This is an optimization exercise on Yosys and OpenROAD, whose aim is small area and a short achievable clock period, not a production implementation. Where RTL was checked, it was by simulation tests only, not by an equivalence proof against the original. Some runs may be left out. An edit can pass the tests and still lose a function that they never use. Function not checked in runs 5 to 12: the RTL went through the layout flow alone.

**design/flow/run.sh**
```bash
#!/bin/bash
# synth_recipe.tcl (not shown) runs the flow's synth.tcl, then flattens the netlist and writes it again
# the make line also repeats each setting of config.mk as NAME=value (left out here)
make -C /OpenROAD-flow-scripts/flow DESIGN_CONFIG=/design/flow/config.mk WORK_HOME=/design/flow/orfs CLKGATE_MAP_FILE= SYNTH_SCRIPT=/design/flow/synth_recipe.tcl finish
```
**design/flow/config.mk**
```make
export PLATFORM = sky130hd
export DESIGN_NAME = LU_cache
export DESIGN_NICKNAME = LU_cache
export VERILOG_FILES = /design/flow/design.v
export SDC_FILE = /design/flow/constraint.sdc
export NUM_CORES = 4
export LEC_CHECK = 0
export CAP_MARGIN = 20
export CORE_MARGIN = 2
export CORE_UTILIZATION = 40
export SLEW_MARGIN = 20
```
**design/flow/constraint.sdc**
```tcl
create_clock -name core_clock -period 7.0 [get_ports {clk}]
set_input_delay 1.4000 -clock core_clock [delete_from_list [all_inputs] [get_ports {clk}]]
set_output_delay 1.4000 -clock core_clock [all_outputs]
set_load 0.01 [all_outputs]
```
**design/flow/design.v**
```verilog
module XOR #(
    parameter WIDTH = 8
)
(
    input [WIDTH - 1:0] in_1,
    input [WIDTH - 1:0] in_2,
    output [WIDTH - 1:0] out
);
assign out = in_1 ^ in_2;
endmodule  
module NOR #(
    parameter WIDTH = 8
)(
    input [WIDTH - 1:0] in,
    output out 
);
assign out = ~(|in) ? 1 : 0;
endmodule  
module memory_cell #(
    parameter CELL_SIZE = 8,
    parameter CELL_ADDR = 0,
    parameter ADDR_SIZE = 3
)(
    input clk,
    input reset,
    input wen,
    input priority_wen,
    input lower_eq,
    input [CELL_SIZE - 1:0] input_data,
    input [CELL_SIZE - 1:0] check_data,
    input [ADDR_SIZE - 1:0] input_addr,
    output eq,
    output [ADDR_SIZE - 1:0] output_addr,
    output reg [CELL_SIZE - 1:0] output_data
);
localparam [ADDR_SIZE - 1:0] cell_addr = CELL_ADDR;
wire [CELL_SIZE - 1:0] temp_data;
XOR #(
    .WIDTH(CELL_SIZE)
) DD1 (
    .in_1(check_data),
    .in_2(output_data),
    .out(temp_data)
);
NOR #(
    .WIDTH(CELL_SIZE)
) DD2 (
    .in(temp_data),
    .out(eq)
);
assign output_addr = (eq && !lower_eq) ? cell_addr : 0;
always @(posedge clk or negedge reset) begin 
    if (!(reset)) output_data <= 0;
    else if (((wen) && (cell_addr <= input_addr)) || priority_wen) output_data <= input_data; 
end
endmodule  
module LU_cache #(
    parameter CELL_SIZE = 8,
    parameter CELL_COUNT = 128,
    parameter CELL_ADDR_SIZE = 7
)
(
    input clk,
    input reset,
    input [CELL_SIZE - 1:0] data_in,
    input new_data,
    output [CELL_COUNT * CELL_SIZE - 1:0] data_out
);
wire [CELL_ADDR_SIZE - 1:0] addr;  
wire [CELL_COUNT - 1:0][CELL_ADDR_SIZE-1:0] addr_array;
wire eq;
wire [CELL_COUNT - 1:0] eq_array;
wire [CELL_COUNT - 1:0] lower_eq_array;
wire priority_wen;
genvar i;
generate 
    for (i = 0; i < CELL_COUNT; i = i + 1) begin : memory_cel_modules
        if (i == 0) begin
            assign lower_eq_array[i] = 1'b0;
            memory_cell #(
                .CELL_SIZE(CELL_SIZE),
                .ADDR_SIZE(CELL_ADDR_SIZE),
                .CELL_ADDR(i)
            ) CELL (
                .clk(clk),
                .reset(reset),
                .wen(new_data),
                .priority_wen(priority_wen),
                .lower_eq(lower_eq_array[i]),
                .input_data(data_in),
                .check_data(data_in),
                .input_addr(addr),
                .eq(eq_array[i]),
                .output_addr(addr_array[i]),
                .output_data(data_out[i*CELL_SIZE +: CELL_SIZE])
            );
        end else begin
            assign lower_eq_array[i] = |eq_array[i-1:0];
            memory_cell #(
                .CELL_SIZE(CELL_SIZE),
                .ADDR_SIZE(CELL_ADDR_SIZE),
                .CELL_ADDR(i)
            ) CELL (
                .clk(clk),
                .reset(reset),
                .wen(new_data),
                .priority_wen(priority_wen),
                .lower_eq(lower_eq_array[i]),
                .input_data(data_out[(i-1)*CELL_SIZE +: CELL_SIZE]),
                .check_data(data_in),
                .input_addr(addr),
                .eq(eq_array[i]),
                .output_addr(addr_array[i]),
                .output_data(data_out[i*CELL_SIZE +: CELL_SIZE])
            );
        end
    end
endgenerate
assign priority_wen = (!eq & new_data) ? 1 : 0;
assign eq = |eq_array;
genvar bit_idx;
generate
    for (bit_idx = 0; bit_idx < CELL_ADDR_SIZE; bit_idx = bit_idx + 1) begin : or_bit
        wire [CELL_COUNT-1:0] or_inputs;
        for (i = 0; i < CELL_COUNT; i = i + 1) begin : collect_bits
            assign or_inputs[i] = addr_array[i][bit_idx];
        end
        assign addr[bit_idx] = |or_inputs;
    end
endgenerate
endmodule  
```
==> implementation parameters, run 1 <==
Parameter                              Value

Finish
  Biggest registers after layout    memory_cel_modules.genblk1.CELL.output_data (1024)
  Seq cells    1024
  Signal buffers share of area    17.6%
  Flip-flop count of the largest register, all copies and words added    1024
  Register containing the most flip-flops in the final layout    memory_cel_modules.genblk1.CELL.output_data
  Number of signal-net inverters in the final layout    12
  Footprint of the multi-input gates    0.0273 mm²
  Number of standard cells in the final layout excluding fillers    7423
  Area delta synth->final    31.8%
  Leading cell category by total area    multi-input combinational cells
  Total inserted antenna cells    2
  FF+latch area    0.0256 mm²
  Sequential fraction of total cell area    35.8%
  Clock buffers and inverters, area share    5.40%
  Fraction of area in multi-input gates    38.1%
  Multi-In Gates    3146
  Post-layout net count    5555
  Nonclk buf count    1248
  Post-Layout Inst Area    0.0716 mm²
  Number of filler cells placed in the layout    12062
  Clk_buf instances    163
  Proportion of layout cells with a drive suffix above 1    26.2%

Worst setup path
  Slowest cell on the critical path    sky130_fd_sc_hd__or4_1
  Depth of the most critical reg-to-reg path    13
  Buffer and inverter count on the worst path    3
  Stage delay of the slowest cell on the critical path    0.74 ns
  Worst-case register-to-register setup slack    1.28 ns
  Critical Path AT    7.01 ns
  Crit path cell chain    buf_8, buf_12, xnor2_1, nand4_1, nor2_1, or4b_1, buf_4, or4_1, a311oi_1, o31a_1, o21ai_0, and3_2, o311ai_1, and2_1, mux2_2
  Critical path class    in2reg
  Top fanout value on the critical path    30
  Kind of end point of the critical path    register
  Data required time of the critical path    7.64 ns
  Worst setup SP type    input pin
  Worst path top cell family by delay    simple AND/OR/NAND/NOR gates
  Number of gates on the worst path with buffers counted    15

Timing
  Highest clock rate    157 MHz
  Number of max-slew violations in the final report    0
  Worst hold slack    0.550 ns
  Hold violation count in the final report    0
  Final setup violation count    0
  RSZ-0062 raised after global routing    false
  Worst setup skew after layout    0.0405 ns
  Slack of the critical path    0.627 ns
  Tmin final    6.37 ns
  Transition at the pin with the smallest max-transition slack    0.999 ns
  Final period utilization    91.0%
  Worst slew margin relative to its limit    32.9%
  Setup_tns    0 ns

Placement
  Placement-stage cell area    0.0678 mm²
  Post-Place Cells    7211
  Post-DP HPWL    183000 µm
  I/O Buffers    1034
  Worst-case setup slack after placement    -0.0402 ns
  Routability congestion estimate    0.946

CTS
  Clock latency of the later-clocked register in the worst-skew pair    0.76 ns
  Gates resized, CTS repair    0
  CTS max path bufs    3
  Root buffer cell    sky130_fd_sc_hd__clkbuf_16
  CTS tree    yes
  Clk pin slew, worst setup/hold paths    0.06 ns
  Cts bufs inserted    112
  H-tree lvl count    3
  Post-CTS setup repair buffer count    0
  Clock sinks    1024
  # hold bufs at CTS    0

Drt
  Total length of routed met2 wires    112000 µm
  First DRT Iteration DRCs    3337
  Detail-routed via count per cell    5.64
  DRC violation count after routing    0
  Met1 Routed Length    94800 µm
  Met3 WL    16500 µm
  Top layer used by detailed routing    met5
  Count of TritonRoute iterations in the first routing pass    5
  Number of nets still failing antenna checks after routing    0

Global route
  Met3 Usage GRT    8.07%
  Total gr overflow    0
  Antenna violations before repair    2
  Vias in the first global route    42367
  Grt met1 use    41.2%
  Maximum number of pins on one net before global-route repair    152
  Global-route met2 utilization    54.7%
  First-pass GRT wire length    333000 µm

Die
  Die height    373 µm
  Initial core utilization    40.2%
  Die Footprint    0.139 mm²
  Site row count    135
  Top-level port count    1035
  Width of the chip    373 µm
  Core Box Area    0.135 mm²
  Tapcell count    1781

Yosys
  Number of synthesized flops with an enable pin    0
  Mapped Cells    4379
  Top-count cell post-synth    sky130_fd_sc_hd__dfrtp_1
  Yosys warnings    128
  Netlist Area Pre-Place    0.0544 mm²
  Flop and latch count out of synthesis    1024
  Number of different library cells in the post-synthesis netlist    105
  Commonest register cell after synthesis    sky130_fd_sc_hd__dfrtp_1
  Synth Area per Inst    12.4 µm²
  Area share of the leading cell type in the synthesized netlist    47.1%
  Share of the yosys chip area belonging to registers    47.1%
  Leading cell types by total area after synthesis    sky130_fd_sc_hd__dfrtp_1 (47%), sky130_fd_sc_hd__mux2_2 (20%), sky130_fd_sc_hd__xor2_1 (9.7%), sky130_fd_sc_hd__xnor2_1 (6.8%), sky130_fd_sc_hd__nor4_1 (1.8%)
  Post-synthesis cell type with the largest combined area    sky130_fd_sc_hd__dfrtp_1
  Top cells by instance count after synthesis    sky130_fd_sc_hd__dfrtp_1 (1024), sky130_fd_sc_hd__mux2_2 (943), sky130_fd_sc_hd__xor2_1 (600)
  Fraction of registers with async set or reset after synthesis    100%
  Syn_nets    4390

Run status
  Result of the run    finished clean

Min path
  Cell depth of the worst min-delay path    2
  Path category of the worst min-delay check    reg2reg

Flow run
  Maximum Capacitance Violations    0
run 1: final timing paths:
path | startpoint | end
min | register | register
min reg2reg | register | register
max reg2reg | register | register
min in group asynchronous | reset | async pin
max | data_in[2] | register
max in group asynchronous | reset | async pin
run 1: cell families (layout without fill, tap and decap cells):
group           count (synthesis)  in the layout  synth area share [%]
xor+xnor                     1024           1024                  16.5
flops                        1024           1024                  47.1
mux                           988            988                  20.5
simple gates                  838            838                  8.54
compound gates                296            296                  4.54
buf+inv                       209           1470                  2.81
other cells                     0              2                     0
run 1: placed cells by master, fill, tap and decap left out, types with 110 or more instances in the layout:
master                            synthesis  layout
sky130_fd_sc_hd__buf_4                   58     165
sky130_fd_sc_hd__clkbuf_16                0     114
sky130_fd_sc_hd__clkdlybuf4s50_1          0    1024
sky130_fd_sc_hd__dfrtp_1               1024    1024
sky130_fd_sc_hd__mux2_2                 943     943
sky130_fd_sc_hd__nand2_1                233     232
sky130_fd_sc_hd__nand4_1                137     137
sky130_fd_sc_hd__nor2_1                 111     110
sky130_fd_sc_hd__nor4_1                 160     160
sky130_fd_sc_hd__xnor2_1                424     424
sky130_fd_sc_hd__xor2_1                 600     600
==> run_1/density.png <==
The die is cut into 37 by 37 equal tiles; dark purple is low, yellow is high, 0 to 100% covered.
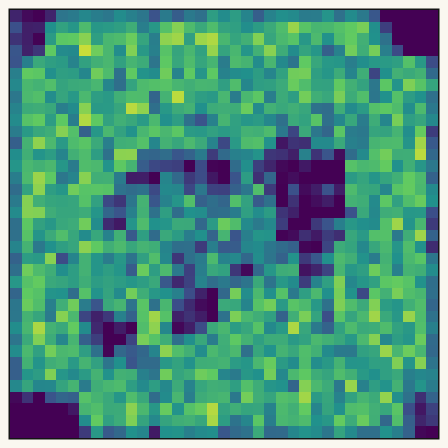
nearly empty tiles: 5.4%
mean over tiles: 50%
emptiest ninth of the die: centre

==> run_1/final_congestion.png <==
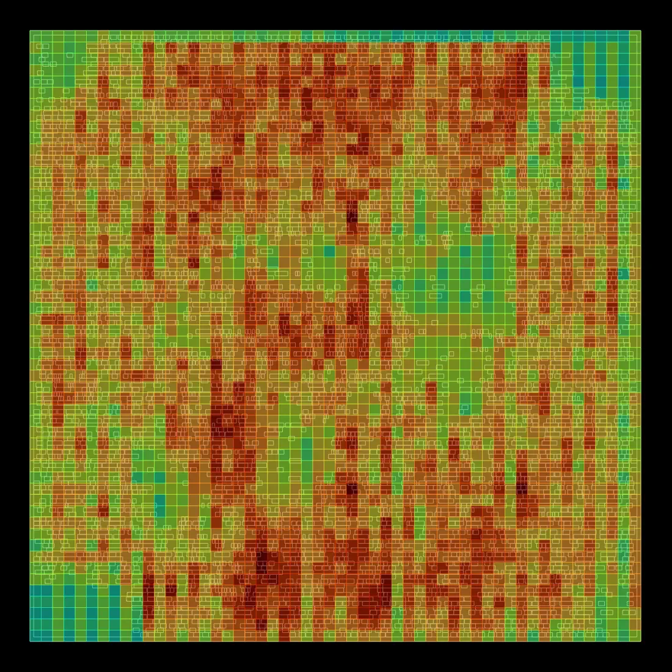
GRT Max-Usage Layer: met2
global router's overall resource usage: 33.0%
Post-Route Utilization: 53.0%

==> run_1/wire_density.png <==
Bar = 100 µm. The die is cut into 37 by 37 equal tiles; dark purple is low, yellow is high, scaled to the fullest tile. Values are wire area over tile area, all layers added.
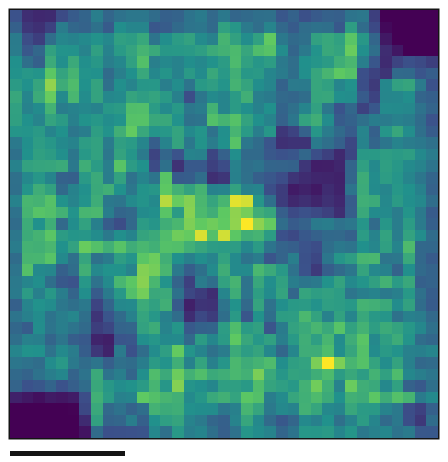
tiles over half the peak: 41%
mean over tiles: 0.27
nearly empty tiles: 2.5%
fullest tile: 0.61
via count of the routed design: 41900
average wire length per cell after detail routing: 31.5 µm
drt total wl: 234000 µm

==> run_1/zoom.png <==
Bar = 10 µm. Region (81, 267) to (106, 292) µm. Cells in grey, sequential cells in the stronger grey; small squares are vias.
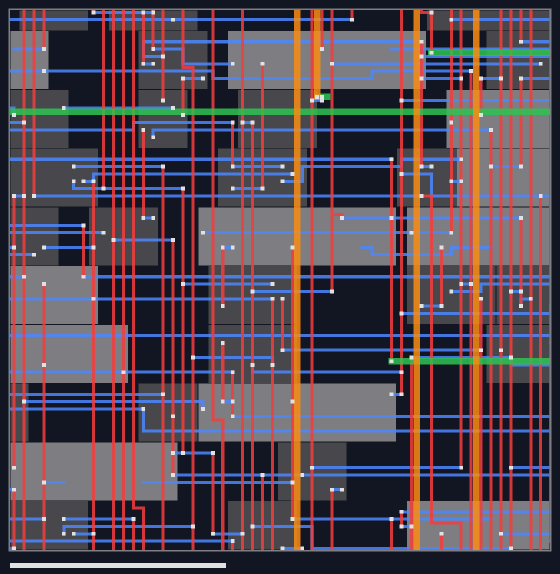

==> inputs of run 2 (changes only) <==
==> design/flow/design.v (replaced) <==
module prefix_or #(
    parameter N = 128,
    parameter L = 7     
)(
    input  [N - 1:0] in,
    output [N - 1:0] out
);
wire [(L + 1) * N - 1:0] lvl;
assign lvl[N - 1:0] = in;
genvar l, i;
generate
    for (l = 0; l < L; l = l + 1) begin : level
        for (i = 0; i < N; i = i + 1) begin : bitn
            if ((i >> l) & 1)
                assign lvl[(l + 1) * N + i] = lvl[l * N + i] | lvl[l * N + ((i >> l) << l) - 1];
            else
                assign lvl[(l + 1) * N + i] = lvl[l * N + i];
        end
    end
endgenerate
assign out = {lvl[L * N +: N - 1], 1'b0};
endmodule  
module LU_cache #(
    parameter CELL_SIZE = 8,
    parameter CELL_COUNT = 128,
    parameter CELL_ADDR_SIZE = 7
)
(
    input clk,
    input reset,
    input [CELL_SIZE - 1:0] data_in,
    input new_data,
    output [CELL_COUNT * CELL_SIZE - 1:0] data_out
);
reg  [CELL_COUNT * CELL_SIZE - 1:0] cells;
wire [CELL_COUNT - 1:0] eq;
wire [CELL_COUNT - 1:0] below;    
wire [CELL_COUNT * CELL_SIZE - 1:0] shifted = {cells[(CELL_COUNT - 1) * CELL_SIZE - 1:0], data_in};
assign data_out = cells;
genvar j;
generate
    for (j = 0; j < CELL_COUNT; j = j + 1) begin : cmp
        assign eq[j] = cells[j * CELL_SIZE +: CELL_SIZE] == data_in;
    end
endgenerate
prefix_or #(.N(CELL_COUNT), .L(CELL_ADDR_SIZE)) PO (.in(eq), .out(below));
generate
    for (j = 0; j < CELL_COUNT; j = j + 1) begin : cl
        always @(posedge clk or negedge reset) begin
            if (!reset) cells[j * CELL_SIZE +: CELL_SIZE] <= 0;
            else if (new_data && !below[j])
                cells[j * CELL_SIZE +: CELL_SIZE] <= shifted[j * CELL_SIZE +: CELL_SIZE];
        end
    end
endgenerate
endmodule  
==> design/flow/flow/run.sh (new file) <==
#!/bin/bash
# Standard ORFS layout, but port buffers are the smallest buffer (buf_1)
# instead of the cell buffer_ports picks by default.
set -euo pipefail
bash standard.sh "BUFFER_PORTS_ARGS=-buffer_cell sky130_fd_sc_hd__buf_1" finish > standard.log 2>&1
==> design/flow/standard.sh (new file) <==
#!/bin/bash
# synth_recipe.tcl (not shown) runs the flow's synth.tcl, then flattens the netlist and writes it again
# the make line also repeats each setting of config.mk as NAME=value (left out here)
make -C /OpenROAD-flow-scripts/flow DESIGN_CONFIG=/design/flow/config.mk WORK_HOME=/design/flow/orfs CLKGATE_MAP_FILE= SYNTH_SCRIPT=/design/flow/synth_recipe.tcl "${@:-finish}"
removed: design/flow/run.sh
==> run_2/zoom.png <==
Bar = 10 µm. Region (79, 261) to (104, 286) µm. Cells in grey, sequential cells in the stronger grey; small squares are vias.
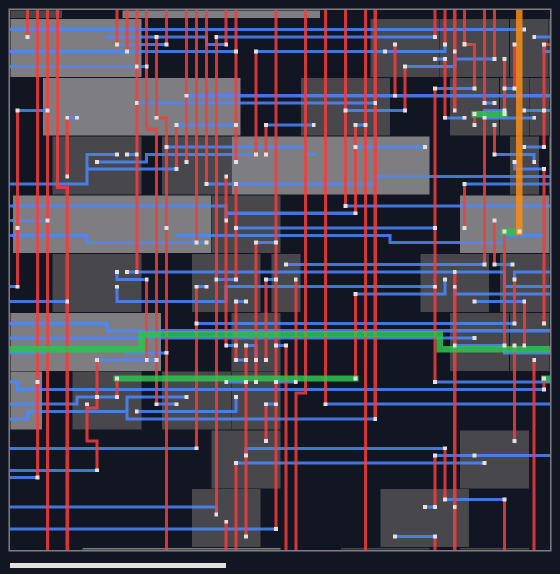
[met2] red
[met3] green
[met4] orange
[met1] blue
most frequent: xnor2_1 (11), mux2_2 (5), dfrtp_1 (5)
sequential cells in the window: 5
cells with their middle in the window: 30
netlist names of flops here include: `cells` (5)

==> run_2/wire_density.png <==
Bar = 100 µm. The die is cut into 36 by 36 equal tiles; dark purple is low, yellow is high, scaled to the fullest tile. Values are wire area over tile area, all layers added.
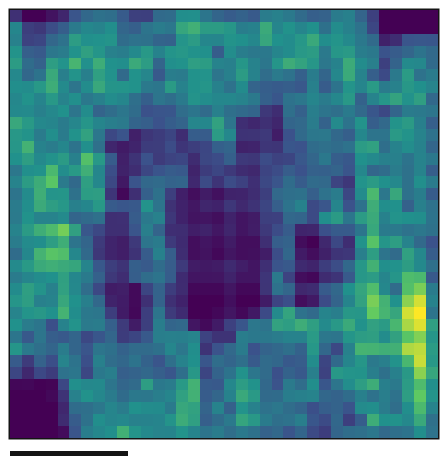
tiles over half the peak: 20%
mean over tiles: 0.24
fullest tile: 0.68
emptiest ninth of the die: centre
densest ninth of the die: lower right
nearly empty tiles: 2.9%

==> run 2 against run 1 <==
Hold slack worse by 0.036 ns. Still clean on timing, DRC and antenna. Maximum frequency is 16% higher. Sequential cell count stayed put. Global-route usage is 3.7 points lower. Area after synthesis is 4.6% lower. Wire length is 15% lower. Sequential share of layout area is 5.7 points higher. Die area is 4.5% lower. Critical path depth is 3 lower.
==> implementation parameters, run 2 <==
Parameter                              Value

Timing
  Worst slew margin relative to its limit    31.1% (-1.8 points)
  Final period utilization    78.5% (-13 points)
  RSZ-0062 raised after global routing    false
  Tmin final    5.50 ns (-0.875 ns)
  Final setup violation count    0 (unchanged)
  Hold violation count in the final report    0 (unchanged)
  Number of max-slew violations in the final report    0 (unchanged)
  Transition at the pin with the smallest max-transition slack    1.03 ns (+0.0335 ns)
  Slack of the critical path    1.50 ns (+0.875 ns)
  Worst hold slack    0.513 ns (-0.0362 ns)
  Highest clock rate    182 MHz (+16%)
  Worst setup skew after layout    0.0473 ns (+0.00683 ns)

Yosys
  Netlist Area Pre-Place    0.0519 mm² (-4.6%)
  Top cells by instance count after synthesis    sky130_fd_sc_hd__dfrtp_1 (1024), sky130_fd_sc_hd__mux2_2 (949), sky130_fd_sc_hd__xor2_1 (526)
  Xor and xnor fraction of the mapped netlist area    17.1% (+0.65 points)
  Post-synthesis cell type with the largest combined area    sky130_fd_sc_hd__dfrtp_1
  Fraction of synthesized area in multiplexers    22.3% (+1.9 points)
  Number of different library cells in the post-synthesis netlist    74 (-30%)
  Share of the synthesized area in compound gates (AO/OA/AOI/OAI)    0.757% (-3.8 points)
  Commonest register cell after synthesis    sky130_fd_sc_hd__dfrtp_1
  Yosys warnings    1 (-99%)
  Synth Area per Inst    13.5 µm² (+8.6%)
  Fraction of registers with async set or reset after synthesis    100% (unchanged)
  Post-synthesis simple-gate area fraction    7.47% (-1.1 points)
  Post-synthesis adder-cell area fraction    0% (unchanged)
  Syn_nets    3858 (-12%)
  Leading cell types by total area after synthesis    sky130_fd_sc_hd__dfrtp_1 (49%), sky130_fd_sc_hd__mux2_2 (21%), sky130_fd_sc_hd__xor2_1 (8.9%), sky130_fd_sc_hd__xnor2_1 (8.3%), sky130_fd_sc_hd__nor4_1 (1.7%)
  Number of synthesized flops with an enable pin    0 (unchanged)
  Top-count cell post-synth    sky130_fd_sc_hd__dfrtp_1
  Flop and latch count out of synthesis    1024 (unchanged)
  Mapped Cells    3847 (-12%)
  Main combinational cell family by area after synthesis    multiplexers
  Share of the yosys chip area belonging to registers    49.4% (+2.3 points)

Drt
  Met3 WL    13300 µm (-19%)
  Average wire length per cell after detail routing    29.4 µm (-6.7%)
  Total length of routed met2 wires    99800 µm (-11%)
  First DRT Iteration DRCs    2299 (-31%)
  Via count of the routed design    36861 (-12%)
  Drt total wl    200000 µm (-15%)
  Detail-routed via count per cell    5.42 (-4.0%)
  Count of TritonRoute iterations in the first routing pass    7 (+2)
  DRC violation count after routing    0 (unchanged)
  Met1 Routed Length    78600 µm (-17%)
  Number of nets still failing antenna checks after routing    0 (unchanged)
  Top layer used by detailed routing    met4

Finish
  Biggest registers after layout    cells (1024)
  Register containing the most flip-flops in the final layout    cells
  Flip-flop count of the largest register, all copies and words added    1024 (unchanged)
  Proportion of layout cells with a drive suffix above 1    27.7% (+1.5 points)
  Post-Layout Inst Area    0.0618 mm² (-14%)
  Post-layout net count    4973 (-10%)
  Area delta synth->final    19.1%
  Post-Route Utilization    47.8% (-5.2 points)
  Most common library cell in the layout ignoring fill and taps    sky130_fd_sc_hd__buf_1

CTS
  Post-CTS setup repair buffer count    0 (unchanged)
  Gates resized, CTS repair    0 (unchanged)
  # hold bufs at CTS    0 (unchanged)
  Root buffer cell    sky130_fd_sc_hd__clkbuf_16
  CTS max path bufs    3 (unchanged)
  H-tree lvl count    3 (unchanged)
  Cts bufs inserted    112 (unchanged)
  Clock latency of the later-clocked register in the worst-skew pair    0.75 ns (about the same)
  CTS tree    yes
  Clock sinks    1024 (unchanged)
  Clk pin slew, worst setup/hold paths    0.06 ns (about the same)

Die
  Core Box Area    0.129 mm² (-4.4%)
  Die Footprint    0.133 mm² (-4.5%)
  Width of the chip    364 µm (-2.3%)
  Site row count    132 (-2.2%)
  Top-level port count    1035 (unchanged)
  Initial core utilization    40.2% (-0.057 points)

Worst setup path
  Crit path cell chain    clkbuf_4, buf_4, xor2_1, nor4_1, a22o_1, a211oi_1, or4b_4, nor4_4, buf_12, buf_4, nand4_2, mux2_2
  Top fanout value on the critical path    37 (+23%)
  Data required time of the critical path    7.61 ns (-0.03 ns)
  Worst setup SP type    input pin
  Stage delay of the slowest cell on the critical path    0.66 ns (-0.08 ns)
  Critical Path AT    6.11 ns (-0.90 ns)
  Kind of end point of the critical path    register
  Buffer and inverter count on the worst path    4 (+1)
  Worst path top cell family by delay    buffers and inverters
  Slowest cell on the critical path    sky130_fd_sc_hd__a211oi_1
  Critical path class    in2reg

Flow run
  Maximum Capacitance Violations    0 (unchanged)

Min path
  Path category of the worst min-delay check    reg2reg

Placement
  Worst-case setup slack after placement    0.684 ns (+0.724 ns)
  Post-Place Cells    6590 (-8.6%)
  Post-DP HPWL    154000 µm (-16%)
  Placement-stage cell area    0.0578 mm² (-15%)
  I/O Buffers    1034 (unchanged)
  Routability congestion estimate    0.894 (-5.5%)

Global route
  Maximum number of pins on one net before global-route repair    170 (+12%)
  GRT Max-Usage Layer    met2
  Antenna violations before repair    6 (+4)
  First-pass GRT wire length    283000 µm (-15%)
  Global-route met2 utilization    50.6% (-4.2 points)

Run status
  Result of the run    finished clean
-- run 2: cell types whose count changed in the layout (fill, tap and decap cells not counted), sizes merged, moves of 26 or more --
cell           before   now
nor2              118    62
a31oi              26     0
xor2              600   526
mux2              984  1016
buf               224  1153
xnor2             424   490
a21oi              66     7
nand2             236    96
o21ai              68     4
clkdlybuf4s50    1024     0
and2               32     4
-- run 2: final cells by class --
class / count / area (µm²)
Timing Repair Buffer: 1162 / 5190
Sequential cell: 1024 / 25600
Antenna cell: 3 / 7.51
Clock buffer: 165 / 3310
Clock inverter: 43 / 673
Fill cell: 11940 / 67400
Multi-Input combinational cell: 2660 / 24800
Tap cell: 1742 / 2180
Inverter: 2 / 7.51
-- run 2: final timing paths --
check	startpoint	endpoint	slack (ns)	cells after the start
setup reg to reg	cells[368]	cells[786]	2.56	10
max in group asynchronous	reset	cells[612]	4.29	3
setup / recovery	data_in[0]	cells[786]	1.50	12
hold / removal	cells[1018]	cells[1018]	0.51	1
hold reg to reg	cells[1018]	cells[1018]	0.51	1
min in group asynchronous	reset	cells[764]	0.87	1
==> run_2/density.png <==
The die is cut into 36 by 36 equal tiles; dark purple is low, yellow is high, 0 to 100% covered.
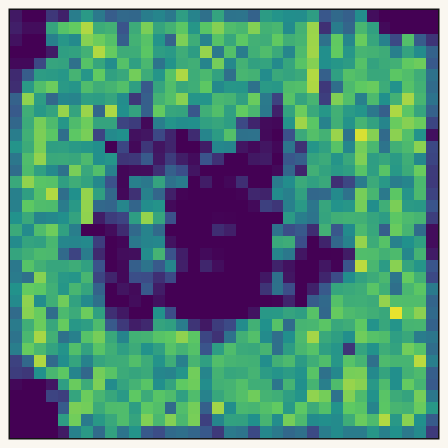

==> inputs of run 3 (changes only) <==
==> design/flow/run.sh (new file) <==
#!/bin/bash
# synth_recipe.tcl (not shown) runs the flow's synth.tcl, then flattens the netlist and writes it again
# the make line also repeats each setting of config.mk as NAME=value (left out here)
make -C /OpenROAD-flow-scripts/flow DESIGN_CONFIG=/design/flow/config.mk WORK_HOME=/design/flow/orfs CLKGATE_MAP_FILE= SYNTH_SCRIPT=/design/flow/synth_recipe.tcl finish
removed: design/flow/flow/run.sh
removed: design/flow/standard.sh
==> run_3/density.png <==
The die is cut into 36 by 36 equal tiles; dark purple is low, yellow is high, 0 to 100% covered.
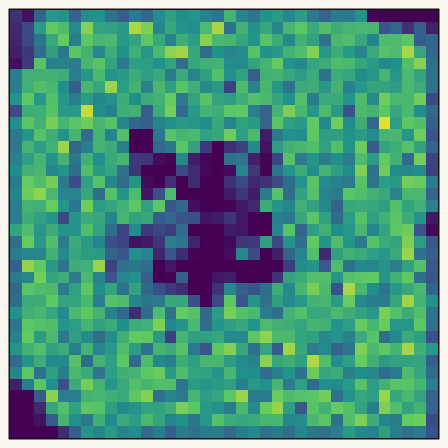
nearly empty tiles: 5.7%
tiles over 75% full: 6.7%
mean over tiles: 49%
emptiest ninth of the die: centre
fullest tile: 96%
initial core utilization: 40.2%
Post-Route Utilization: 52.4%

==> run 3 against run 2 <==
First-iteration DRC count is 1.4% higher. Global-route usage is 0.82 points higher. Setup slack better by 0.13 ns. Final area is 9.6% higher. Die area stayed put. Utilization is 4.6 points higher. Clock skew is 0.0054 ns lower. Critical path type unchanged.
==> implementation parameters, run 3 <==
Parameter                              Value

Run status
  Result of the run    finished clean

Timing
  Final setup violation count    0 (unchanged)
  Highest clock rate    186 MHz (+2.4%)
  Slack of the critical path    1.63 ns (+0.130 ns)
  Worst slew margin relative to its limit    33.5% (+2.4 points)
  Worst hold slack    0.504 ns (-0.00949 ns)
  Final period utilization    76.7% (-1.9 points)
  Hold violation count in the final report    0 (unchanged)
  RSZ-0062 raised after global routing    false
  Tmin final    5.37 ns (-0.130 ns)

Placement
  Placement-stage cell area    0.0639 mm² (+11%)
  Post-Place Cells    6553 (-0.56%)
  Worst-case setup slack after placement    0.830 ns (+0.146 ns)
  I/O Buffers    1034 (unchanged)
  Routability congestion estimate    0.902 (+0.82%)
  Post-DP HPWL    155000 µm (+0.62%)

Yosys
  Leading cell types by total area after synthesis    sky130_fd_sc_hd__dfrtp_1 (49%), sky130_fd_sc_hd__mux2_2 (21%), sky130_fd_sc_hd__xor2_1 (8.9%), sky130_fd_sc_hd__xnor2_1 (8.3%), sky130_fd_sc_hd__nor4_1 (1.7%)
  Share of the synthesized area in compound gates (AO/OA/AOI/OAI)    0.757% (unchanged)
  Area share of the leading cell type in the synthesized netlist    49.4%
  Netlist Area Pre-Place    0.0519 mm² (unchanged)
  Number of different library cells in the post-synthesis netlist    74 (unchanged)
  Top-count cell post-synth    sky130_fd_sc_hd__dfrtp_1
  Top cells by instance count after synthesis    sky130_fd_sc_hd__dfrtp_1 (1024), sky130_fd_sc_hd__mux2_2 (949), sky130_fd_sc_hd__xor2_1 (526)
  Main combinational cell family by area after synthesis    multiplexers
  Post-synthesis cell type with the largest combined area    sky130_fd_sc_hd__dfrtp_1
  Post-synthesis simple-gate area fraction    7.47% (unchanged)
  Mapped Cells    3847 (unchanged)
  Fraction of registers with async set or reset after synthesis    100% (unchanged)
  Xor and xnor fraction of the mapped netlist area    17.1% (unchanged)
  Fraction of synthesized area in multiplexers    22.3% (unchanged)
  Synth Area per Inst    13.5 µm² (unchanged)
  Yosys warnings    1 (unchanged)
  Share of the yosys chip area belonging to registers    49.4% (unchanged)
  Post-synthesis adder-cell area fraction    0% (unchanged)
  Number of synthesized flops with an enable pin    0 (unchanged)
  Flop and latch count out of synthesis    1024 (unchanged)
  Commonest register cell after synthesis    sky130_fd_sc_hd__dfrtp_1
  Syn_nets    3858 (unchanged)

Die
  Width of the chip    364 µm (unchanged)
  Tapcell count    1742 (unchanged)
  Site row count    132 (unchanged)
  Die Footprint    0.133 mm² (unchanged)
  Core Box Area    0.129 mm² (unchanged)

CTS
  Gates resized, CTS repair    0 (unchanged)
  Post-CTS setup repair buffer count    0 (unchanged)
  CTS max path bufs    3 (unchanged)
  # hold bufs at CTS    0 (unchanged)
  Root buffer cell    sky130_fd_sc_hd__clkbuf_16
  H-tree lvl count    3 (unchanged)
  CTS tree    yes
  Clock sinks    1024 (unchanged)
  Cts bufs inserted    116 (+3.6%)

Worst setup path
  Worst setup SP type    input pin
  Top fanout value on the critical path    41 (+11%)
  Critical path class    in2reg
  Kind of end point of the critical path    register
  Worst path top cell family by delay    simple AND/OR/NAND/NOR gates
  Crit path cell chain    buf_8, buf_12, xnor2_1, nand4_1, o22ai_1, or4b_1, nor3_1, nand4_2, or4_1, mux2_4
  Slowest cell on the critical path    sky130_fd_sc_hd__or4_1
  Critical Path AT    5.99 ns (-0.12 ns)
  Stage delay of the slowest cell on the critical path    0.98 ns (+0.32 ns)
  Buffer and inverter count on the worst path    2 (-2)

Drt
  Count of TritonRoute iterations in the first routing pass    7 (unchanged)
  First DRT Iteration DRCs    2331 (+1.4%)
  Drt total wl    204000 µm (+2.4%)
  DRC violation count after routing    0 (unchanged)
  Number of nets still failing antenna checks after routing    0 (unchanged)
  Via count of the routed design    36341 (-1.4%)

Global route
  Antenna violations before repair    4 (-2)
  Maximum number of pins on one net before global-route repair    150 (-12%)
  First-pass GRT wire length    290000 µm (+2.4%)

Finish
  Fraction of area in multi-input gates    36.6% (-3.5 points)
  Clock buffers and inverters, area share    5.63% (-0.82 points)
  Area delta synth->final    30.5%
  Register containing the most flip-flops in the final layout    cells
  Sequential fraction of total cell area    37.8% (-3.6 points)
  Seq cells    1024 (unchanged)
  Number of signal-net inverters in the final layout    2 (unchanged)
  Multi-In Gates    2660 (unchanged)
  Footprint of the multi-input gates    0.0248 mm² (unchanged)
  Number of filler cells placed in the layout    11383 (-4.7%)
  Biggest registers after layout    cells (1024)
  FF+latch area    0.0256 mm² (unchanged)
  Clk_buf instances    174 (+5.5%)
  Flip-flop count of the largest register, all copies and words added    1024 (unchanged)
  Post-layout net count    4940 (-0.66%)
  Leading cell category by total area    sequential cells
  Nonclk buf count    1125 (-3.2%)
  Most common library cell in the layout ignoring fill and taps    sky130_fd_sc_hd__clkdlybuf4s50_1
  Post-Layout Inst Area    0.0677 mm² (+9.6%)

Min path
  Path category of the worst min-delay check    reg2reg

Flow run
  Maximum Capacitance Violations    0 (unchanged)
==> run_3/final_congestion.png <==
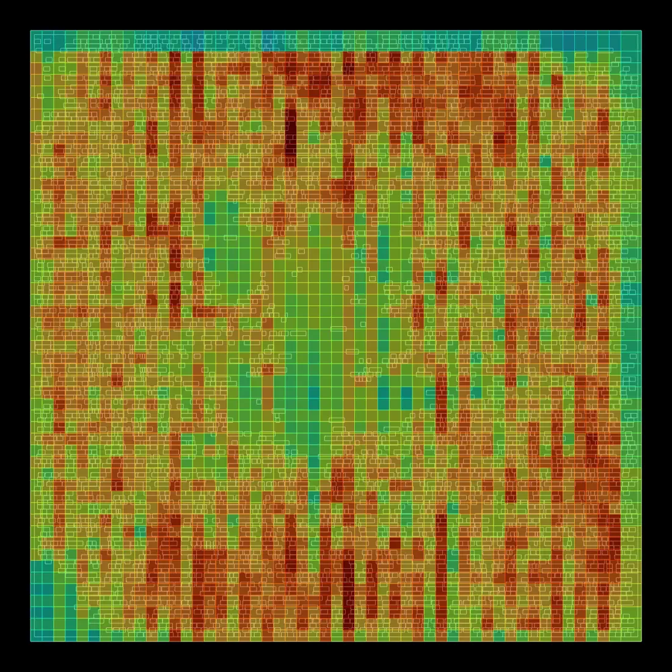
global-route met2 utilization: 52.2%
met3 Usage GRT: 7.61%
grt met1 use: 36.6%
average wire length per cell after detail routing: 30.2 µm

-- run 3: worst paths after layout --
check	from	end	slack, ns	cells past startpoint
max	data_in[3]	cells[935]	1.63	10
min	cells[1017]	cells[1017]	0.50	1
max reg2reg	cells[6]	cells[296]	2.63	9
min in group asynchronous	reset	cells[868]	0.67	1
min reg2reg	cells[1017]	cells[1017]	0.50	1
max in group asynchronous	reset	cells[720]	4.87	2
-- run 3: metal layers --
layer / wire length [µm] / global-route usage [%] / part of all wire (%) / up-vias
met5: 0 / 0 / 0 / -
met3: 13200 / 7.61 / 6.5 / 265
li1: - / - / - / 15781
met4: 7090 / 9.71 / 3.5 / 0
met1: 81600 / 36.6 / 40 / 19210
met2: 103000 / 52.2 / 50 / 1085
-- run 3: cell families after synthesis --
kind of cell | count (synthesis)
muxes | 1016
and+or+nand+nor | 580
buffers and inverters | 163
AOI/OAI and AO/OA | 48
DFF | 1024
xor gates and xnor gates | 1016
==> run_3/wire_density.png <==
Bar = 100 µm. The die is cut into 36 by 36 equal tiles; dark purple is low, yellow is high, scaled to the fullest tile. Values are wire area over tile area, all layers added.
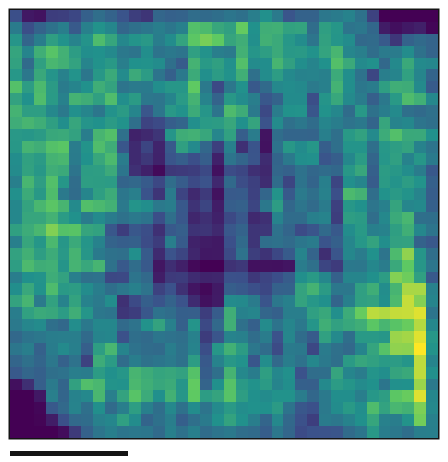

==> inputs of run 4 (changes only) <==
--- a/design/flow/config.mk
+++ b/design/flow/config.mk
@@ -5,7 +5,9 @@
 export SDC_FILE = /design/flow/constraint.sdc
 export NUM_CORES = 4
 export LEC_CHECK = 0
+export ABC_CLOCK_PERIOD_IN_PS = 4000
 export CAP_MARGIN = 20
 export CORE_MARGIN = 2
 export CORE_UTILIZATION = 40
+export CTS_BUF_LIST = sky130_fd_sc_hd__clkbuf_4 sky130_fd_sc_hd__clkbuf_8
 export SLEW_MARGIN = 20
==> run_4/wire_density.png <==
Bar = 100 µm. The die is cut into 36 by 36 equal tiles; dark purple is low, yellow is high, scaled to the fullest tile. Values are wire area over tile area, all layers added.
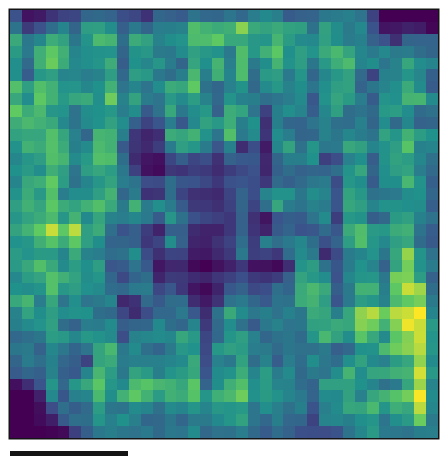
fullest tile: 0.58
densest ninth of the die: lower right
nearly empty tiles: 1.3%
tiles over half the peak: 36%
emptiest ninth of the die: centre

==> run_4/density.png <==
The die is cut into 36 by 36 equal tiles; dark purple is low, yellow is high, 0 to 100% covered.
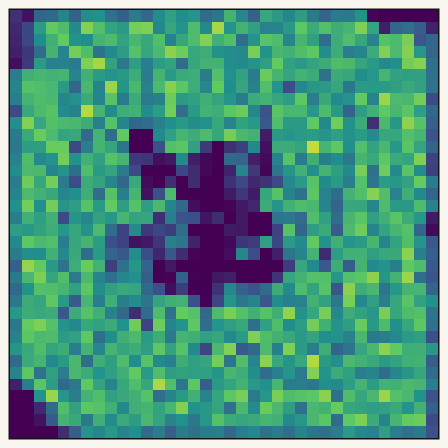
mean over tiles: 50%
nearly empty tiles: 5.6%
emptiest ninth of the die: centre
tiles over 75% full: 7.3%

==> run 4 against run 3 <==
Die area unchanged. Sequential cell count is the same. Still clean. Synthesized cell count unchanged. Count of clock-buffer cells in the layout rose by 122. Setup slack improved by 0.17 ns. Global-route usage is 0.21 points higher. Register-to-register slack improved by 0.04 ns. First-iteration DRC count is 2.9% higher. Non-clock buffer count did not move. Largest cell class unchanged. Final cell count rose by 1.6%.
==> implementation parameters, run 4 <==
Parameter                              Value

Global route
  First-pass GRT wire length    292000 µm (+0.61%)
  Maximum number of pins on one net before global-route repair    150 (unchanged)
  Met3 Usage GRT    8.58% (+0.97 points)
  Grt met1 use    36.2% (-0.42 points)
  Total gr overflow    0
  Antenna violations before repair    8 (+4)
  Vias in the first global route    38138
  Global-route met2 utilization    51.7% (-0.43 points)
  Global router's overall resource usage    30.4%
  GRT Max-Usage Layer    met2

Timing
  Worst hold slack    0.504 ns (+0.000303 ns)
  Tmin final    5.20 ns (-0.169 ns)
  Worst setup skew after layout    0.0465 ns
  Transition at the pin with the smallest max-transition slack    0.990 ns
  Number of max-slew violations in the final report    0
  Final setup violation count    0 (unchanged)
  Worst slew margin relative to its limit    33.4% (-0.086 points)
  Highest clock rate    192 MHz (+3.2%)
  RSZ-0062 raised after global routing    false
  Hold violation count in the final report    0 (unchanged)
  Setup_tns    0 ns
  Slack of the critical path    1.80 ns (+0.169 ns)
  Final period utilization    74.3% (-2.4 points)

Finish
  Flip-flop count of the largest register, all copies and words added    1024 (unchanged)
  Most common library cell in the layout ignoring fill and taps    sky130_fd_sc_hd__clkdlybuf4s50_1
  Number of filler cells placed in the layout    11478 (+0.83%)
  Proportion of layout cells with a drive suffix above 1    29.2%
  Post-Layout Inst Area    0.0678 mm² (about the same)
  Most used cells in the layout excluding fill and tap cells    sky130_fd_sc_hd__clkdlybuf4s50_1 (1025), sky130_fd_sc_hd__dfrtp_1 (1024), sky130_fd_sc_hd__mux2_2 (949)
  Post-layout net count    5008 (+1.4%)
  Register containing the most flip-flops in the final layout    cells
  Post-Route Utilization    52.5% (about the same)
  Biggest registers after layout    cells (1024)
  Number of standard cells in the final layout excluding fillers    6876
  Area delta synth->final    30.7% (about the same)

Yosys
  Area share of the leading cell type in the synthesized netlist    49.4% (unchanged)
  Yosys warnings    1 (unchanged)
  Post-synthesis cell type with the largest combined area    sky130_fd_sc_hd__dfrtp_1
  Top-count cell post-synth    sky130_fd_sc_hd__dfrtp_1
  Mapped Cells    3847 (unchanged)
  Syn_nets    3858 (unchanged)
  Fraction of registers with async set or reset after synthesis    100% (unchanged)
  Flop and latch count out of synthesis    1024 (unchanged)
  Number of different library cells in the post-synthesis netlist    74 (unchanged)
  Netlist Area Pre-Place    0.0519 mm² (unchanged)
  Number of synthesized flops with an enable pin    0 (unchanged)
  Leading cell types by total area after synthesis    sky130_fd_sc_hd__dfrtp_1 (49%), sky130_fd_sc_hd__mux2_2 (21%), sky130_fd_sc_hd__xor2_1 (8.9%), sky130_fd_sc_hd__xnor2_1 (8.3%), sky130_fd_sc_hd__nor4_1 (1.7%)
  Commonest register cell after synthesis    sky130_fd_sc_hd__dfrtp_1
  Top cells by instance count after synthesis    sky130_fd_sc_hd__dfrtp_1 (1024), sky130_fd_sc_hd__mux2_2 (949), sky130_fd_sc_hd__xor2_1 (526)
  Synth Area per Inst    13.5 µm² (unchanged)
  Share of the yosys chip area belonging to registers    49.4% (unchanged)

Placement
  Worst-case setup slack after placement    0.830 ns (unchanged)
  Post-Place Cells    6553 (unchanged)
  Routability congestion estimate    0.902 (unchanged)
  Placement-stage cell area    0.0639 mm² (unchanged)
  Post-DP HPWL    155000 µm (unchanged)
  I/O Buffers    1034 (unchanged)

Die
  Core Box Area    0.129 mm² (unchanged)
  Die height    364 µm
  Die Footprint    0.133 mm² (unchanged)
  Initial core utilization    40.2% (unchanged)
  Top-level port count    1035
  Width of the chip    364 µm (unchanged)
  Site row count    132 (unchanged)

Min path
  Cell depth of the worst min-delay path    1 (unchanged)
  Path category of the worst min-delay check    reg2reg

CTS
  Clock sinks    1024 (unchanged)
  Clk pin slew, worst setup/hold paths    0.06 ns
  CTS tree    yes
  Gates resized, CTS repair    0 (unchanged)
  Cts bufs inserted    184 (+59%)
  Root buffer cell    sky130_fd_sc_hd__clkbuf_8
  H-tree lvl count    4 (+1)
  CTS max path bufs    3 (unchanged)
  Post-CTS setup repair buffer count    0 (unchanged)
  Clock latency of the later-clocked register in the worst-skew pair    0.89 ns
  # hold bufs at CTS    0 (unchanged)

Drt
  First DRT Iteration DRCs    2399 (+2.9%)
  Met3 WL    14400 µm (+9.2%)
  Drt total wl    205000 µm (+0.46%)
  Met1 Routed Length    81300 µm (-0.41%)
  Top layer used by detailed routing    met4
  Count of TritonRoute iterations in the first routing pass    5 (-2)
  Number of nets still failing antenna checks after routing    0 (unchanged)
  Average wire length per cell after detail routing    29.9 µm (-1.2%)
  DRC violation count after routing    0 (unchanged)
  Detail-routed via count per cell    5.35
  Total length of routed met2 wires    102000 µm (-0.97%)
  Via count of the routed design    36772 (+1.2%)

Worst setup path
  Critical path class    in2reg
  Kind of end point of the critical path    register
  Slowest cell on the critical path    sky130_fd_sc_hd__or4_1
  Worst setup SP type    input pin
  Data required time of the critical path    7.76 ns
  Stage delay of the slowest cell on the critical path    0.98 ns (about the same)
  Number of gates on the worst path with buffers counted    10 (unchanged)
  Buffer and inverter count on the worst path    2 (unchanged)
  Critical Path AT    5.95 ns (-0.04 ns)
  Worst-case register-to-register setup slack    2.67 ns (+0.04 ns)
  Crit path cell chain    buf_8, buf_12, xnor2_1, nand4_1, o22ai_1, or4b_1, nor3_1, nand4_2, or4_1, mux2_4
  Worst path top cell family by delay    simple AND/OR/NAND/NOR gates
  Top fanout value on the critical path    41 (unchanged)
  Depth of the most critical reg-to-reg path    9 (unchanged)

Run status
  Result of the run    finished clean

Flow run
  Maximum Capacitance Violations    0 (unchanged)
[run 4: final timing paths]
| path | start | endpoint |
|---|---|---|
| max in group asynchronous | reset | cells[735] |
| worst max-delay path | data_in[3] | cells[935] |
| worst max register to register | cells[6] | cells[296] |
| worst min-delay path | cells[1017] | cells[1017] |
| worst min register to register | cells[1017] | cells[1017] |
| min in group asynchronous | reset | cells[868] |
[run 4: final cells by class]
cell class | instances | area [µm²] | share of cell area [%]
antenna | 4 | 10.0 | 0.0148
clock buffer | 296 | 3730 | 5.50
clock inverter | 23 | 141 | 0.209
inverter | 2 | 7.51 | 0.0111
multi-input combinational | 2660 | 24800 | 36.6
sequential | 1024 | 25600 | 37.8
tap | 1742 | 2180 | 3.21
timing repair buffer | 1125 | 11300 | 16.7
[run 4: cell families (layout without fill, tap and decap cells)]
logic type | count (synthesis) | count (layout) | synth area share (%)
AO/OA/AOI/OAI | 48 | 48 | 0.757
XOR/XNOR | 1016 | 1016 | 17.1
buffers and inverters | 163 | 1446 | 2.91
flip-flops | 1024 | 1024 | 49.4
multiplexers | 1016 | 1016 | 22.3
other | 0 | 4 | 0
AND/OR/NAND/NOR | 580 | 580 | 7.47
==> run_4/met3.png <==
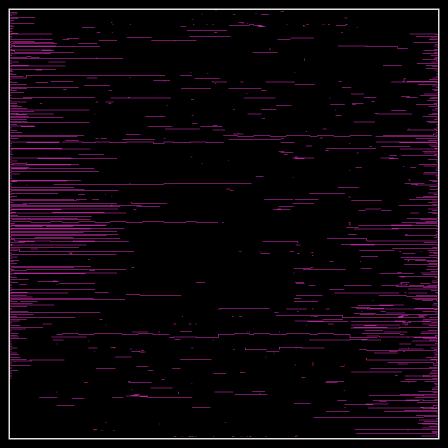

==> inputs of run 5 (changes only) <==
--- a/design/flow/design.v
+++ b/design/flow/design.v
@@ -1,3 +1,14 @@
+module sel_mux #(
+    parameter W = 8
+)(
+    input s,
+    input sn,
+    input [W - 1:0] a,
+    input [W - 1:0] b,
+    output [W - 1:0] x
+);
+assign x = ({W{s}} & a) | ({W{sn}} & b);
+endmodule  
 module prefix_or #(
     parameter N = 128,
     parameter L = 7     
@@ -33,8 +44,11 @@
     output [CELL_COUNT * CELL_SIZE - 1:0] data_out
 );
 reg  [CELL_COUNT * CELL_SIZE - 1:0] cells;
+wire [CELL_COUNT * CELL_SIZE - 1:0] cells_next;
 wire [CELL_COUNT - 1:0] eq;
 wire [CELL_COUNT - 1:0] below;    
+wire [CELL_COUNT - 1:0] shift = {CELL_COUNT{new_data}} & ~below;
+wire [CELL_COUNT - 1:0] hold = ~shift;
 wire [CELL_COUNT * CELL_SIZE - 1:0] shifted = {cells[(CELL_COUNT - 1) * CELL_SIZE - 1:0], data_in};
 assign data_out = cells;
 genvar j;
@@ -45,12 +59,18 @@
 endgenerate
 prefix_or #(.N(CELL_COUNT), .L(CELL_ADDR_SIZE)) PO (.in(eq), .out(below));
 generate
-    for (j = 0; j < CELL_COUNT; j = j + 1) begin : cl
-        always @(posedge clk or negedge reset) begin
-            if (!reset) cells[j * CELL_SIZE +: CELL_SIZE] <= 0;
-            else if (new_data && !below[j])
-                cells[j * CELL_SIZE +: CELL_SIZE] <= shifted[j * CELL_SIZE +: CELL_SIZE];
-        end
+    for (j = 0; j < CELL_COUNT; j = j + 1) begin : nxt
+        sel_mux #(.W(CELL_SIZE)) M (
+            .s(shift[j]),
+            .sn(hold[j]),
+            .a(shifted[j * CELL_SIZE +: CELL_SIZE]),
+            .b(cells[j * CELL_SIZE +: CELL_SIZE]),
+            .x(cells_next[j * CELL_SIZE +: CELL_SIZE])
+        );
     end
 endgenerate
+always @(posedge clk or negedge reset) begin
+    if (!reset) cells <= 0;
+    else cells <= cells_next;
+end
 endmodule  
==> design/flow/flow/run.sh (new file) <==
#!/bin/bash
# Standard ORFS layout, except that port buffers are buf_1 instead of the
# cell buffer_ports picks by default.
set -euo pipefail
bash standard.sh "BUFFER_PORTS_ARGS=-buffer_cell sky130_fd_sc_hd__buf_1" finish > layout.log 2>&1
==> design/flow/standard.sh (new file) <==
#!/bin/bash
# synth_recipe.tcl (not shown) runs the flow's synth.tcl, then flattens the netlist and writes it again
# the make line also repeats each setting of config.mk as NAME=value (left out here)
make -C /OpenROAD-flow-scripts/flow DESIGN_CONFIG=/design/flow/config.mk WORK_HOME=/design/flow/orfs CLKGATE_MAP_FILE= SYNTH_SCRIPT=/design/flow/synth_recipe.tcl "${@:-finish}"
==> design/flow/config.mk (replaced) <==
export PLATFORM = sky130hd
export DESIGN_NAME = LU_cache
export DESIGN_NICKNAME = LU_cache
export VERILOG_FILES = /design/flow/design.v
export SDC_FILE = /design/flow/constraint.sdc
export NUM_CORES = 4
export LEC_CHECK = 0
export CAP_MARGIN = 20
export CORE_MARGIN = 2
export CORE_UTILIZATION = 55
export CTS_CLUSTER_DIAMETER = 60
export CTS_CLUSTER_SIZE = 30
export SETUP_SLACK_MARGIN = 3.5
export SLEW_MARGIN = 20
export SYNTH_HIERARCHICAL = 1
removed: design/flow/run.sh
==> run_5/met3.png <==
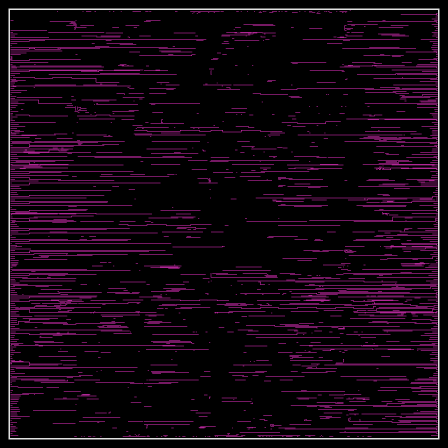
longest straight run: 141 µm
main direction: horizontal
wire length on this layer: 20.9 mm
share of all routed wire: 10%
nets with wire on the layer: 1076

==> run_5/wire_density.png <==
Bar = 100 µm. The die is cut into 31 by 31 equal tiles; dark purple is low, yellow is high, scaled to the fullest tile. Values are wire area over tile area, all layers added.
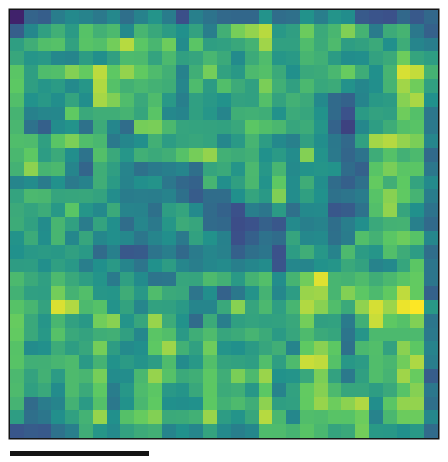
mean over tiles: 0.38
fullest tile: 0.66
tiles over half the peak: 69%
densest ninth of the die: lower right
drt total wl: 207000 µm
average wire length per cell after detail routing: 31.1 µm
via count of the routed design: 41896
global router's overall resource usage: 42.1%

==> run 5 against run 4 <==
Still clean. Area after synthesis is 1.6% lower. Wire length is 0.59% higher. Utilization is 15 points higher. Die area is 28% lower. First-iteration DRC count is 85% higher. Count of clock-buffer cells in the layout is 204 lower. Critical endpoint is now cells[982]. Highest routed layer is now met5.
==> implementation parameters, run 5 <==
Parameter                              Value

CTS
  Clock sinks    1024 (unchanged)
  Clock latency of the later-clocked register in the worst-skew pair    0.70 ns (-0.19 ns)
  H-tree lvl count    3 (-1)
  Cts bufs inserted    85 (-54%)
  Root buffer cell    sky130_fd_sc_hd__clkbuf_16
  # hold bufs at CTS    0 (unchanged)
  CTS max path bufs    3 (unchanged)
  Clk pin slew, worst setup/hold paths    0.08 ns (+0.02 ns)
  CTS tree    yes

Global route
  First-pass GRT wire length    292000 µm (+0.16%)
  Total gr overflow    0 (unchanged)
  Antenna violations before repair    2 (-6)
  Maximum number of pins on one net before global-route repair    126 (-16%)
  Vias in the first global route    39642 (+3.9%)

Finish
  Seq cells    1024 (unchanged)
  Clock buffers and inverters, area share    4.87% (-0.84 points)
  FF+latch area    0.0256 mm² (unchanged)
  Sequential fraction of total cell area    41.1% (+3.3 points)
  Number of signal-net inverters in the final layout    140 (+138)
  Signal buffers share of area    12.3% (-4.4 points)
  Leading cell category by total area    sequential cells
  Area delta synth->final    22.1%
  Post-layout net count    5345 (+6.7%)
  Number of standard cells in the final layout excluding fillers    6645 (-3.4%)
  Most used cells in the layout excluding fill and tap cells    sky130_fd_sc_hd__a22o_1 (1024), sky130_fd_sc_hd__dfrtp_1 (1024), sky130_fd_sc_hd__buf_1 (1024)
  Post-Layout Inst Area    0.0624 mm² (-8.0%)
  Total inserted antenna cells    0 (-4)
  Flip-flop count of the largest register, all copies and words added    1024 (unchanged)
  Biggest registers after layout    cells (1024)
  Nonclk buf count    1286 (+14%)
  Post-Route Utilization    67.9% (+15 points)
  Multi-In Gates    2797 (+5.2%)
  Number of filler cells placed in the layout    7050 (-39%)
  Fraction of area in multi-input gates    37.8% (+1.2 points)
  Proportion of layout cells with a drive suffix above 1    14.5% (-15 points)
  Register containing the most flip-flops in the final layout    cells
  Clk_buf instances    92 (-69%)
  Footprint of the multi-input gates    0.0236 mm² (-4.9%)

Worst setup path
  Setup crit start    data_in[2]
  Data required time of the critical path    7.62 ns (-0.14 ns)
  Stage delay of the slowest cell on the critical path    0.59 ns (-0.39 ns)
  Critical path class    in2reg
  Top fanout value on the critical path    10 (-76%)
  Kind of end point of the critical path    register
  Critical Path AT    5.02 ns (-0.93 ns)
  Crit-path most repeated cell    sky130_fd_sc_hd__or4_4
  Worst R2R Start    cells[367]
  Worst path top cell family by delay    simple AND/OR/NAND/NOR gates
  Crit path cell chain    clkbuf_16, bufbuf_16, xnor2_1, nand4_1, nor2_2, or4_4, or3_4, or4_4, nor3_4, buf_12, inv_8, or4_4, nand2b_4, clkinvlp_4, a22o_1
  Worst setup SP type    input pin
  Buffer and inverter count on the worst path    5 (+3)
  Slowest cell on the critical path    sky130_fd_sc_hd__or4_4

Flow run
  Maximum Capacitance Violations    0 (unchanged)

Timing
  Worst hold slack    0.516 ns (+0.0120 ns)
  Worst setup skew after layout    0.0326 ns (-0.0139 ns)
  RSZ-0062 raised after global routing    true
  Hold violation count in the final report    0 (unchanged)
  Final period utilization    62.8% (-11 points)
  Slack of the critical path    2.60 ns (+0.800 ns)
  Number of max-slew violations in the final report    0 (unchanged)
  Tmin final    4.40 ns (-0.800 ns)
  Transition at the pin with the smallest max-transition slack    1.26 ns (+0.275 ns)
  Worst slew margin relative to its limit    15.7% (-18 points)
  Setup_tns    0 ns (unchanged)
  Final setup violation count    0 (unchanged)
  Highest clock rate    227 MHz (+18%)

Placement
  Worst-case setup slack after placement    0.802 ns (-0.0275 ns)
  Placement-stage cell area    0.0549 mm² (-14%)
  Routability congestion estimate    0.938 (+4.0%)
  Post-DP HPWL    142000 µm (-8.6%)
  I/O Buffers    1034 (unchanged)
  Post-Place Cells    6277 (-4.2%)

Die
  Site row count    111 (-16%)
  Initial core utilization    55.6% (+15 points)
  Die height    309 µm (-15%)
  Top-level port count    1035 (unchanged)
  Tapcell count    1243 (-29%)
  Core Box Area    0.0918 mm² (-29%)
  Die Footprint    0.0953 mm² (-28%)
  Width of the chip    309 µm (-15%)

Drt
  Detail-routed via count per cell    6.30 (+18%)
  Count of TritonRoute iterations in the first routing pass    6 (+1)
  Number of nets still failing antenna checks after routing    0 (unchanged)
  DRC violation count after routing    0 (unchanged)
  First DRT Iteration DRCs    4444 (+85%)

Yosys
  Netlist Area Pre-Place    0.0511 mm² (-1.6%)
  Syn_nets    4319 (+12%)
  Mapped Cells    4308 (+12%)
  Synth Area per Inst    11.9 µm² (-12%)
  Yosys warnings    7 (+6)

Run status
  Result of the run    finished clean

Min path
  Path category of the worst min-delay check    reg2reg
  Hold wc startpoint    cells[1023]
run 5: cell types whose count changed in the layout (fill, tap and decap cells not counted), sizes merged, moves of 171 or more:
cell           change
a22o            +1020
xnor2            +526
buf             +1154
clkdlybuf4s50   -1025
mux2            -1016
clkbuf           -182
xor2             -526
nand2b           +171
run 5: per-layer routing:
metal	wire, µm	up-vias	global-route usage, %
met1	76600	21329	52.2
met3	20900	612	12.7
li1	-	17674	-
met5	26	-	0
met4	16300	4	27.6
met2	92800	2277	63.9
run 5: what timing repair did:
item,4_1_cts,5_1_grt
cloned,60,23
resized for setup,393,162
setup buffers,83,47
hold endpoints to repair,0,0
pin swaps,62,117
setup endpoints to repair,970,960
run 5: final timing paths:
| path | to | slack [ns] | cells past startpoint |
|---|---|---|---|
| max in group asynchronous | cells[313] | 4.68 | 3 |
| worst max-delay path | cells[982] | 2.60 | 15 |
| worst max register to register | cells[982] | 3.19 | 13 |
| min in group asynchronous | cells[96] | 0.65 | 1 |
| worst min register to register | cells[1023] | 0.52 | 1 |
| worst min-delay path | cells[1023] | 0.52 | 1 |
==> run_5/density.png <==
The die is cut into 31 by 31 equal tiles; dark purple is low, yellow is high, 0 to 100% covered.
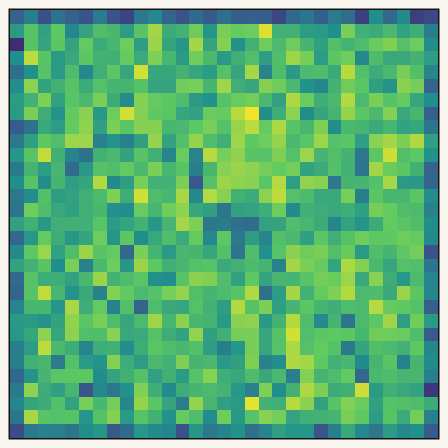

==> inputs of run 6 (changes only) <==
--- a/design/flow/design.v
+++ b/design/flow/design.v
@@ -16,20 +16,38 @@
     input  [N - 1:0] in,
     output [N - 1:0] out
 );
-wire [(L + 1) * N - 1:0] lvl;
-assign lvl[N - 1:0] = in;
-genvar l, i;
+localparam NG = N / 4;     
+localparam NB = N / 16;    
+wire [N - 1:0]  lg;        
+wire [NG - 1:0] g;         
+wire [NG - 1:0] lb;        
+wire [NB - 1:0] b;         
+wire [NB - 1:0] pb;        
+genvar i;
 generate
-    for (l = 0; l < L; l = l + 1) begin : level
-        for (i = 0; i < N; i = i + 1) begin : bitn
-            if ((i >> l) & 1)
-                assign lvl[(l + 1) * N + i] = lvl[l * N + i] | lvl[l * N + ((i >> l) << l) - 1];
-            else
-                assign lvl[(l + 1) * N + i] = lvl[l * N + i];
+    for (i = 0; i < NG; i = i + 1) begin : grp
+        assign lg[4 * i]     = 1'b0;
+        assign lg[4 * i + 1] = in[4 * i];
+        assign lg[4 * i + 2] = in[4 * i] | in[4 * i + 1];
+        assign lg[4 * i + 3] = in[4 * i] | in[4 * i + 1] | in[4 * i + 2];
+        assign g[i] = |in[4 * i +: 4];
+    end
+    for (i = 0; i < NB; i = i + 1) begin : blk
+        assign lb[4 * i]     = 1'b0;
+        assign lb[4 * i + 1] = g[4 * i];
+        assign lb[4 * i + 2] = g[4 * i] | g[4 * i + 1];
+        assign lb[4 * i + 3] = g[4 * i] | g[4 * i + 1] | g[4 * i + 2];
+        assign b[i] = |g[4 * i +: 4];
+        if (i == 0) begin : first
+            assign pb[i] = 1'b0;
+        end else begin : rest
+            assign pb[i] = |b[i - 1:0];
         end
     end
+    for (i = 0; i < N; i = i + 1) begin : o
+        assign out[i] = pb[i / 16] | lb[i / 4] | lg[i];
+    end
 endgenerate
-assign out = {lvl[L * N +: N - 1], 1'b0};
 endmodule  
 module LU_cache #(
     parameter CELL_SIZE = 8,
==> run_6/density.png <==
The die is cut into 31 by 31 equal tiles; dark purple is low, yellow is high, 0 to 100% covered.
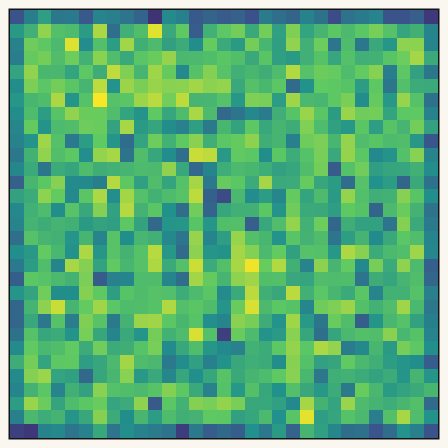
tiles over 75% full: 22%
fullest tile: 99%
mean over tiles: 63%
Post-Route Utilization: 66.8%
initial core utilization: 55.6%
Core Box Area: 0.0919 mm²

==> run 6 against run 5 <==
Die area up 0.11%. Critical path depth up 4. Wire length down 1.2%. Utilization down 1.1 points. Hold slack worse by 0.0050 ns. Setup slack better by 0.22 ns.
==> implementation parameters, run 6 <==
Parameter                              Value

Run status
  Result of the run    finished clean

Placement
  Worst-case setup slack after placement    0.937 ns (+0.135 ns)
  Post-Place Cells    6281 (+0.064%)
  Routability congestion estimate    1.02 (+8.4%)
  Placement-stage cell area    0.0551 mm² (+0.40%)
  Post-DP HPWL    143000 µm (+0.63%)

Drt
  Number of nets still failing antenna checks after routing    0 (unchanged)
  DRC violation count after routing    0 (unchanged)
  Detail-routed via count per cell    6.31 (about the same)

Finish
  Register containing the most flip-flops in the final layout    cells
  Area delta synth->final    20.1%
  FF+latch area    0.0256 mm² (unchanged)
  Footprint of the multi-input gates    0.0235 mm² (-0.17%)
  Post-layout net count    5302 (-0.80%)
  Biggest registers after layout    cells (1024)
  Number of filler cells placed in the layout    7314 (+3.7%)
  Number of standard cells in the final layout excluding fillers    6605 (-0.60%)

Yosys
  Syn_nets    4316 (-0.069%)
  Mapped Cells    4305 (-0.070%)
  Yosys warnings    7 (unchanged)
  Netlist Area Pre-Place    0.0511 mm² (+0.11%)

CTS
  Clock sinks    1024 (unchanged)
  Cts bufs inserted    84 (-1.2%)
  # hold bufs at CTS    0 (unchanged)
  Clock latency of the later-clocked register in the worst-skew pair    0.69 ns (about the same)
  Root buffer cell    sky130_fd_sc_hd__clkbuf_16
  CTS tree    yes
  Clk pin slew, worst setup/hold paths    0.07 ns (about the same)
  CTS max path bufs    3 (unchanged)

Worst setup path
  Top fanout value on the critical path    7 (-3)
  Buffer and inverter count on the worst path    9 (+4)
  Critical Path AT    4.74 ns (-0.28 ns)
  Data required time of the critical path    7.57 ns (-0.05 ns)
  Worst path top cell family by delay    simple AND/OR/NAND/NOR gates
  Worst-case register-to-register setup slack    3.32 ns (+0.13 ns)
  Worst R2R Start    cells[0]
  Kind of end point of the critical path    register
  Stage delay of the slowest cell on the critical path    0.57 ns (-0.02 ns)
  Worst setup SP type    input pin
  Critical path class    in2reg
  Slowest cell on the critical path    sky130_fd_sc_hd__or4_4
  Crit-path most repeated cell    sky130_fd_sc_hd__buf_12
  Setup crit start    data_in[0]

Timing
  Worst setup skew after layout    0.0361 ns (+0.00352 ns)
  Number of max-slew violations in the final report    0 (unchanged)
  Tmin final    4.18 ns (-0.223 ns)
  RSZ-0062 raised after global routing    true
  Hold violation count in the final report    0 (unchanged)
  Final period utilization    59.7% (-3.2 points)
  Worst hold slack    0.511 ns (-0.00496 ns)
  Worst slew margin relative to its limit    12.0% (-3.7 points)
  Transition at the pin with the smallest max-transition slack    1.32 ns (+0.0554 ns)

Global route
  Maximum number of pins on one net before global-route repair    171 (+36%)
  First-pass GRT wire length    286000 µm (-2.1%)
  Antenna violations before repair    4 (+2)

Die
  Die Footprint    0.0954 mm² (+0.11%)
  Site row count    111 (unchanged)
  Top-level port count    1035 (unchanged)
  Width of the chip    309 µm (about the same)
  Die height    309 µm (about the same)

Flow run
  Maximum Capacitance Violations    0 (unchanged)
==> run_6/wire_density.png <==
Bar = 100 µm. The die is cut into 31 by 31 equal tiles; dark purple is low, yellow is high, scaled to the fullest tile. Values are wire area over tile area, all layers added.
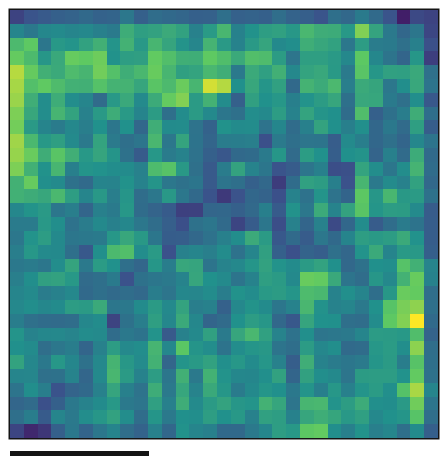
mean over tiles: 0.37
tiles over half the peak: 41%
fullest tile: 0.77
global router's overall resource usage: 41.1%
via count of the routed design: 41679
drt total wl: 204000 µm
average wire length per cell after detail routing: 30.9 µm

-- run 6: cell type report --
type | instances | area share (%)
Tap cell | 1243 | 2.53
Multi-Input combinational cell | 2793 | 38.3
Clock buffer | 99 | 3.68
Timing Repair Buffer | 1255 | 11.2
Antenna cell | 1 | 0.00407
Sequential cell | 1024 | 41.7
Clock inverter | 57 | 1.16
Inverter | 133 | 1.42
-- run 6: timing repair --
action / 4_1_cts / 5_1_grt
gates resized for setup: 299 / 146
endpoints found under the setup margin: 986 / 970
pin swaps: 92 / 114
buffers inserted: 53 / 51
gates cloned: 39 / 24
-- run 6: metal layers --
metal | vias up | global-route usage [%] | routed length (µm)
met2 | 2290 | 60.8 | 90500
li1 | 17582 | - | -
met1 | 21257 | 53.6 | 77900
met4 | 4 | 26.3 | 15600
met3 | 546 | 11.1 | 20000
met5 | - | 0 | 26
-- run 6: final timing paths --
| kind | end | cells past startpoint |
|---|---|---|
| max | cells[763] | 19 |
| min | cells[1018] | 1 |
| max reg2reg | cells[565] | 15 |
| min reg2reg | cells[1018] | 1 |
| max in group asynchronous | cells[168] | 2 |
| min in group asynchronous | cells[693] | 1 |
==> run_6/final_congestion.png <==
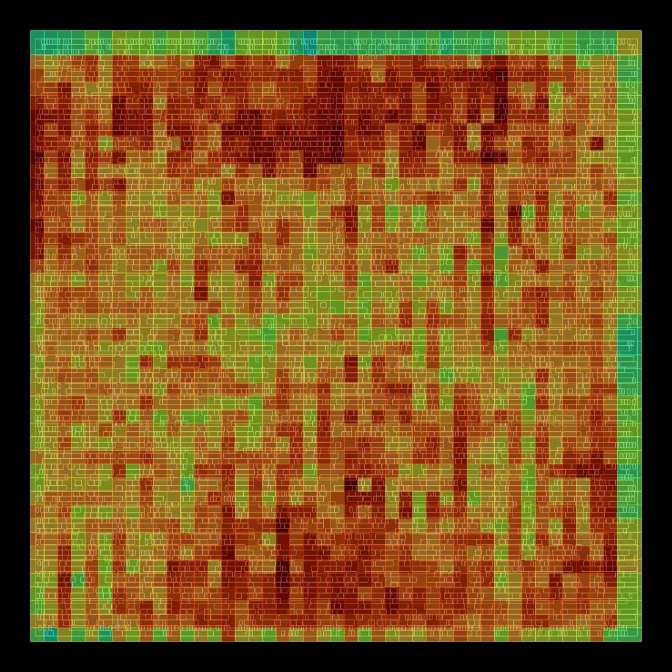

==> inputs of run 7 (changes only) <==
==> design/flow/flow/run.sh (replaced) <==
#!/bin/bash
# Standard ORFS layout, except that port buffers are buf_1 instead of the
# cell buffer_ports picks by default, and timing is repaired after CTS only
# (no second repair after global routing).
set -euo pipefail
bash standard.sh "BUFFER_PORTS_ARGS=-buffer_cell sky130_fd_sc_hd__buf_1" SKIP_INCREMENTAL_REPAIR=1 finish > layout.log 2>&1
--- a/design/flow/config.mk
+++ b/design/flow/config.mk
@@ -8,8 +8,6 @@
 export CAP_MARGIN = 20
 export CORE_MARGIN = 2
 export CORE_UTILIZATION = 55
-export CTS_CLUSTER_DIAMETER = 60
-export CTS_CLUSTER_SIZE = 30
-export SETUP_SLACK_MARGIN = 3.5
+export SETUP_SLACK_MARGIN = 2.5
 export SLEW_MARGIN = 20
 export SYNTH_HIERARCHICAL = 1
==> run_7/final_congestion.png <==
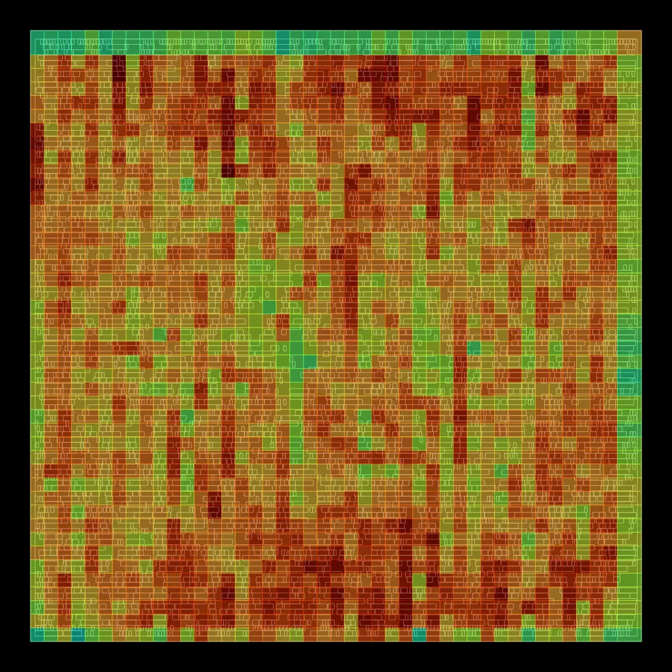
Post-Route Utilization: 63.7%
global router's overall resource usage: 39.1%
grt met1 use: 50.2%
average wire length per cell after detail routing: 29.4 µm

==> run_7/wire_density.png <==
Bar = 100 µm. The die is cut into 31 by 31 equal tiles; dark purple is low, yellow is high, scaled to the fullest tile. Values are wire area over tile area, all layers added.
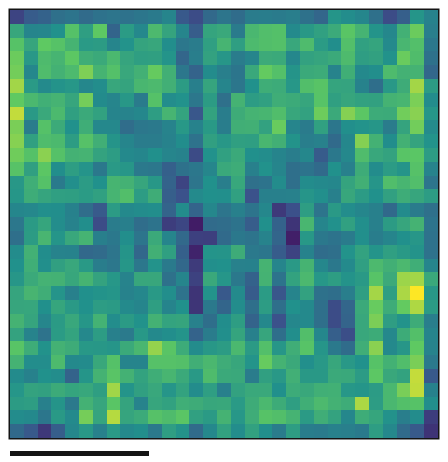
fullest tile: 0.65
tiles over half the peak: 58%
mean over tiles: 0.34

==> run 7 against run 6 <==
Wire length decreased by 6.5%. Sequential cell count unchanged. Utilization decreased by 3.1 points. Critical endpoint is now cells[840].
==> implementation parameters, run 7 <==
Parameter                              Value

Run status
  Result of the run    finished clean

CTS
  # hold bufs at CTS    0 (unchanged)
  Root buffer cell    sky130_fd_sc_hd__clkbuf_16
  H-tree lvl count    3
  CTS tree    yes
  Gates resized, CTS repair    71 (-76%)
  Post-CTS setup repair buffer count    5 (-91%)
  Clock sinks    1024 (unchanged)
  Clock latency of the later-clocked register in the worst-skew pair    0.71 ns (+0.02 ns)
  Clk pin slew, worst setup/hold paths    0.06 ns (about the same)
  Cts bufs inserted    109 (+30%)
  CTS max path bufs    3 (unchanged)

Die
  Width of the chip    309 µm (unchanged)
  Die Footprint    0.0954 mm² (unchanged)
  Top-level port count    1035 (unchanged)
  Core Box Area    0.0919 mm² (unchanged)
  Site row count    111 (unchanged)
  Initial core utilization    55.6% (unchanged)
  Die height    309 µm (unchanged)

Worst setup path
  Worst path top cell family by delay    buffers and inverters
  Worst reg2reg endpoint    cells[840]
  Data required time of the critical path    7.64 ns (+0.07 ns)
  Worst setup SP type    input pin
  Crit path cell chain    clkbuf_8, buf_12, buf_12, xnor2_1, nand4_1, nor2_1, nor4_1, buf_4, and3_1, nand4_1, buf_4, nor3_4, buf_6, nand4b_1, nand2b_1, inv_1, a22o_1
  Slowest cell on the critical path    sky130_fd_sc_hd__nor4_1
  Worst-case register-to-register setup slack    3.13 ns (-0.19 ns)
  Kind of end point of the critical path    register
  Setup crit start    data_in[2]
  Buffer and inverter count on the worst path    7 (-2)
  Worst R2R Start    cells[15]
  Number of gates on the worst path with buffers counted    17 (-2)
  Worst setup endpoint    cells[840]
  Stage delay of the slowest cell on the critical path    0.41 ns (-0.16 ns)
  Top fanout value on the critical path    28 (+21)
  Depth of the most critical reg-to-reg path    14 (-1)
  Critical Path AT    5.29 ns (+0.55 ns)
  Critical path class    in2reg

Timing
  Final setup violation count    0
  Worst hold slack    0.572 ns (+0.0610 ns)
  Worst slew margin relative to its limit    19.2% (+7.2 points)
  Transition at the pin with the smallest max-transition slack    1.21 ns (-0.108 ns)
  Worst setup skew after layout    0.0311 ns (-0.00497 ns)
  Tmin final    4.66 ns (+0.479 ns)
  Setup_tns    0 ns
  Highest clock rate    215 MHz
  Number of max-slew violations in the final report    0 (unchanged)
  Hold violation count in the final report    0 (unchanged)
  Final period utilization    66.5% (+6.8 points)
  Slack of the critical path    2.34 ns

Drt
  Detail-routed via count per cell    6.21 (-1.6%)
  Drt total wl    191000 µm (-6.5%)
  Count of TritonRoute iterations in the first routing pass    6
  Via count of the routed design    40222 (-3.5%)
  Number of nets still failing antenna checks after routing    0 (unchanged)
  First DRT Iteration DRCs    4219
  DRC violation count after routing    0 (unchanged)

Placement
  Placement-stage cell area    0.0544 mm² (-1.2%)
  I/O Buffers    1034
  Post-Place Cells    6263 (-0.29%)
  Post-DP HPWL    142000 µm (-0.33%)
  Worst-case setup slack after placement    0.771 ns (-0.166 ns)
  Routability congestion estimate    0.938 (-7.7%)

Finish
  Register containing the most flip-flops in the final layout    cells
  Number of standard cells in the final layout excluding fillers    6477 (-1.9%)
  Biggest registers after layout    cells (1024)
  Post-layout net count    5150 (-2.9%)
  Post-Layout Inst Area    0.0585 mm²
  Flip-flop count of the largest register, all copies and words added    1024
  Proportion of layout cells with a drive suffix above 1    6.63%
  Area delta synth->final    14.5%
  Most used cells in the layout excluding fill and tap cells    sky130_fd_sc_hd__a22o_1 (1024), sky130_fd_sc_hd__dfrtp_1 (1024), sky130_fd_sc_hd__buf_1 (1024)

Min path
  Hold Crit Endpoint    cells[948]
  Cell depth of the worst min-delay path    1 (unchanged)
  Path category of the worst min-delay check    reg2reg
  Hold wc startpoint    cells[940]

Yosys
  Netlist Area Pre-Place    0.0511 mm² (unchanged)
  Synth Area per Inst    11.9 µm²
  Syn_nets    4316 (unchanged)
  Mapped Cells    4305 (unchanged)
  Yosys warnings    7 (unchanged)

Global route
  First-pass GRT wire length    276000 µm (-3.6%)
  Total gr overflow    0
  Vias in the first global route    38095
  Antenna violations before repair    0 (-4)
  Maximum number of pins on one net before global-route repair    150 (-12%)

Flow run
  Maximum Capacitance Violations    0 (unchanged)
==> run 7: cell count changes in the layout (fill, tap and decap cells not counted), sizes merged <==
cell      previous run  this run
clkinvlp            56         2
clkbuf             114       179
buf               1226      1104
bufbuf              14         3
bufinv               4         6
nand2b             163       124
inv                108       138
clkinv              22        23
==> run 7: layer usage <==
| metal | track usage, % | vias to the layer above | share of wire (%) |
|---|---|---|---|
| li1 | - | 17154 | - |
| met1 | 50.2 | 20669 | 38 |
| met2 | 58.7 | 1950 | 45 |
| met3 | 12.0 | 449 | 10 |
| met4 | 22.6 | 0 | 6.6 |
| met5 | 0 | - | 0 |
==> run 7: cell type report <==
cell class	instances	area [µm²]
flip-flops and latches	1024	25600
clock inverters	36	362
inverters	133	499
repair buffers	1117	5080
clock buffers	169	3340
multi-input cells	2754	22100
diodes	1	2.50
well taps	1243	1560
fillers	7614	33400
==> run_7/zoom.png <==
Bar = 10 µm. Region (65, 219) to (90, 244) µm. Cells in grey, sequential cells in the stronger grey; small squares are vias.
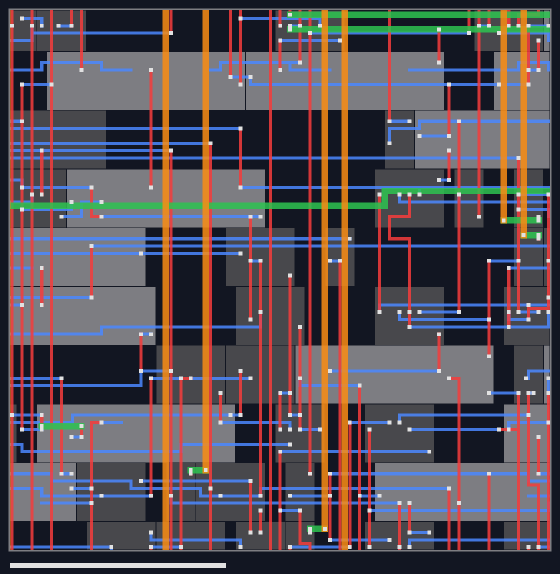

==> inputs of run 8 (changes only) <==
--- a/design/flow/config.mk
+++ b/design/flow/config.mk
@@ -8,6 +8,6 @@
 export CAP_MARGIN = 20
 export CORE_MARGIN = 2
 export CORE_UTILIZATION = 55
-export SETUP_SLACK_MARGIN = 2.5
+export SETUP_SLACK_MARGIN = 3.0
 export SLEW_MARGIN = 20
 export SYNTH_HIERARCHICAL = 1
==> run_8/zoom.png <==
Bar = 10 µm. Region (65, 219) to (90, 244) µm. Cells in grey, sequential cells in the stronger grey; small squares are vias.
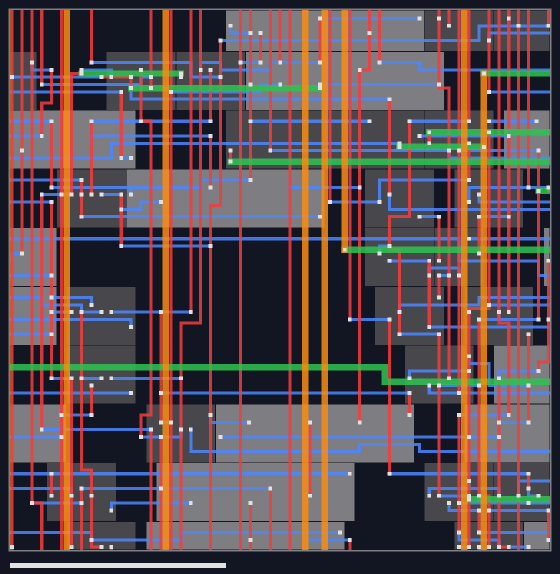
[met1] blue
[met4] orange
[met2] red
[met3] green
cells with their middle in the window: 26
most frequent: a22o_1 (12), xnor2_1 (6), dfrtp_1 (6)
sequential cells in the window: 6
netlist names of flops here include: `cells` (6)

==> run 8 against run 7 <==
Largest cell class unchanged. Die area did not move. Final cell count rose by 0.14%. Global-route usage increased by 1.3 points. Final area grew 1.8%. Hold slack got worse by 0.076 ns. Maximum frequency up 10%. Area after synthesis is the same. Sequential share of layout area is 0.76 points lower. Still clean on timing, DRC and antenna.
==> implementation parameters, run 8 <==
Parameter                              Value

Run status
  Result of the run    finished clean

Global route
  Maximum number of pins on one net before global-route repair    150 (unchanged)
  Total gr overflow    0 (unchanged)
  Antenna violations before repair    0 (unchanged)
  Grt met1 use    50.8% (+0.55 points)
  GRT Max-Usage Layer    met2
  Vias in the first global route    38453 (+0.94%)
  Global-route met2 utilization    61.1% (+2.4 points)
  Global router's overall resource usage    40.4% (+1.3 points)
  Met3 Usage GRT    11.4% (-0.63 points)

Finish
  Proportion of layout cells with a drive suffix above 1    8.45% (+1.8 points)
  Area delta synth->final    16.5%
  Multi-In Gates    2755 (+0.036%)
  Footprint of the multi-input gates    0.0225 mm² (+2.1%)
  Signal buffers share of area    9.59% (+0.90 points)
  Nonclk buf count    1142 (+2.2%)
  Number of filler cells placed in the layout    7452 (-2.1%)
  Sequential fraction of total cell area    43.0% (-0.76 points)
  Flip-flop count of the largest register, all copies and words added    1024 (unchanged)
  Post-layout net count    5176 (+0.50%)

Worst setup path
  Depth of the most critical reg-to-reg path    13 (-1)
  Worst-case register-to-register setup slack    3.42 ns (+0.29 ns)
  Setup crit start    data_in[0]
  Worst path top cell family by delay    simple AND/OR/NAND/NOR gates
  Worst setup SP type    input pin
  Crit path cell chain    clkbuf_16, buf_16, xnor2_1, nand4_1, nor2_1, or4_4, nor4_4, buf_4, buf_4, nand2_2, nor3_4, buf_4, nand3b_1, nand2b_1, inv_2, a22o_1
  Buffer and inverter count on the worst path    6 (-1)
  Data required time of the critical path    7.62 ns (-0.02 ns)
  Critical path class    in2reg
  Worst setup endpoint    cells[680]
  Worst R2R Start    cells[13]

Timing
  Tmin final    4.22 ns (-0.436 ns)
  Transition at the pin with the smallest max-transition slack    1.06 ns (-0.150 ns)
  Worst setup skew after layout    0.0280 ns (-0.00309 ns)
  Final period utilization    60.3% (-6.2 points)
  Final setup violation count    0 (unchanged)
  Setup_tns    0 ns (unchanged)
  Highest clock rate    237 MHz (+10%)

Die
  Core Box Area    0.0919 mm² (unchanged)
  Die Footprint    0.0954 mm² (unchanged)
  Tapcell count    1243 (unchanged)
  Initial core utilization    55.6% (unchanged)
  Top-level port count    1035 (unchanged)
  Width of the chip    309 µm (unchanged)

CTS
  H-tree lvl count    3 (unchanged)
  Clock latency of the later-clocked register in the worst-skew pair    0.70 ns (about the same)
  CTS max path bufs    3 (unchanged)

Placement
  Worst-case setup slack after placement    0.733 ns (-0.0382 ns)
  Post-DP HPWL    141000 µm (-1.1%)
  I/O Buffers    1034 (unchanged)
  Routability congestion estimate    0.950 (+1.3%)

Yosys
  Mapped Cells    4305 (unchanged)
  Yosys warnings    7 (unchanged)
  Syn_nets    4316 (unchanged)

Drt
  DRC violation count after routing    0 (unchanged)
  Average wire length per cell after detail routing    30.4 µm (+3.1%)
  Detail-routed via count per cell    6.23 (+0.27%)

Min path
  Hold wc startpoint    cells[1021]
  Path category of the worst min-delay check    reg2reg

Flow run
  Maximum Capacitance Violations    0 (unchanged)
==> run_8/met3.png <==
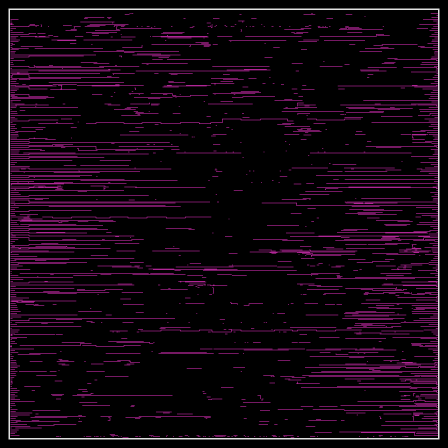
wire length on this layer: 19100 µm
share of all routed wire: 9.7%

==> run 8: cell types whose count changed in the layout (fill, tap and decap cells not counted), moves of 7 or more <==
cell / before / now
sky130_fd_sc_hd__nand3_2: 1 / 8
sky130_fd_sc_hd__inv_1: 107 / 89
sky130_fd_sc_hd__buf_16: 4 / 13
sky130_fd_sc_hd__nand2b_1: 124 / 86
sky130_fd_sc_hd__nand3_1: 20 / 13
sky130_fd_sc_hd__nand2b_4: 0 / 34
sky130_fd_sc_hd__clkinvlp_4: 2 / 11
sky130_fd_sc_hd__bufbuf_16: 3 / 11
==> run 8: stage by stage <==
stage	area [µm²]	util (%)	cells
after floorplan	51900	-	4305
after CTS	59600	64.8	6485
after detailed placement	54700	59.5	6250
after global routing	59600	64.8	6485
after global placement	54700	59.5	6250
final	59600	64.8	6486
==> run 8: layer usage <==
layer	part of all wire, %	wire [µm]	vias to the layer above
li1	-	-	17249
met1	38	74200	20497
met2	45	88000	2085
met3	9.7	19100	556
met4	8.0	15700	0
met5	0	0	-
==> run_8/density.png <==
The die is cut into 31 by 31 equal tiles; dark purple is low, yellow is high, 0 to 100% covered.
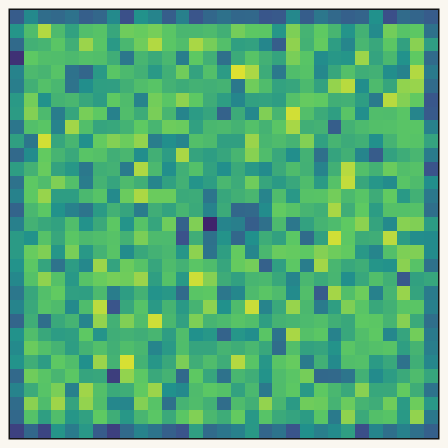

==> inputs of run 9 (changes only) <==
==> design/flow/flow/run.sh (replaced) <==
#!/bin/bash
# Standard ORFS layout with these changes:
#  - port buffers are buf_1 instead of the cell buffer_ports picks by default;
#  - the slow AND/OR cells (and*, or*) are added to the don't-use list, so
#    synthesis and repair build logic from NAND/NOR/AOI cells;

set -euo pipefail
DU="sky130_fd_sc_hd__probe_p_8 sky130_fd_sc_hd__probec_p_8 sky130_fd_sc_hd__lpflow_bleeder_1 sky130_fd_sc_hd__lpflow_clkbufkapwr_1 sky130_fd_sc_hd__lpflow_clkbufkapwr_16 sky130_fd_sc_hd__lpflow_clkbufkapwr_2 sky130_fd_sc_hd__lpflow_clkbufkapwr_4 sky130_fd_sc_hd__lpflow_clkbufkapwr_8 sky130_fd_sc_hd__lpflow_clkinvkapwr_1 sky130_fd_sc_hd__lpflow_clkinvkapwr_16 sky130_fd_sc_hd__lpflow_clkinvkapwr_2 sky130_fd_sc_hd__lpflow_clkinvkapwr_4 sky130_fd_sc_hd__lpflow_clkinvkapwr_8 sky130_fd_sc_hd__lpflow_decapkapwr_12 sky130_fd_sc_hd__lpflow_decapkapwr_3 sky130_fd_sc_hd__lpflow_decapkapwr_4 sky130_fd_sc_hd__lpflow_decapkapwr_6 sky130_fd_sc_hd__lpflow_decapkapwr_8 sky130_fd_sc_hd__lpflow_inputiso0n_1 sky130_fd_sc_hd__lpflow_inputiso0p_1 sky130_fd_sc_hd__lpflow_inputiso1n_1 sky130_fd_sc_hd__lpflow_inputiso1p_1 sky130_fd_sc_hd__lpflow_inputisolatch_1 sky130_fd_sc_hd__lpflow_isobufsrc_1 sky130_fd_sc_hd__lpflow_isobufsrc_16 sky130_fd_sc_hd__lpflow_isobufsrc_2 sky130_fd_sc_hd__lpflow_isobufsrc_4 sky130_fd_sc_hd__lpflow_isobufsrc_8 sky130_fd_sc_hd__lpflow_isobufsrckapwr_16 sky130_fd_sc_hd__lpflow_lsbuf_lh_hl_isowell_tap_1 sky130_fd_sc_hd__lpflow_lsbuf_lh_hl_isowell_tap_2 sky130_fd_sc_hd__lpflow_lsbuf_lh_hl_isowell_tap_4 sky130_fd_sc_hd__lpflow_lsbuf_lh_isowell_4 sky130_fd_sc_hd__lpflow_lsbuf_lh_isowell_tap_1 sky130_fd_sc_hd__lpflow_lsbuf_lh_isowell_tap_2 sky130_fd_sc_hd__lpflow_lsbuf_lh_isowell_tap_4"
EX=" sky130_fd_sc_hd__or2_0 sky130_fd_sc_hd__or2_1 sky130_fd_sc_hd__or2_2 sky130_fd_sc_hd__or2_4 sky130_fd_sc_hd__or3_1 sky130_fd_sc_hd__or3_2 sky130_fd_sc_hd__or3_4 sky130_fd_sc_hd__or4_1 sky130_fd_sc_hd__or4_2 sky130_fd_sc_hd__or4_4 sky130_fd_sc_hd__or2b_1 sky130_fd_sc_hd__or2b_2 sky130_fd_sc_hd__or2b_4 sky130_fd_sc_hd__or3b_1 sky130_fd_sc_hd__or3b_2 sky130_fd_sc_hd__or3b_4 sky130_fd_sc_hd__or4b_1 sky130_fd_sc_hd__or4b_2 sky130_fd_sc_hd__or4b_4 sky130_fd_sc_hd__or4bb_1 sky130_fd_sc_hd__or4bb_2 sky130_fd_sc_hd__or4bb_4 sky130_fd_sc_hd__and2_0 sky130_fd_sc_hd__and2_1 sky130_fd_sc_hd__and2_2 sky130_fd_sc_hd__and2_4 sky130_fd_sc_hd__and3_1 sky130_fd_sc_hd__and3_2 sky130_fd_sc_hd__and3_4 sky130_fd_sc_hd__and4_1 sky130_fd_sc_hd__and4_2 sky130_fd_sc_hd__and4_4 sky130_fd_sc_hd__and2b_1 sky130_fd_sc_hd__and2b_2 sky130_fd_sc_hd__and2b_4 sky130_fd_sc_hd__and3b_1 sky130_fd_sc_hd__and3b_2 sky130_fd_sc_hd__and3b_4 sky130_fd_sc_hd__and4b_1 sky130_fd_sc_hd__and4b_2 sky130_fd_sc_hd__and4b_4 sky130_fd_sc_hd__and4bb_1 sky130_fd_sc_hd__and4bb_2 sky130_fd_sc_hd__and4bb_4"
bash standard.sh "BUFFER_PORTS_ARGS=-buffer_cell sky130_fd_sc_hd__buf_1" "DONT_USE_CELLS=$DU $EX" finish > layout.log 2>&1
==> run_9/density.png <==
The die is cut into 31 by 31 equal tiles; dark purple is low, yellow is high, 0 to 100% covered.
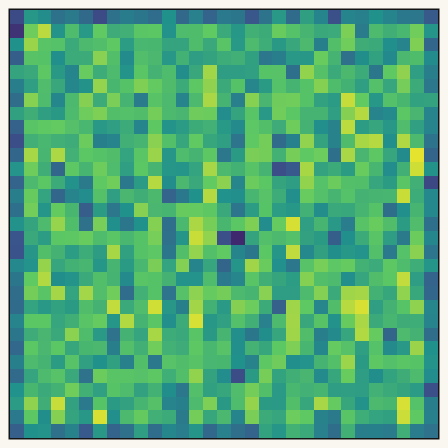
tiles over 75% full: 18%
fullest tile: 97%
mean over tiles: 61%
Core Box Area: 0.0933 mm²
initial core utilization: 55.4%

==> run 9 against run 8 <==
Still clean. Critical path depth decreased by 2. Register-to-register slack better by 0.29 ns. Wire length is 2.4% higher. Final cell count is 1.5% higher. First-iteration DRC count rose by 5.1%. Clock skew barely moved. Non-clock buffer count grew 40. Final area rose by 2.1%. Maximum frequency is 5.5% higher. Utilization rose by 0.40 points. Via count is 2.2% higher.
==> implementation parameters, run 9 <==
Parameter                              Value

Timing
  Highest clock rate    250 MHz (+5.5%)
  Tmin final    4.00 ns (-0.218 ns)
  Slack of the critical path    3.00 ns
  Transition at the pin with the smallest max-transition slack    1.34 ns (+0.283 ns)
  Number of max-slew violations in the final report    0
  Final period utilization    57.2% (-3.1 points)
  Worst setup skew after layout    0.0278 ns (-0.000253 ns)
  RSZ-0062 raised after global routing    true
  Final setup violation count    0 (unchanged)
  Setup_tns    0 ns (unchanged)
  Worst hold slack    0.507 ns
  Worst slew margin relative to its limit    10.4%
  Hold violation count in the final report    0

Yosys
  Yosys warnings    7 (unchanged)
  Mapped Cells    4335 (+0.70%)
  Synth Area per Inst    11.9 µm²
  Syn_nets    4346 (+0.70%)
  Netlist Area Pre-Place    0.0517 mm²

Global route
  Vias in the first global route    38794 (+0.89%)
  Met3 Usage GRT    10.6% (-0.85 points)
  GRT Max-Usage Layer    met2
  First-pass GRT wire length    284000 µm
  Antenna violations before repair    1 (+1)
  Global-route met2 utilization    59.7% (-1.4 points)
  Total gr overflow    0 (unchanged)
  Maximum number of pins on one net before global-route repair    133 (-11%)
  Global router's overall resource usage    39.6% (-0.86 points)
  Grt met1 use    51.7% (+0.91 points)

Finish
  Number of signal-net inverters in the final layout    144
  Seq cells    1024
  Most used cells in the layout excluding fill and tap cells    sky130_fd_sc_hd__a22o_1 (1024), sky130_fd_sc_hd__dfrtp_1 (1024), sky130_fd_sc_hd__buf_1 (1024)
  FF+latch area    0.0256 mm²
  Signal buffers share of area    10.3% (+0.74 points)
  Leading cell category by total area    sequential cells
  Number of standard cells in the final layout excluding fillers    6582 (+1.5%)
  Footprint of the multi-input gates    0.0229 mm² (+1.7%)
  Total inserted antenna cells    0
  Multi-In Gates    2780 (+0.91%)
  Flip-flop count of the largest register, all copies and words added    1024 (unchanged)
  Number of filler cells placed in the layout    7630 (+2.4%)
  Nonclk buf count    1182 (+3.5%)
  Proportion of layout cells with a drive suffix above 1    10.6% (+2.1 points)
  Clock buffers and inverters, area share    6.15%
  Fraction of area in multi-input gates    37.7%
  Biggest registers after layout    cells (1024)
  Post-Layout Inst Area    0.0608 mm² (+2.1%)
  Clk_buf instances    154
  Post-Route Utilization    65.2% (+0.40 points)
  Post-layout net count    5253 (+1.5%)
  Area delta synth->final    17.6%
  Sequential fraction of total cell area    42.1% (-0.90 points)
  Register containing the most flip-flops in the final layout    cells

CTS
  Root buffer cell    sky130_fd_sc_hd__clkbuf_16
  Clock sinks    1024
  H-tree lvl count    3 (unchanged)
  CTS max path bufs    3 (unchanged)
  Clock latency of the later-clocked register in the worst-skew pair    0.71 ns (about the same)
  Gates resized, CTS repair    165
  Clk pin slew, worst setup/hold paths    0.06 ns
  Post-CTS setup repair buffer count    26
  CTS tree    yes
  # hold bufs at CTS    0
  Cts bufs inserted    110

Placement
  Routability congestion estimate    0.990 (+4.1%)
  I/O Buffers    1034 (unchanged)
  Post-Place Cells    6308 (+0.93%)
  Post-DP HPWL    142000 µm (+1.2%)
  Placement-stage cell area    0.0549 mm² (+0.30%)
  Worst-case setup slack after placement    0.842 ns (+0.109 ns)

Drt
  Average wire length per cell after detail routing    30.6 µm (+0.88%)
  Drt total wl    202000 µm
  Via count of the routed design    41295
  Detail-routed via count per cell    6.27 (+0.76%)
  DRC violation count after routing    0 (unchanged)
  Met3 WL    18800 µm (-1.7%)
  Met1 Routed Length    78400 µm (+5.7%)
  Top layer used by detailed routing    met5
  Number of nets still failing antenna checks after routing    0
  First DRT Iteration DRCs    4565
  Total length of routed met2 wires    90600 µm (+3.0%)
  Count of TritonRoute iterations in the first routing pass    5

Worst setup path
  Data required time of the critical path    7.57 ns (-0.05 ns)
  Top fanout value on the critical path    22
  Critical path class    in2reg
  Worst setup SP type    input pin
  Critical Path AT    4.57 ns
  Kind of end point of the critical path    register

Flow run
  Maximum Capacitance Violations    0 (unchanged)

Min path
  Path category of the worst min-delay check    reg2reg

Run status
  Result of the run    finished clean

Die
  Width of the chip    311 µm (+0.59%)
  Tapcell count    1254 (+0.88%)
  Top-level port count    1035 (unchanged)
  Die Footprint    0.0966 mm² (+1.2%)
  Die height    311 µm
  Site row count    112
==> run_9/met3.png <==
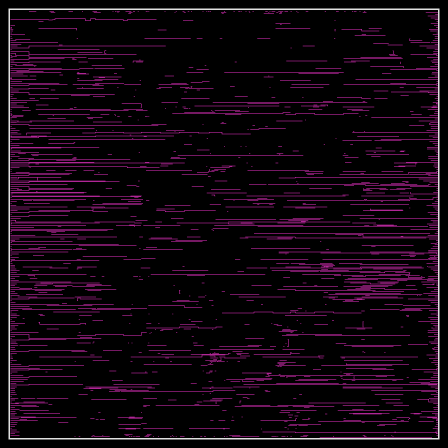
wire length on this layer: 18800 µm
nets with wire on the layer: 1036
longest straight run: 140 µm
share of all routed wire: 9.3%

[run 9: path summary, 6_finish.rpt]
path	start	endpoint	slack, ns	depth (start not counted)
worst max-delay path	data_in[3]	cells[797]	3.00	14
worst min-delay path	cells[1021]	cells[1021]	0.51	1
worst max register to register	cells[251]	cells[797]	3.71	12
worst min register to register	cells[1021]	cells[1021]	0.51	1
max in group asynchronous	reset	cells[751]	4.50	3
min in group asynchronous	reset	cells[138]	0.79	1
[run 9: critical path, stage by stage]
cell	delay [ns]
sky130_fd_sc_hd__clkbuf_16	0.21
sky130_fd_sc_hd__buf_16	0.22
sky130_fd_sc_hd__xnor2_1	0.14
sky130_fd_sc_hd__nand4_1	0.13
sky130_fd_sc_hd__nor2_1	0.07
sky130_fd_sc_hd__nor2_1	0.48
sky130_fd_sc_hd__nand3_2	0.28
sky130_fd_sc_hd__nand4bb_4	0.36
sky130_fd_sc_hd__nor3b_4	0.26
sky130_fd_sc_hd__buf_6	0.16
sky130_fd_sc_hd__buf_12	0.14
sky130_fd_sc_hd__nand4b_1	0.10
sky130_fd_sc_hd__nand2b_2	0.29
sky130_fd_sc_hd__a22o_1	0.27
==> run_9/final_congestion.png <==
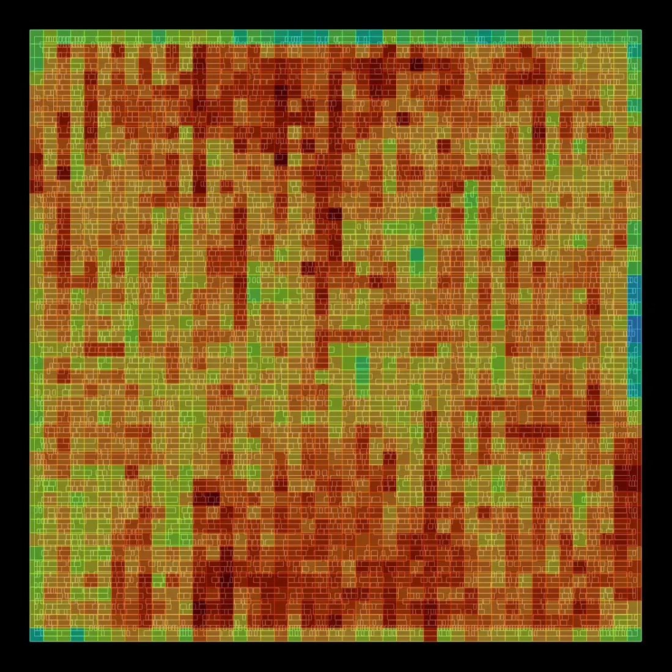

==> inputs of run 10 (changes only) <==
--- a/design/flow/config.mk
+++ b/design/flow/config.mk
@@ -8,6 +8,8 @@
 export CAP_MARGIN = 20
 export CORE_MARGIN = 2
 export CORE_UTILIZATION = 55
+export CTS_BUF_LIST = sky130_fd_sc_hd__clkbuf_8
+export CTS_CLUSTER_SIZE = 25
 export SETUP_SLACK_MARGIN = 3.0
 export SLEW_MARGIN = 20
 export SYNTH_HIERARCHICAL = 1
==> run_10/final_congestion.png <==
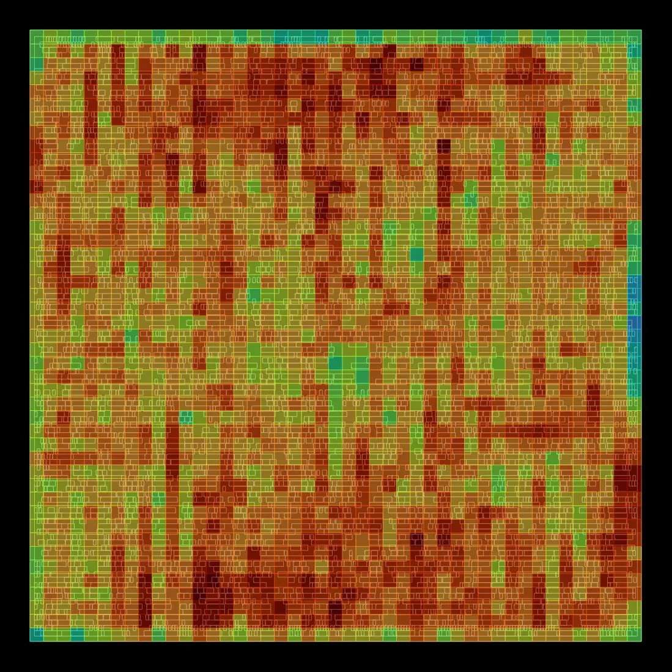
grt met1 use: 51.1%
global router's overall resource usage: 39.3%

==> run 10 against run 9 <==
Sequential cell count unchanged. Setup slack got worse by 0.0059 ns. Maximum frequency fell by 0.15%. Final cell count up 0.99%. Via count decreased by 0.28%. First-iteration DRC count shrank 8.2%. Count of clock-buffer cells in the layout is 62 higher. Register-to-register slack got worse by 0.20 ns. Synthesized cell count stayed put. Largest cell class unchanged.
==> implementation parameters, run 10 <==
Parameter                              Value

CTS
  # hold bufs at CTS    0 (unchanged)
  CTS tree    yes
  Gates resized, CTS repair    75 (-55%)
  Post-CTS setup repair buffer count    13 (-50%)
  Clock latency of the later-clocked register in the worst-skew pair    0.87 ns (+0.16 ns)
  CTS max path bufs    3 (unchanged)
  H-tree lvl count    4 (+1)
  Cts bufs inserted    172 (+56%)
  Clock sinks    1024 (unchanged)
  Clk pin slew, worst setup/hold paths    0.06 ns (about the same)
  Root buffer cell    sky130_fd_sc_hd__clkbuf_8

Die
  Width of the chip    311 µm (unchanged)
  Tapcell count    1254 (unchanged)
  Site row count    112 (unchanged)
  Die Footprint    0.0966 mm² (unchanged)
  Initial core utilization    55.4% (unchanged)
  Die height    311 µm (unchanged)
  Core Box Area    0.0933 mm² (unchanged)
  Top-level port count    1035 (unchanged)

Yosys
  Syn_nets    4346 (unchanged)
  Mapped Cells    4335 (unchanged)
  Yosys warnings    7 (unchanged)
  Netlist Area Pre-Place    0.0517 mm² (unchanged)
  Synth Area per Inst    11.9 µm² (unchanged)

Global route
  GRT Max-Usage Layer    met2
  Maximum number of pins on one net before global-route repair    133 (unchanged)
  Antenna violations before repair    2 (+1)
  Vias in the first global route    39180 (+0.99%)
  Global-route met2 utilization    59.3% (-0.43 points)
  Total gr overflow    0 (unchanged)
  First-pass GRT wire length    281000 µm (-0.81%)

Finish
  Biggest registers after layout    cells (1024)
  FF+latch area    0.0256 mm² (unchanged)
  Signal buffers share of area    9.42% (-0.90 points)
  Clock buffers and inverters, area share    5.65% (-0.49 points)
  Clk_buf instances    216 (+40%)
  Post-layout net count    5276 (+0.44%)
  Flip-flop count of the largest register, all copies and words added    1024 (unchanged)
  Most used cells in the layout excluding fill and tap cells    sky130_fd_sc_hd__a22o_1 (1024), sky130_fd_sc_hd__dfrtp_1 (1024), sky130_fd_sc_hd__buf_1 (1024)
  Total inserted antenna cells    1 (+1)
  Seq cells    1024 (unchanged)
  Fraction of area in multi-input gates    38.1% (+0.45 points)
  Post-Layout Inst Area    0.0594 mm² (-2.4%)
  Multi-In Gates    2776 (-0.14%)
  Number of filler cells placed in the layout    7833 (+2.7%)
  Footprint of the multi-input gates    0.0226 mm² (-1.2%)
  Post-Route Utilization    63.6% (-1.5 points)
  Proportion of layout cells with a drive suffix above 1    9.48% (-1.1 points)
  Sequential fraction of total cell area    43.1% (+1.0 points)
  Number of signal-net inverters in the final layout    144 (unchanged)
  Area delta synth->final    14.8%
  Number of standard cells in the final layout excluding fillers    6647 (+0.99%)
  Nonclk buf count    1147 (-3.0%)
  Leading cell category by total area    sequential cells
  Register containing the most flip-flops in the final layout    cells

Drt
  First DRT Iteration DRCs    4189 (-8.2%)
  Detail-routed via count per cell    6.19 (-1.3%)
  Via count of the routed design    41178 (-0.28%)
  DRC violation count after routing    0 (unchanged)
  Number of nets still failing antenna checks after routing    0 (unchanged)
  Average wire length per cell after detail routing    29.5 µm (-3.7%)
  Count of TritonRoute iterations in the first routing pass    5 (unchanged)

Placement
  Worst-case setup slack after placement    0.842 ns (unchanged)
  Post-DP HPWL    142000 µm (unchanged)
  I/O Buffers    1034 (unchanged)
  Routability congestion estimate    0.990 (unchanged)
  Placement-stage cell area    0.0549 mm² (unchanged)
  Post-Place Cells    6308 (unchanged)

Worst setup path
  Top fanout value on the critical path    23 (+4.5%)
  Worst-case register-to-register setup slack    3.51 ns (-0.20 ns)
  Critical Path AT    4.75 ns (+0.18 ns)
  Buffer and inverter count on the worst path    7 (+3)
  Crit path cell chain    clkbuf_16, buf_16, buf_4, xnor2_1, nand4_1, nor2_1, nor4_4, nand4b_1, buf_4, buf_4, nor4_1, nor3b_4, buf_4, buf_6, nand3_1, nand2b_2, a22o_1
  Data required time of the critical path    7.74 ns (+0.17 ns)
  Stage delay of the slowest cell on the critical path    0.39 ns (-0.09 ns)
  Worst setup SP type    input pin
  Worst R2R Start    cells[130]
  Kind of end point of the critical path    register
  Depth of the most critical reg-to-reg path    13 (+1)
  Critical path class    in2reg
  Worst reg2reg endpoint    cells[828]
  Crit-path most repeated cell    sky130_fd_sc_hd__buf_4
  Worst path top cell family by delay    simple AND/OR/NAND/NOR gates
  Slowest cell on the critical path    sky130_fd_sc_hd__nor4_4

Timing
  Hold violation count in the final report    0 (unchanged)
  Slack of the critical path    2.99 ns (-0.00589 ns)
  Worst setup skew after layout    0.0293 ns (+0.00153 ns)
  RSZ-0062 raised after global routing    true
  Number of max-slew violations in the final report    0 (unchanged)
  Final period utilization    57.2% (+0.084 points)
  Worst hold slack    0.499 ns (-0.00813 ns)
  Tmin final    4.01 ns (+0.00589 ns)
  Worst slew margin relative to its limit    34.9% (+25 points)
  Setup_tns    0 ns (unchanged)
  Transition at the pin with the smallest max-transition slack    0.976 ns (-0.368 ns)
  Highest clock rate    250 MHz (-0.15%)
  Final setup violation count    0 (unchanged)

Min path
  Hold wc startpoint    cells[1021]
  Hold Crit Endpoint    cells[1021]
  Path category of the worst min-delay check    reg2reg
  Cell depth of the worst min-delay path    1 (unchanged)

Run status
  Result of the run    finished clean

Flow run
  Maximum Capacitance Violations    0 (unchanged)
==> run_10/met3.png <==
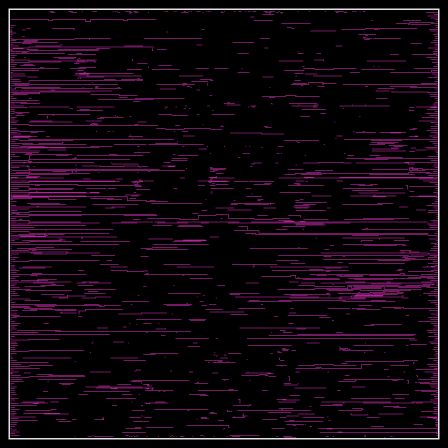
wire length on this layer: 18400 µm
longest straight run: 128 µm
met3 Usage GRT: 10.7%
drt total wl: 196000 µm

-- run 10: worst max-delay path by stage --
| stage | from | endpoint | slack [ns] | depth (start not counted) |
|---|---|---|---|---|
| 6_report | data_in[1] | cells[703] | 2.99 | 17 |
| 3_5_place_dp | data_in[3] | cells[542] | 0.84 | 14 |
| 4_1_cts | data_in[1] | cells[828] | 3.00 | 14 |
| 5_1_grt | data_in[1] | cells[699] | 2.87 | 18 |
| 2_1_floorplan | data_in[6] | cells[496] | 2.93 | 15 |
| 3_3_place_gp | data_in[5] | cells[570] | 0.86 | 14 |
-- run 10: metal layers --
layer	up-vias	share of wire (%)	routed length, µm
met5	-	0.0066	13
met1	20940	39	76800
met2	2241	45	88100
met3	495	9.4	18400
met4	2	6.5	12800
li1	17500	-	-
==> inputs of run 11 (changes only) <==
--- a/design/flow/config.mk
+++ b/design/flow/config.mk
@@ -7,7 +7,7 @@
 export LEC_CHECK = 0
 export CAP_MARGIN = 20
 export CORE_MARGIN = 2
-export CORE_UTILIZATION = 55
+export CORE_UTILIZATION = 70
 export CTS_BUF_LIST = sky130_fd_sc_hd__clkbuf_8
 export CTS_CLUSTER_SIZE = 25
 export SETUP_SLACK_MARGIN = 3.0
==> run 11 against run 10 <==
The run now fails in I/O pin placement. Area after synthesis unchanged. Synthesized cell count unchanged.
==> implementation parameters, run 11 <==
Parameter                              Value

Run status
  Result of the run    did not finish
  Stage at which the run stopped    I/O pin placement
  Run-stopping error    [ERROR PPL-0024] Number of IO pins (1035) exceeds maximum number of available positions (994). Increase the die perimeter from 1103.54um to 1407.60um.

Die
  Width of the chip    276 µm (-11%)
  Site row count    99 (-12%)
  Die height    276 µm (-11%)
  Initial core utilization    70.8% (+15 points)

Yosys
  Mapped Cells    4335 (unchanged)
  Syn_nets    4346 (unchanged)
  Synth Area per Inst    11.9 µm² (unchanged)
  Netlist Area Pre-Place    0.0517 mm² (unchanged)
  Yosys warnings    7 (unchanged)
==> inputs of run 12 (changes only) <==
==> design/flow/design.v (replaced) <==
module sel_mux #(
    parameter W = 8
)(
    input s,
    input sn,
    input [W - 1:0] a,
    input [W - 1:0] b,
    output [W - 1:0] x
);
assign x = ({W{s}} & a) | ({W{sn}} & b);
endmodule  
module eq_cmp #(
    parameter W = 8
)(
    input [W - 1:0] a,
    input [W - 1:0] b,
    output eq
);
assign eq = a == b;
endmodule  
module g_nor #(
    parameter N = 2
)(
    input [N - 1:0] a,
    output y
);
assign y = ~(|a);
endmodule  
module g_nand #(
    parameter N = 2
)(
    input [N - 1:0] a,
    output y
);
assign y = ~(&a);
endmodule  
module hold_gate #(
    parameter HAS_G = 1,
    parameter INV_G = 0,
    parameter HAS_B = 1,
    parameter INV_B = 0,
    parameter HAS_P = 1,
    parameter HAS_Q = 0
)(
    input nd,
    input g,
    input b,
    input p,
    input q,
    output hold
);
wire gt = HAS_G ? (INV_G ? ~g : g) : 1'b1;
wire bt = HAS_B ? (INV_B ? ~b : b) : 1'b1;
wire pt = HAS_P ? p : 1'b1;
wire qt = HAS_Q ? q : 1'b1;
assign hold = ~(nd & gt & bt & pt & qt);
endmodule  
module LU_cache #(
    parameter CELL_SIZE = 8,
    parameter CELL_COUNT = 128,
    parameter CELL_ADDR_SIZE = 7
)
(
    input clk,
    input reset,
    input [CELL_SIZE - 1:0] data_in,
    input new_data,
    output [CELL_COUNT * CELL_SIZE - 1:0] data_out
);
localparam NG = CELL_COUNT / 4;     
localparam NB = CELL_COUNT / 16;    
reg  [CELL_COUNT * CELL_SIZE - 1:0] cells;
wire [CELL_COUNT * CELL_SIZE - 1:0] cells_next;
wire [CELL_COUNT * CELL_SIZE - 1:0] shifted = {cells[(CELL_COUNT - 1) * CELL_SIZE - 1:0], data_in};
wire [CELL_COUNT - 1:0] eq;
wire [CELL_COUNT - 1:0] hold;
wire [CELL_COUNT - 1:0] shift;
assign data_out = cells;
genvar i;
generate
    for (i = 0; i < CELL_COUNT; i = i + 1) begin : cmp
        eq_cmp #(.W(CELL_SIZE)) C (
            .a(cells[i * CELL_SIZE +: CELL_SIZE]), .b(data_in), .eq(eq[i]));
    end
endgenerate
wire [NG - 1:0] z2, z3, zg;
generate
    for (i = 0; i < NG; i = i + 1) begin : grp
        g_nor #(.N(2)) N2 (.a(eq[4 * i +: 2]), .y(z2[i]));
        g_nor #(.N(3)) N3 (.a(eq[4 * i +: 3]), .y(z3[i]));
        g_nor #(.N(4)) N4 (.a(eq[4 * i +: 4]), .y(zg[i]));
    end
endgenerate
wire [NB - 1:0] a2, a3, ab;
generate
    for (i = 0; i < NB; i = i + 1) begin : blk
        g_nand #(.N(2)) A2 (.a(zg[4 * i +: 2]), .y(a2[i]));
        g_nand #(.N(3)) A3 (.a(zg[4 * i +: 3]), .y(a3[i]));
        g_nand #(.N(4)) A4 (.a(zg[4 * i +: 4]), .y(ab[i]));
    end
endgenerate
wire [NB - 1:0] np, nq;
assign np[0] = 1'b1;
assign nq[4:0] = 5'b11111;
g_nor #(.N(1)) P1 (.a(ab[0:0]), .y(np[1]));
g_nor #(.N(2)) P2 (.a(ab[1:0]), .y(np[2]));
g_nor #(.N(3)) P3 (.a(ab[2:0]), .y(np[3]));
g_nor #(.N(4)) P4 (.a(ab[3:0]), .y(np[4]));
g_nor #(.N(1)) Q5 (.a(ab[4:4]), .y(nq[5]));
g_nor #(.N(2)) Q6 (.a(ab[5:4]), .y(nq[6]));
g_nor #(.N(3)) Q7 (.a(ab[6:4]), .y(nq[7]));
assign np[7:5] = {3{np[4]}};
generate
    for (i = 0; i < CELL_COUNT; i = i + 1) begin : sel
        localparam integer T = i % 4;           
        localparam integer K = (i / 4) % 4;     
        localparam integer M = i / 16;          
        wire gterm = (T == 0) ? 1'b1 : (T == 1) ? eq[i - 1] : (T == 2) ? z2[i / 4] : z3[i / 4];
        wire bterm = (K == 0) ? 1'b1 : (K == 1) ? zg[i / 4 - 1] : (K == 2) ? a2[i / 16] : a3[i / 16];
        hold_gate #(
            .HAS_G(T != 0), .INV_G(T == 1),
            .HAS_B(K != 0), .INV_B(K >= 2),
            .HAS_P(M != 0), .HAS_Q(M >= 5)
        ) H (
            .nd(new_data), .g(gterm), .b(bterm), .p(np[M]), .q(nq[M]),
            .hold(hold[i])
        );
        g_nor #(.N(1)) S (.a(hold[i +: 1]), .y(shift[i]));
        sel_mux #(.W(CELL_SIZE)) MX (
            .s(shift[i]),
            .sn(hold[i]),
            .a(shifted[i * CELL_SIZE +: CELL_SIZE]),
            .b(cells[i * CELL_SIZE +: CELL_SIZE]),
            .x(cells_next[i * CELL_SIZE +: CELL_SIZE])
        );
    end
endgenerate
always @(posedge clk or negedge reset) begin
    if (!reset) cells <= 0;
    else cells <= cells_next;
end
endmodule  
--- a/design/flow/config.mk
+++ b/design/flow/config.mk
@@ -7,9 +7,7 @@
 export LEC_CHECK = 0
 export CAP_MARGIN = 20
 export CORE_MARGIN = 2
-export CORE_UTILIZATION = 70
-export CTS_BUF_LIST = sky130_fd_sc_hd__clkbuf_8
-export CTS_CLUSTER_SIZE = 25
+export CORE_UTILIZATION = 55
 export SETUP_SLACK_MARGIN = 3.0
 export SLEW_MARGIN = 20
 export SYNTH_HIERARCHICAL = 1
==> run_12/final_congestion.png <==
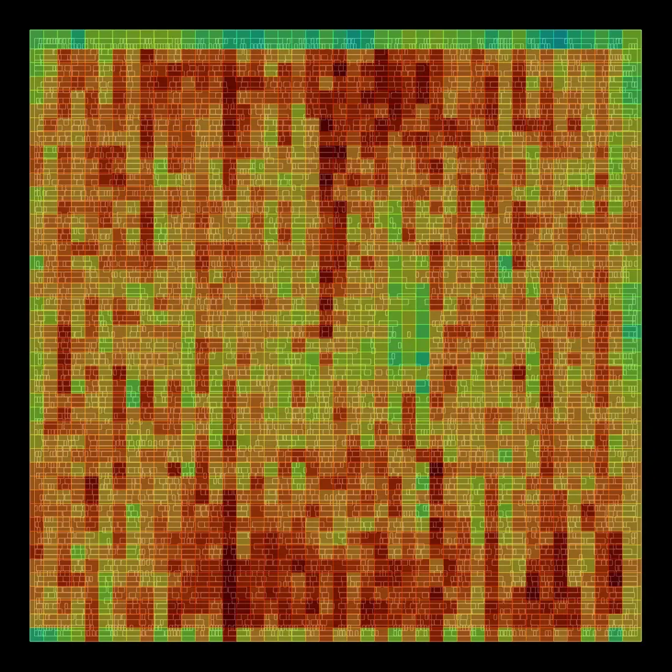
global router's overall resource usage: 39.2%
grt met1 use: 49.4%
global-route met2 utilization: 61.6%
met3 Usage GRT: 10.5%
Post-Route Utilization: 66.2%

==> run 12 against run 11 <==
The run now finishes clean. Area after synthesis fell by 3.0%. Synthesized cell count fell by 5.0%.
==> implementation parameters, run 12 <==
Parameter                              Value

Timing
  Hold violation count in the final report    0
  Slack of the critical path    3.02 ns
  Highest clock rate    251 MHz
  Transition at the pin with the smallest max-transition slack    1.06 ns
  RSZ-0062 raised after global routing    true
  Tmin final    3.98 ns
  Number of max-slew violations in the final report    0
  Final period utilization    56.9%
  Worst slew margin relative to its limit    29.7%
  Setup_tns    0 ns
  Final setup violation count    0
  Worst hold slack    0.500 ns

Placement
  Post-Place Cells    6128
  Post-DP HPWL    137000 µm
  Placement-stage cell area    0.0543 mm²
  Routability congestion estimate    0.950

Die
  Top-level port count    1035
  Tapcell count    1176
  Site row count    110 (+11%)
  Die Footprint    0.0937 mm²
  Die height    306 µm (+11%)
  Core Box Area    0.0903 mm²
  Initial core utilization    55.6% (-15 points)
  Width of the chip    306 µm (+11%)

Finish
  Number of filler cells placed in the layout    7239
  Signal buffers share of area    10.7%
  Nonclk buf count    1227
  Proportion of layout cells with a drive suffix above 1    9.74%
  Leading cell category by total area    sequential cells
  Total inserted antenna cells    0
  Clock buffers and inverters, area share    6.06%
  Post-Layout Inst Area    0.0598 mm²
  Biggest registers after layout    cells (1024)
  Register containing the most flip-flops in the final layout    cells
  Multi-In Gates    2698
  Most used cells in the layout excluding fill and tap cells    sky130_fd_sc_hd__a22o_1 (1024), sky130_fd_sc_hd__dfrtp_1 (1024), sky130_fd_sc_hd__buf_1 (1024)
  FF+latch area    0.0256 mm²
  Sequential fraction of total cell area    42.9%
  Number of signal-net inverters in the final layout    139
  Seq cells    1024
  Post-layout net count    5211
  Flip-flop count of the largest register, all copies and words added    1024
  Fraction of area in multi-input gates    37.0%

Min path
  Hold wc startpoint    cells[1017]
  Cell depth of the worst min-delay path    1
  Hold Crit Endpoint    cells[1017]
  Path category of the worst min-delay check    reg2reg

Drt
  First DRT Iteration DRCs    4094
  Count of TritonRoute iterations in the first routing pass    5
  Detail-routed via count per cell    6.31
  Number of nets still failing antenna checks after routing    0
  Via count of the routed design    40782
  Met1 Routed Length    73500 µm
  DRC violation count after routing    0
  Drt total wl    195000 µm
  Total length of routed met2 wires    90200 µm
  Top layer used by detailed routing    met5
  Average wire length per cell after detail routing    30.2 µm

Flow run
  Maximum Capacitance Violations    0

CTS
  Clock sinks    1024
  H-tree lvl count    3
  CTS max path bufs    3
  Clock latency of the later-clocked register in the worst-skew pair    0.71 ns
  Clk pin slew, worst setup/hold paths    0.06 ns
  Root buffer cell    sky130_fd_sc_hd__clkbuf_16
  # hold bufs at CTS    0

Worst setup path
  Worst R2R Start    cells[3]
  Worst setup SP type    input pin
  Top fanout value on the critical path    36
  Worst setup endpoint    cells[876]
  Worst-case register-to-register setup slack    3.74 ns
  Kind of end point of the critical path    register
  Worst reg2reg endpoint    cells[254]
  Critical Path AT    4.55 ns
  Data required time of the critical path    7.57 ns
  Critical path class    in2reg

Global route
  GRT Max-Usage Layer    met2
  Maximum number of pins on one net before global-route repair    157
  Antenna violations before repair    1
  First-pass GRT wire length    273000 µm
  Total gr overflow    0

Yosys
  Netlist Area Pre-Place    0.0502 mm² (-3.0%)
  Syn_nets    4128 (-5.0%)
  Synth Area per Inst    12.2 µm² (+2.2%)
  Yosys warnings    7 (unchanged)
  Mapped Cells    4117 (-5.0%)

Run status
  Result of the run    finished clean
==> run_12/wire_density.png <==
Bar = 100 µm. The die is cut into 31 by 31 equal tiles; dark purple is low, yellow is high, scaled to the fullest tile. Values are wire area over tile area, all layers added.
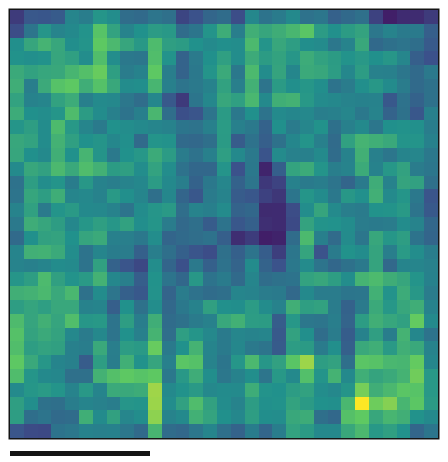
mean over tiles: 0.36
fullest tile: 0.75
tiles over half the peak: 41%
emptiest ninth of the die: centre

## run 12: worst max-delay path, cell delays in order
cell and delay (ns):
sky130_fd_sc_hd__clkbuf_16 0.21, sky130_fd_sc_hd__buf_4 0.27, sky130_fd_sc_hd__xnor2_1 0.14, sky130_fd_sc_hd__nand4_1 0.10, sky130_fd_sc_hd__nor2_1 0.10, sky130_fd_sc_hd__nor4_4 0.36, sky130_fd_sc_hd__nand4_1 0.14, sky130_fd_sc_hd__buf_4 0.19
sky130_fd_sc_hd__nor4_4 0.29, sky130_fd_sc_hd__buf_6 0.24, sky130_fd_sc_hd__buf_4 0.15, sky130_fd_sc_hd__clkbuf_16 0.20, sky130_fd_sc_hd__nand4b_1 0.18, sky130_fd_sc_hd__buf_4 0.25, sky130_fd_sc_hd__a22o_1 0.19
## run 12: what timing repair did
action	4_1_cts	5_1_grt
pin swaps	37	21
endpoints found under the setup margin	896	859
setup buffers	60	52
gates cloned	6	18
resized for setup	84	43

==> re-timing with driven ports <==
In the flow no input, the clock included, has a driving cell. The finished layouts below were timed again as built, in two steps. Step 1 assumes that a clkbuf_16 drives the clock port and a buf_2 every other input. Step 2 times the ports against the registers' clock, not the clock port: input delays grow and output delays shrink by t, the midpoint of the rising clock arrivals with the driver on. Three values: no drivers, after step 1, after step 2; two values: the first two.
| run | shift t [ns] | setup slack, ns | pins driven straight from the clock port |
|---|---|---|---|
| run 1 | 0.823 | 0.627 / 0.653 / -0.170 | 1 |
| run 2 | 0.802 | 1.503 / 1.558 / 0.755 | 1 |
| run 3 | 0.802 | 1.632 / 1.663 / 0.861 | 1 |
| run 4 | 0.943 | 1.801 / 1.834 / 0.891 | 1 |
| run 5 | 0.760 | 2.601 / 2.464 / 1.704 | 1 |
| run 6 | 0.753 | 2.824 / 2.656 / 1.903 | 1 |
| run 7 | 0.778 | 2.345 / 2.379 / 1.602 | 1 |
| run 8 | 0.764 | 2.780 / 2.669 / 1.905 | 1 |
| run 9 | 0.774 | 2.998 / 2.841 / 2.067 | 1 |
| run 10 | 0.931 | 2.993 / 2.867 / 1.935 | 1 |
| run 12 | 0.774 | 3.018 / 2.813 / 2.039 | 1 |
With both steps, setup timing fails in run 1, where it was met with ideal ports. The setup slack of run 10, which loses most, moves by -0.126 ns with the drivers and by -1.058 ns with both steps.
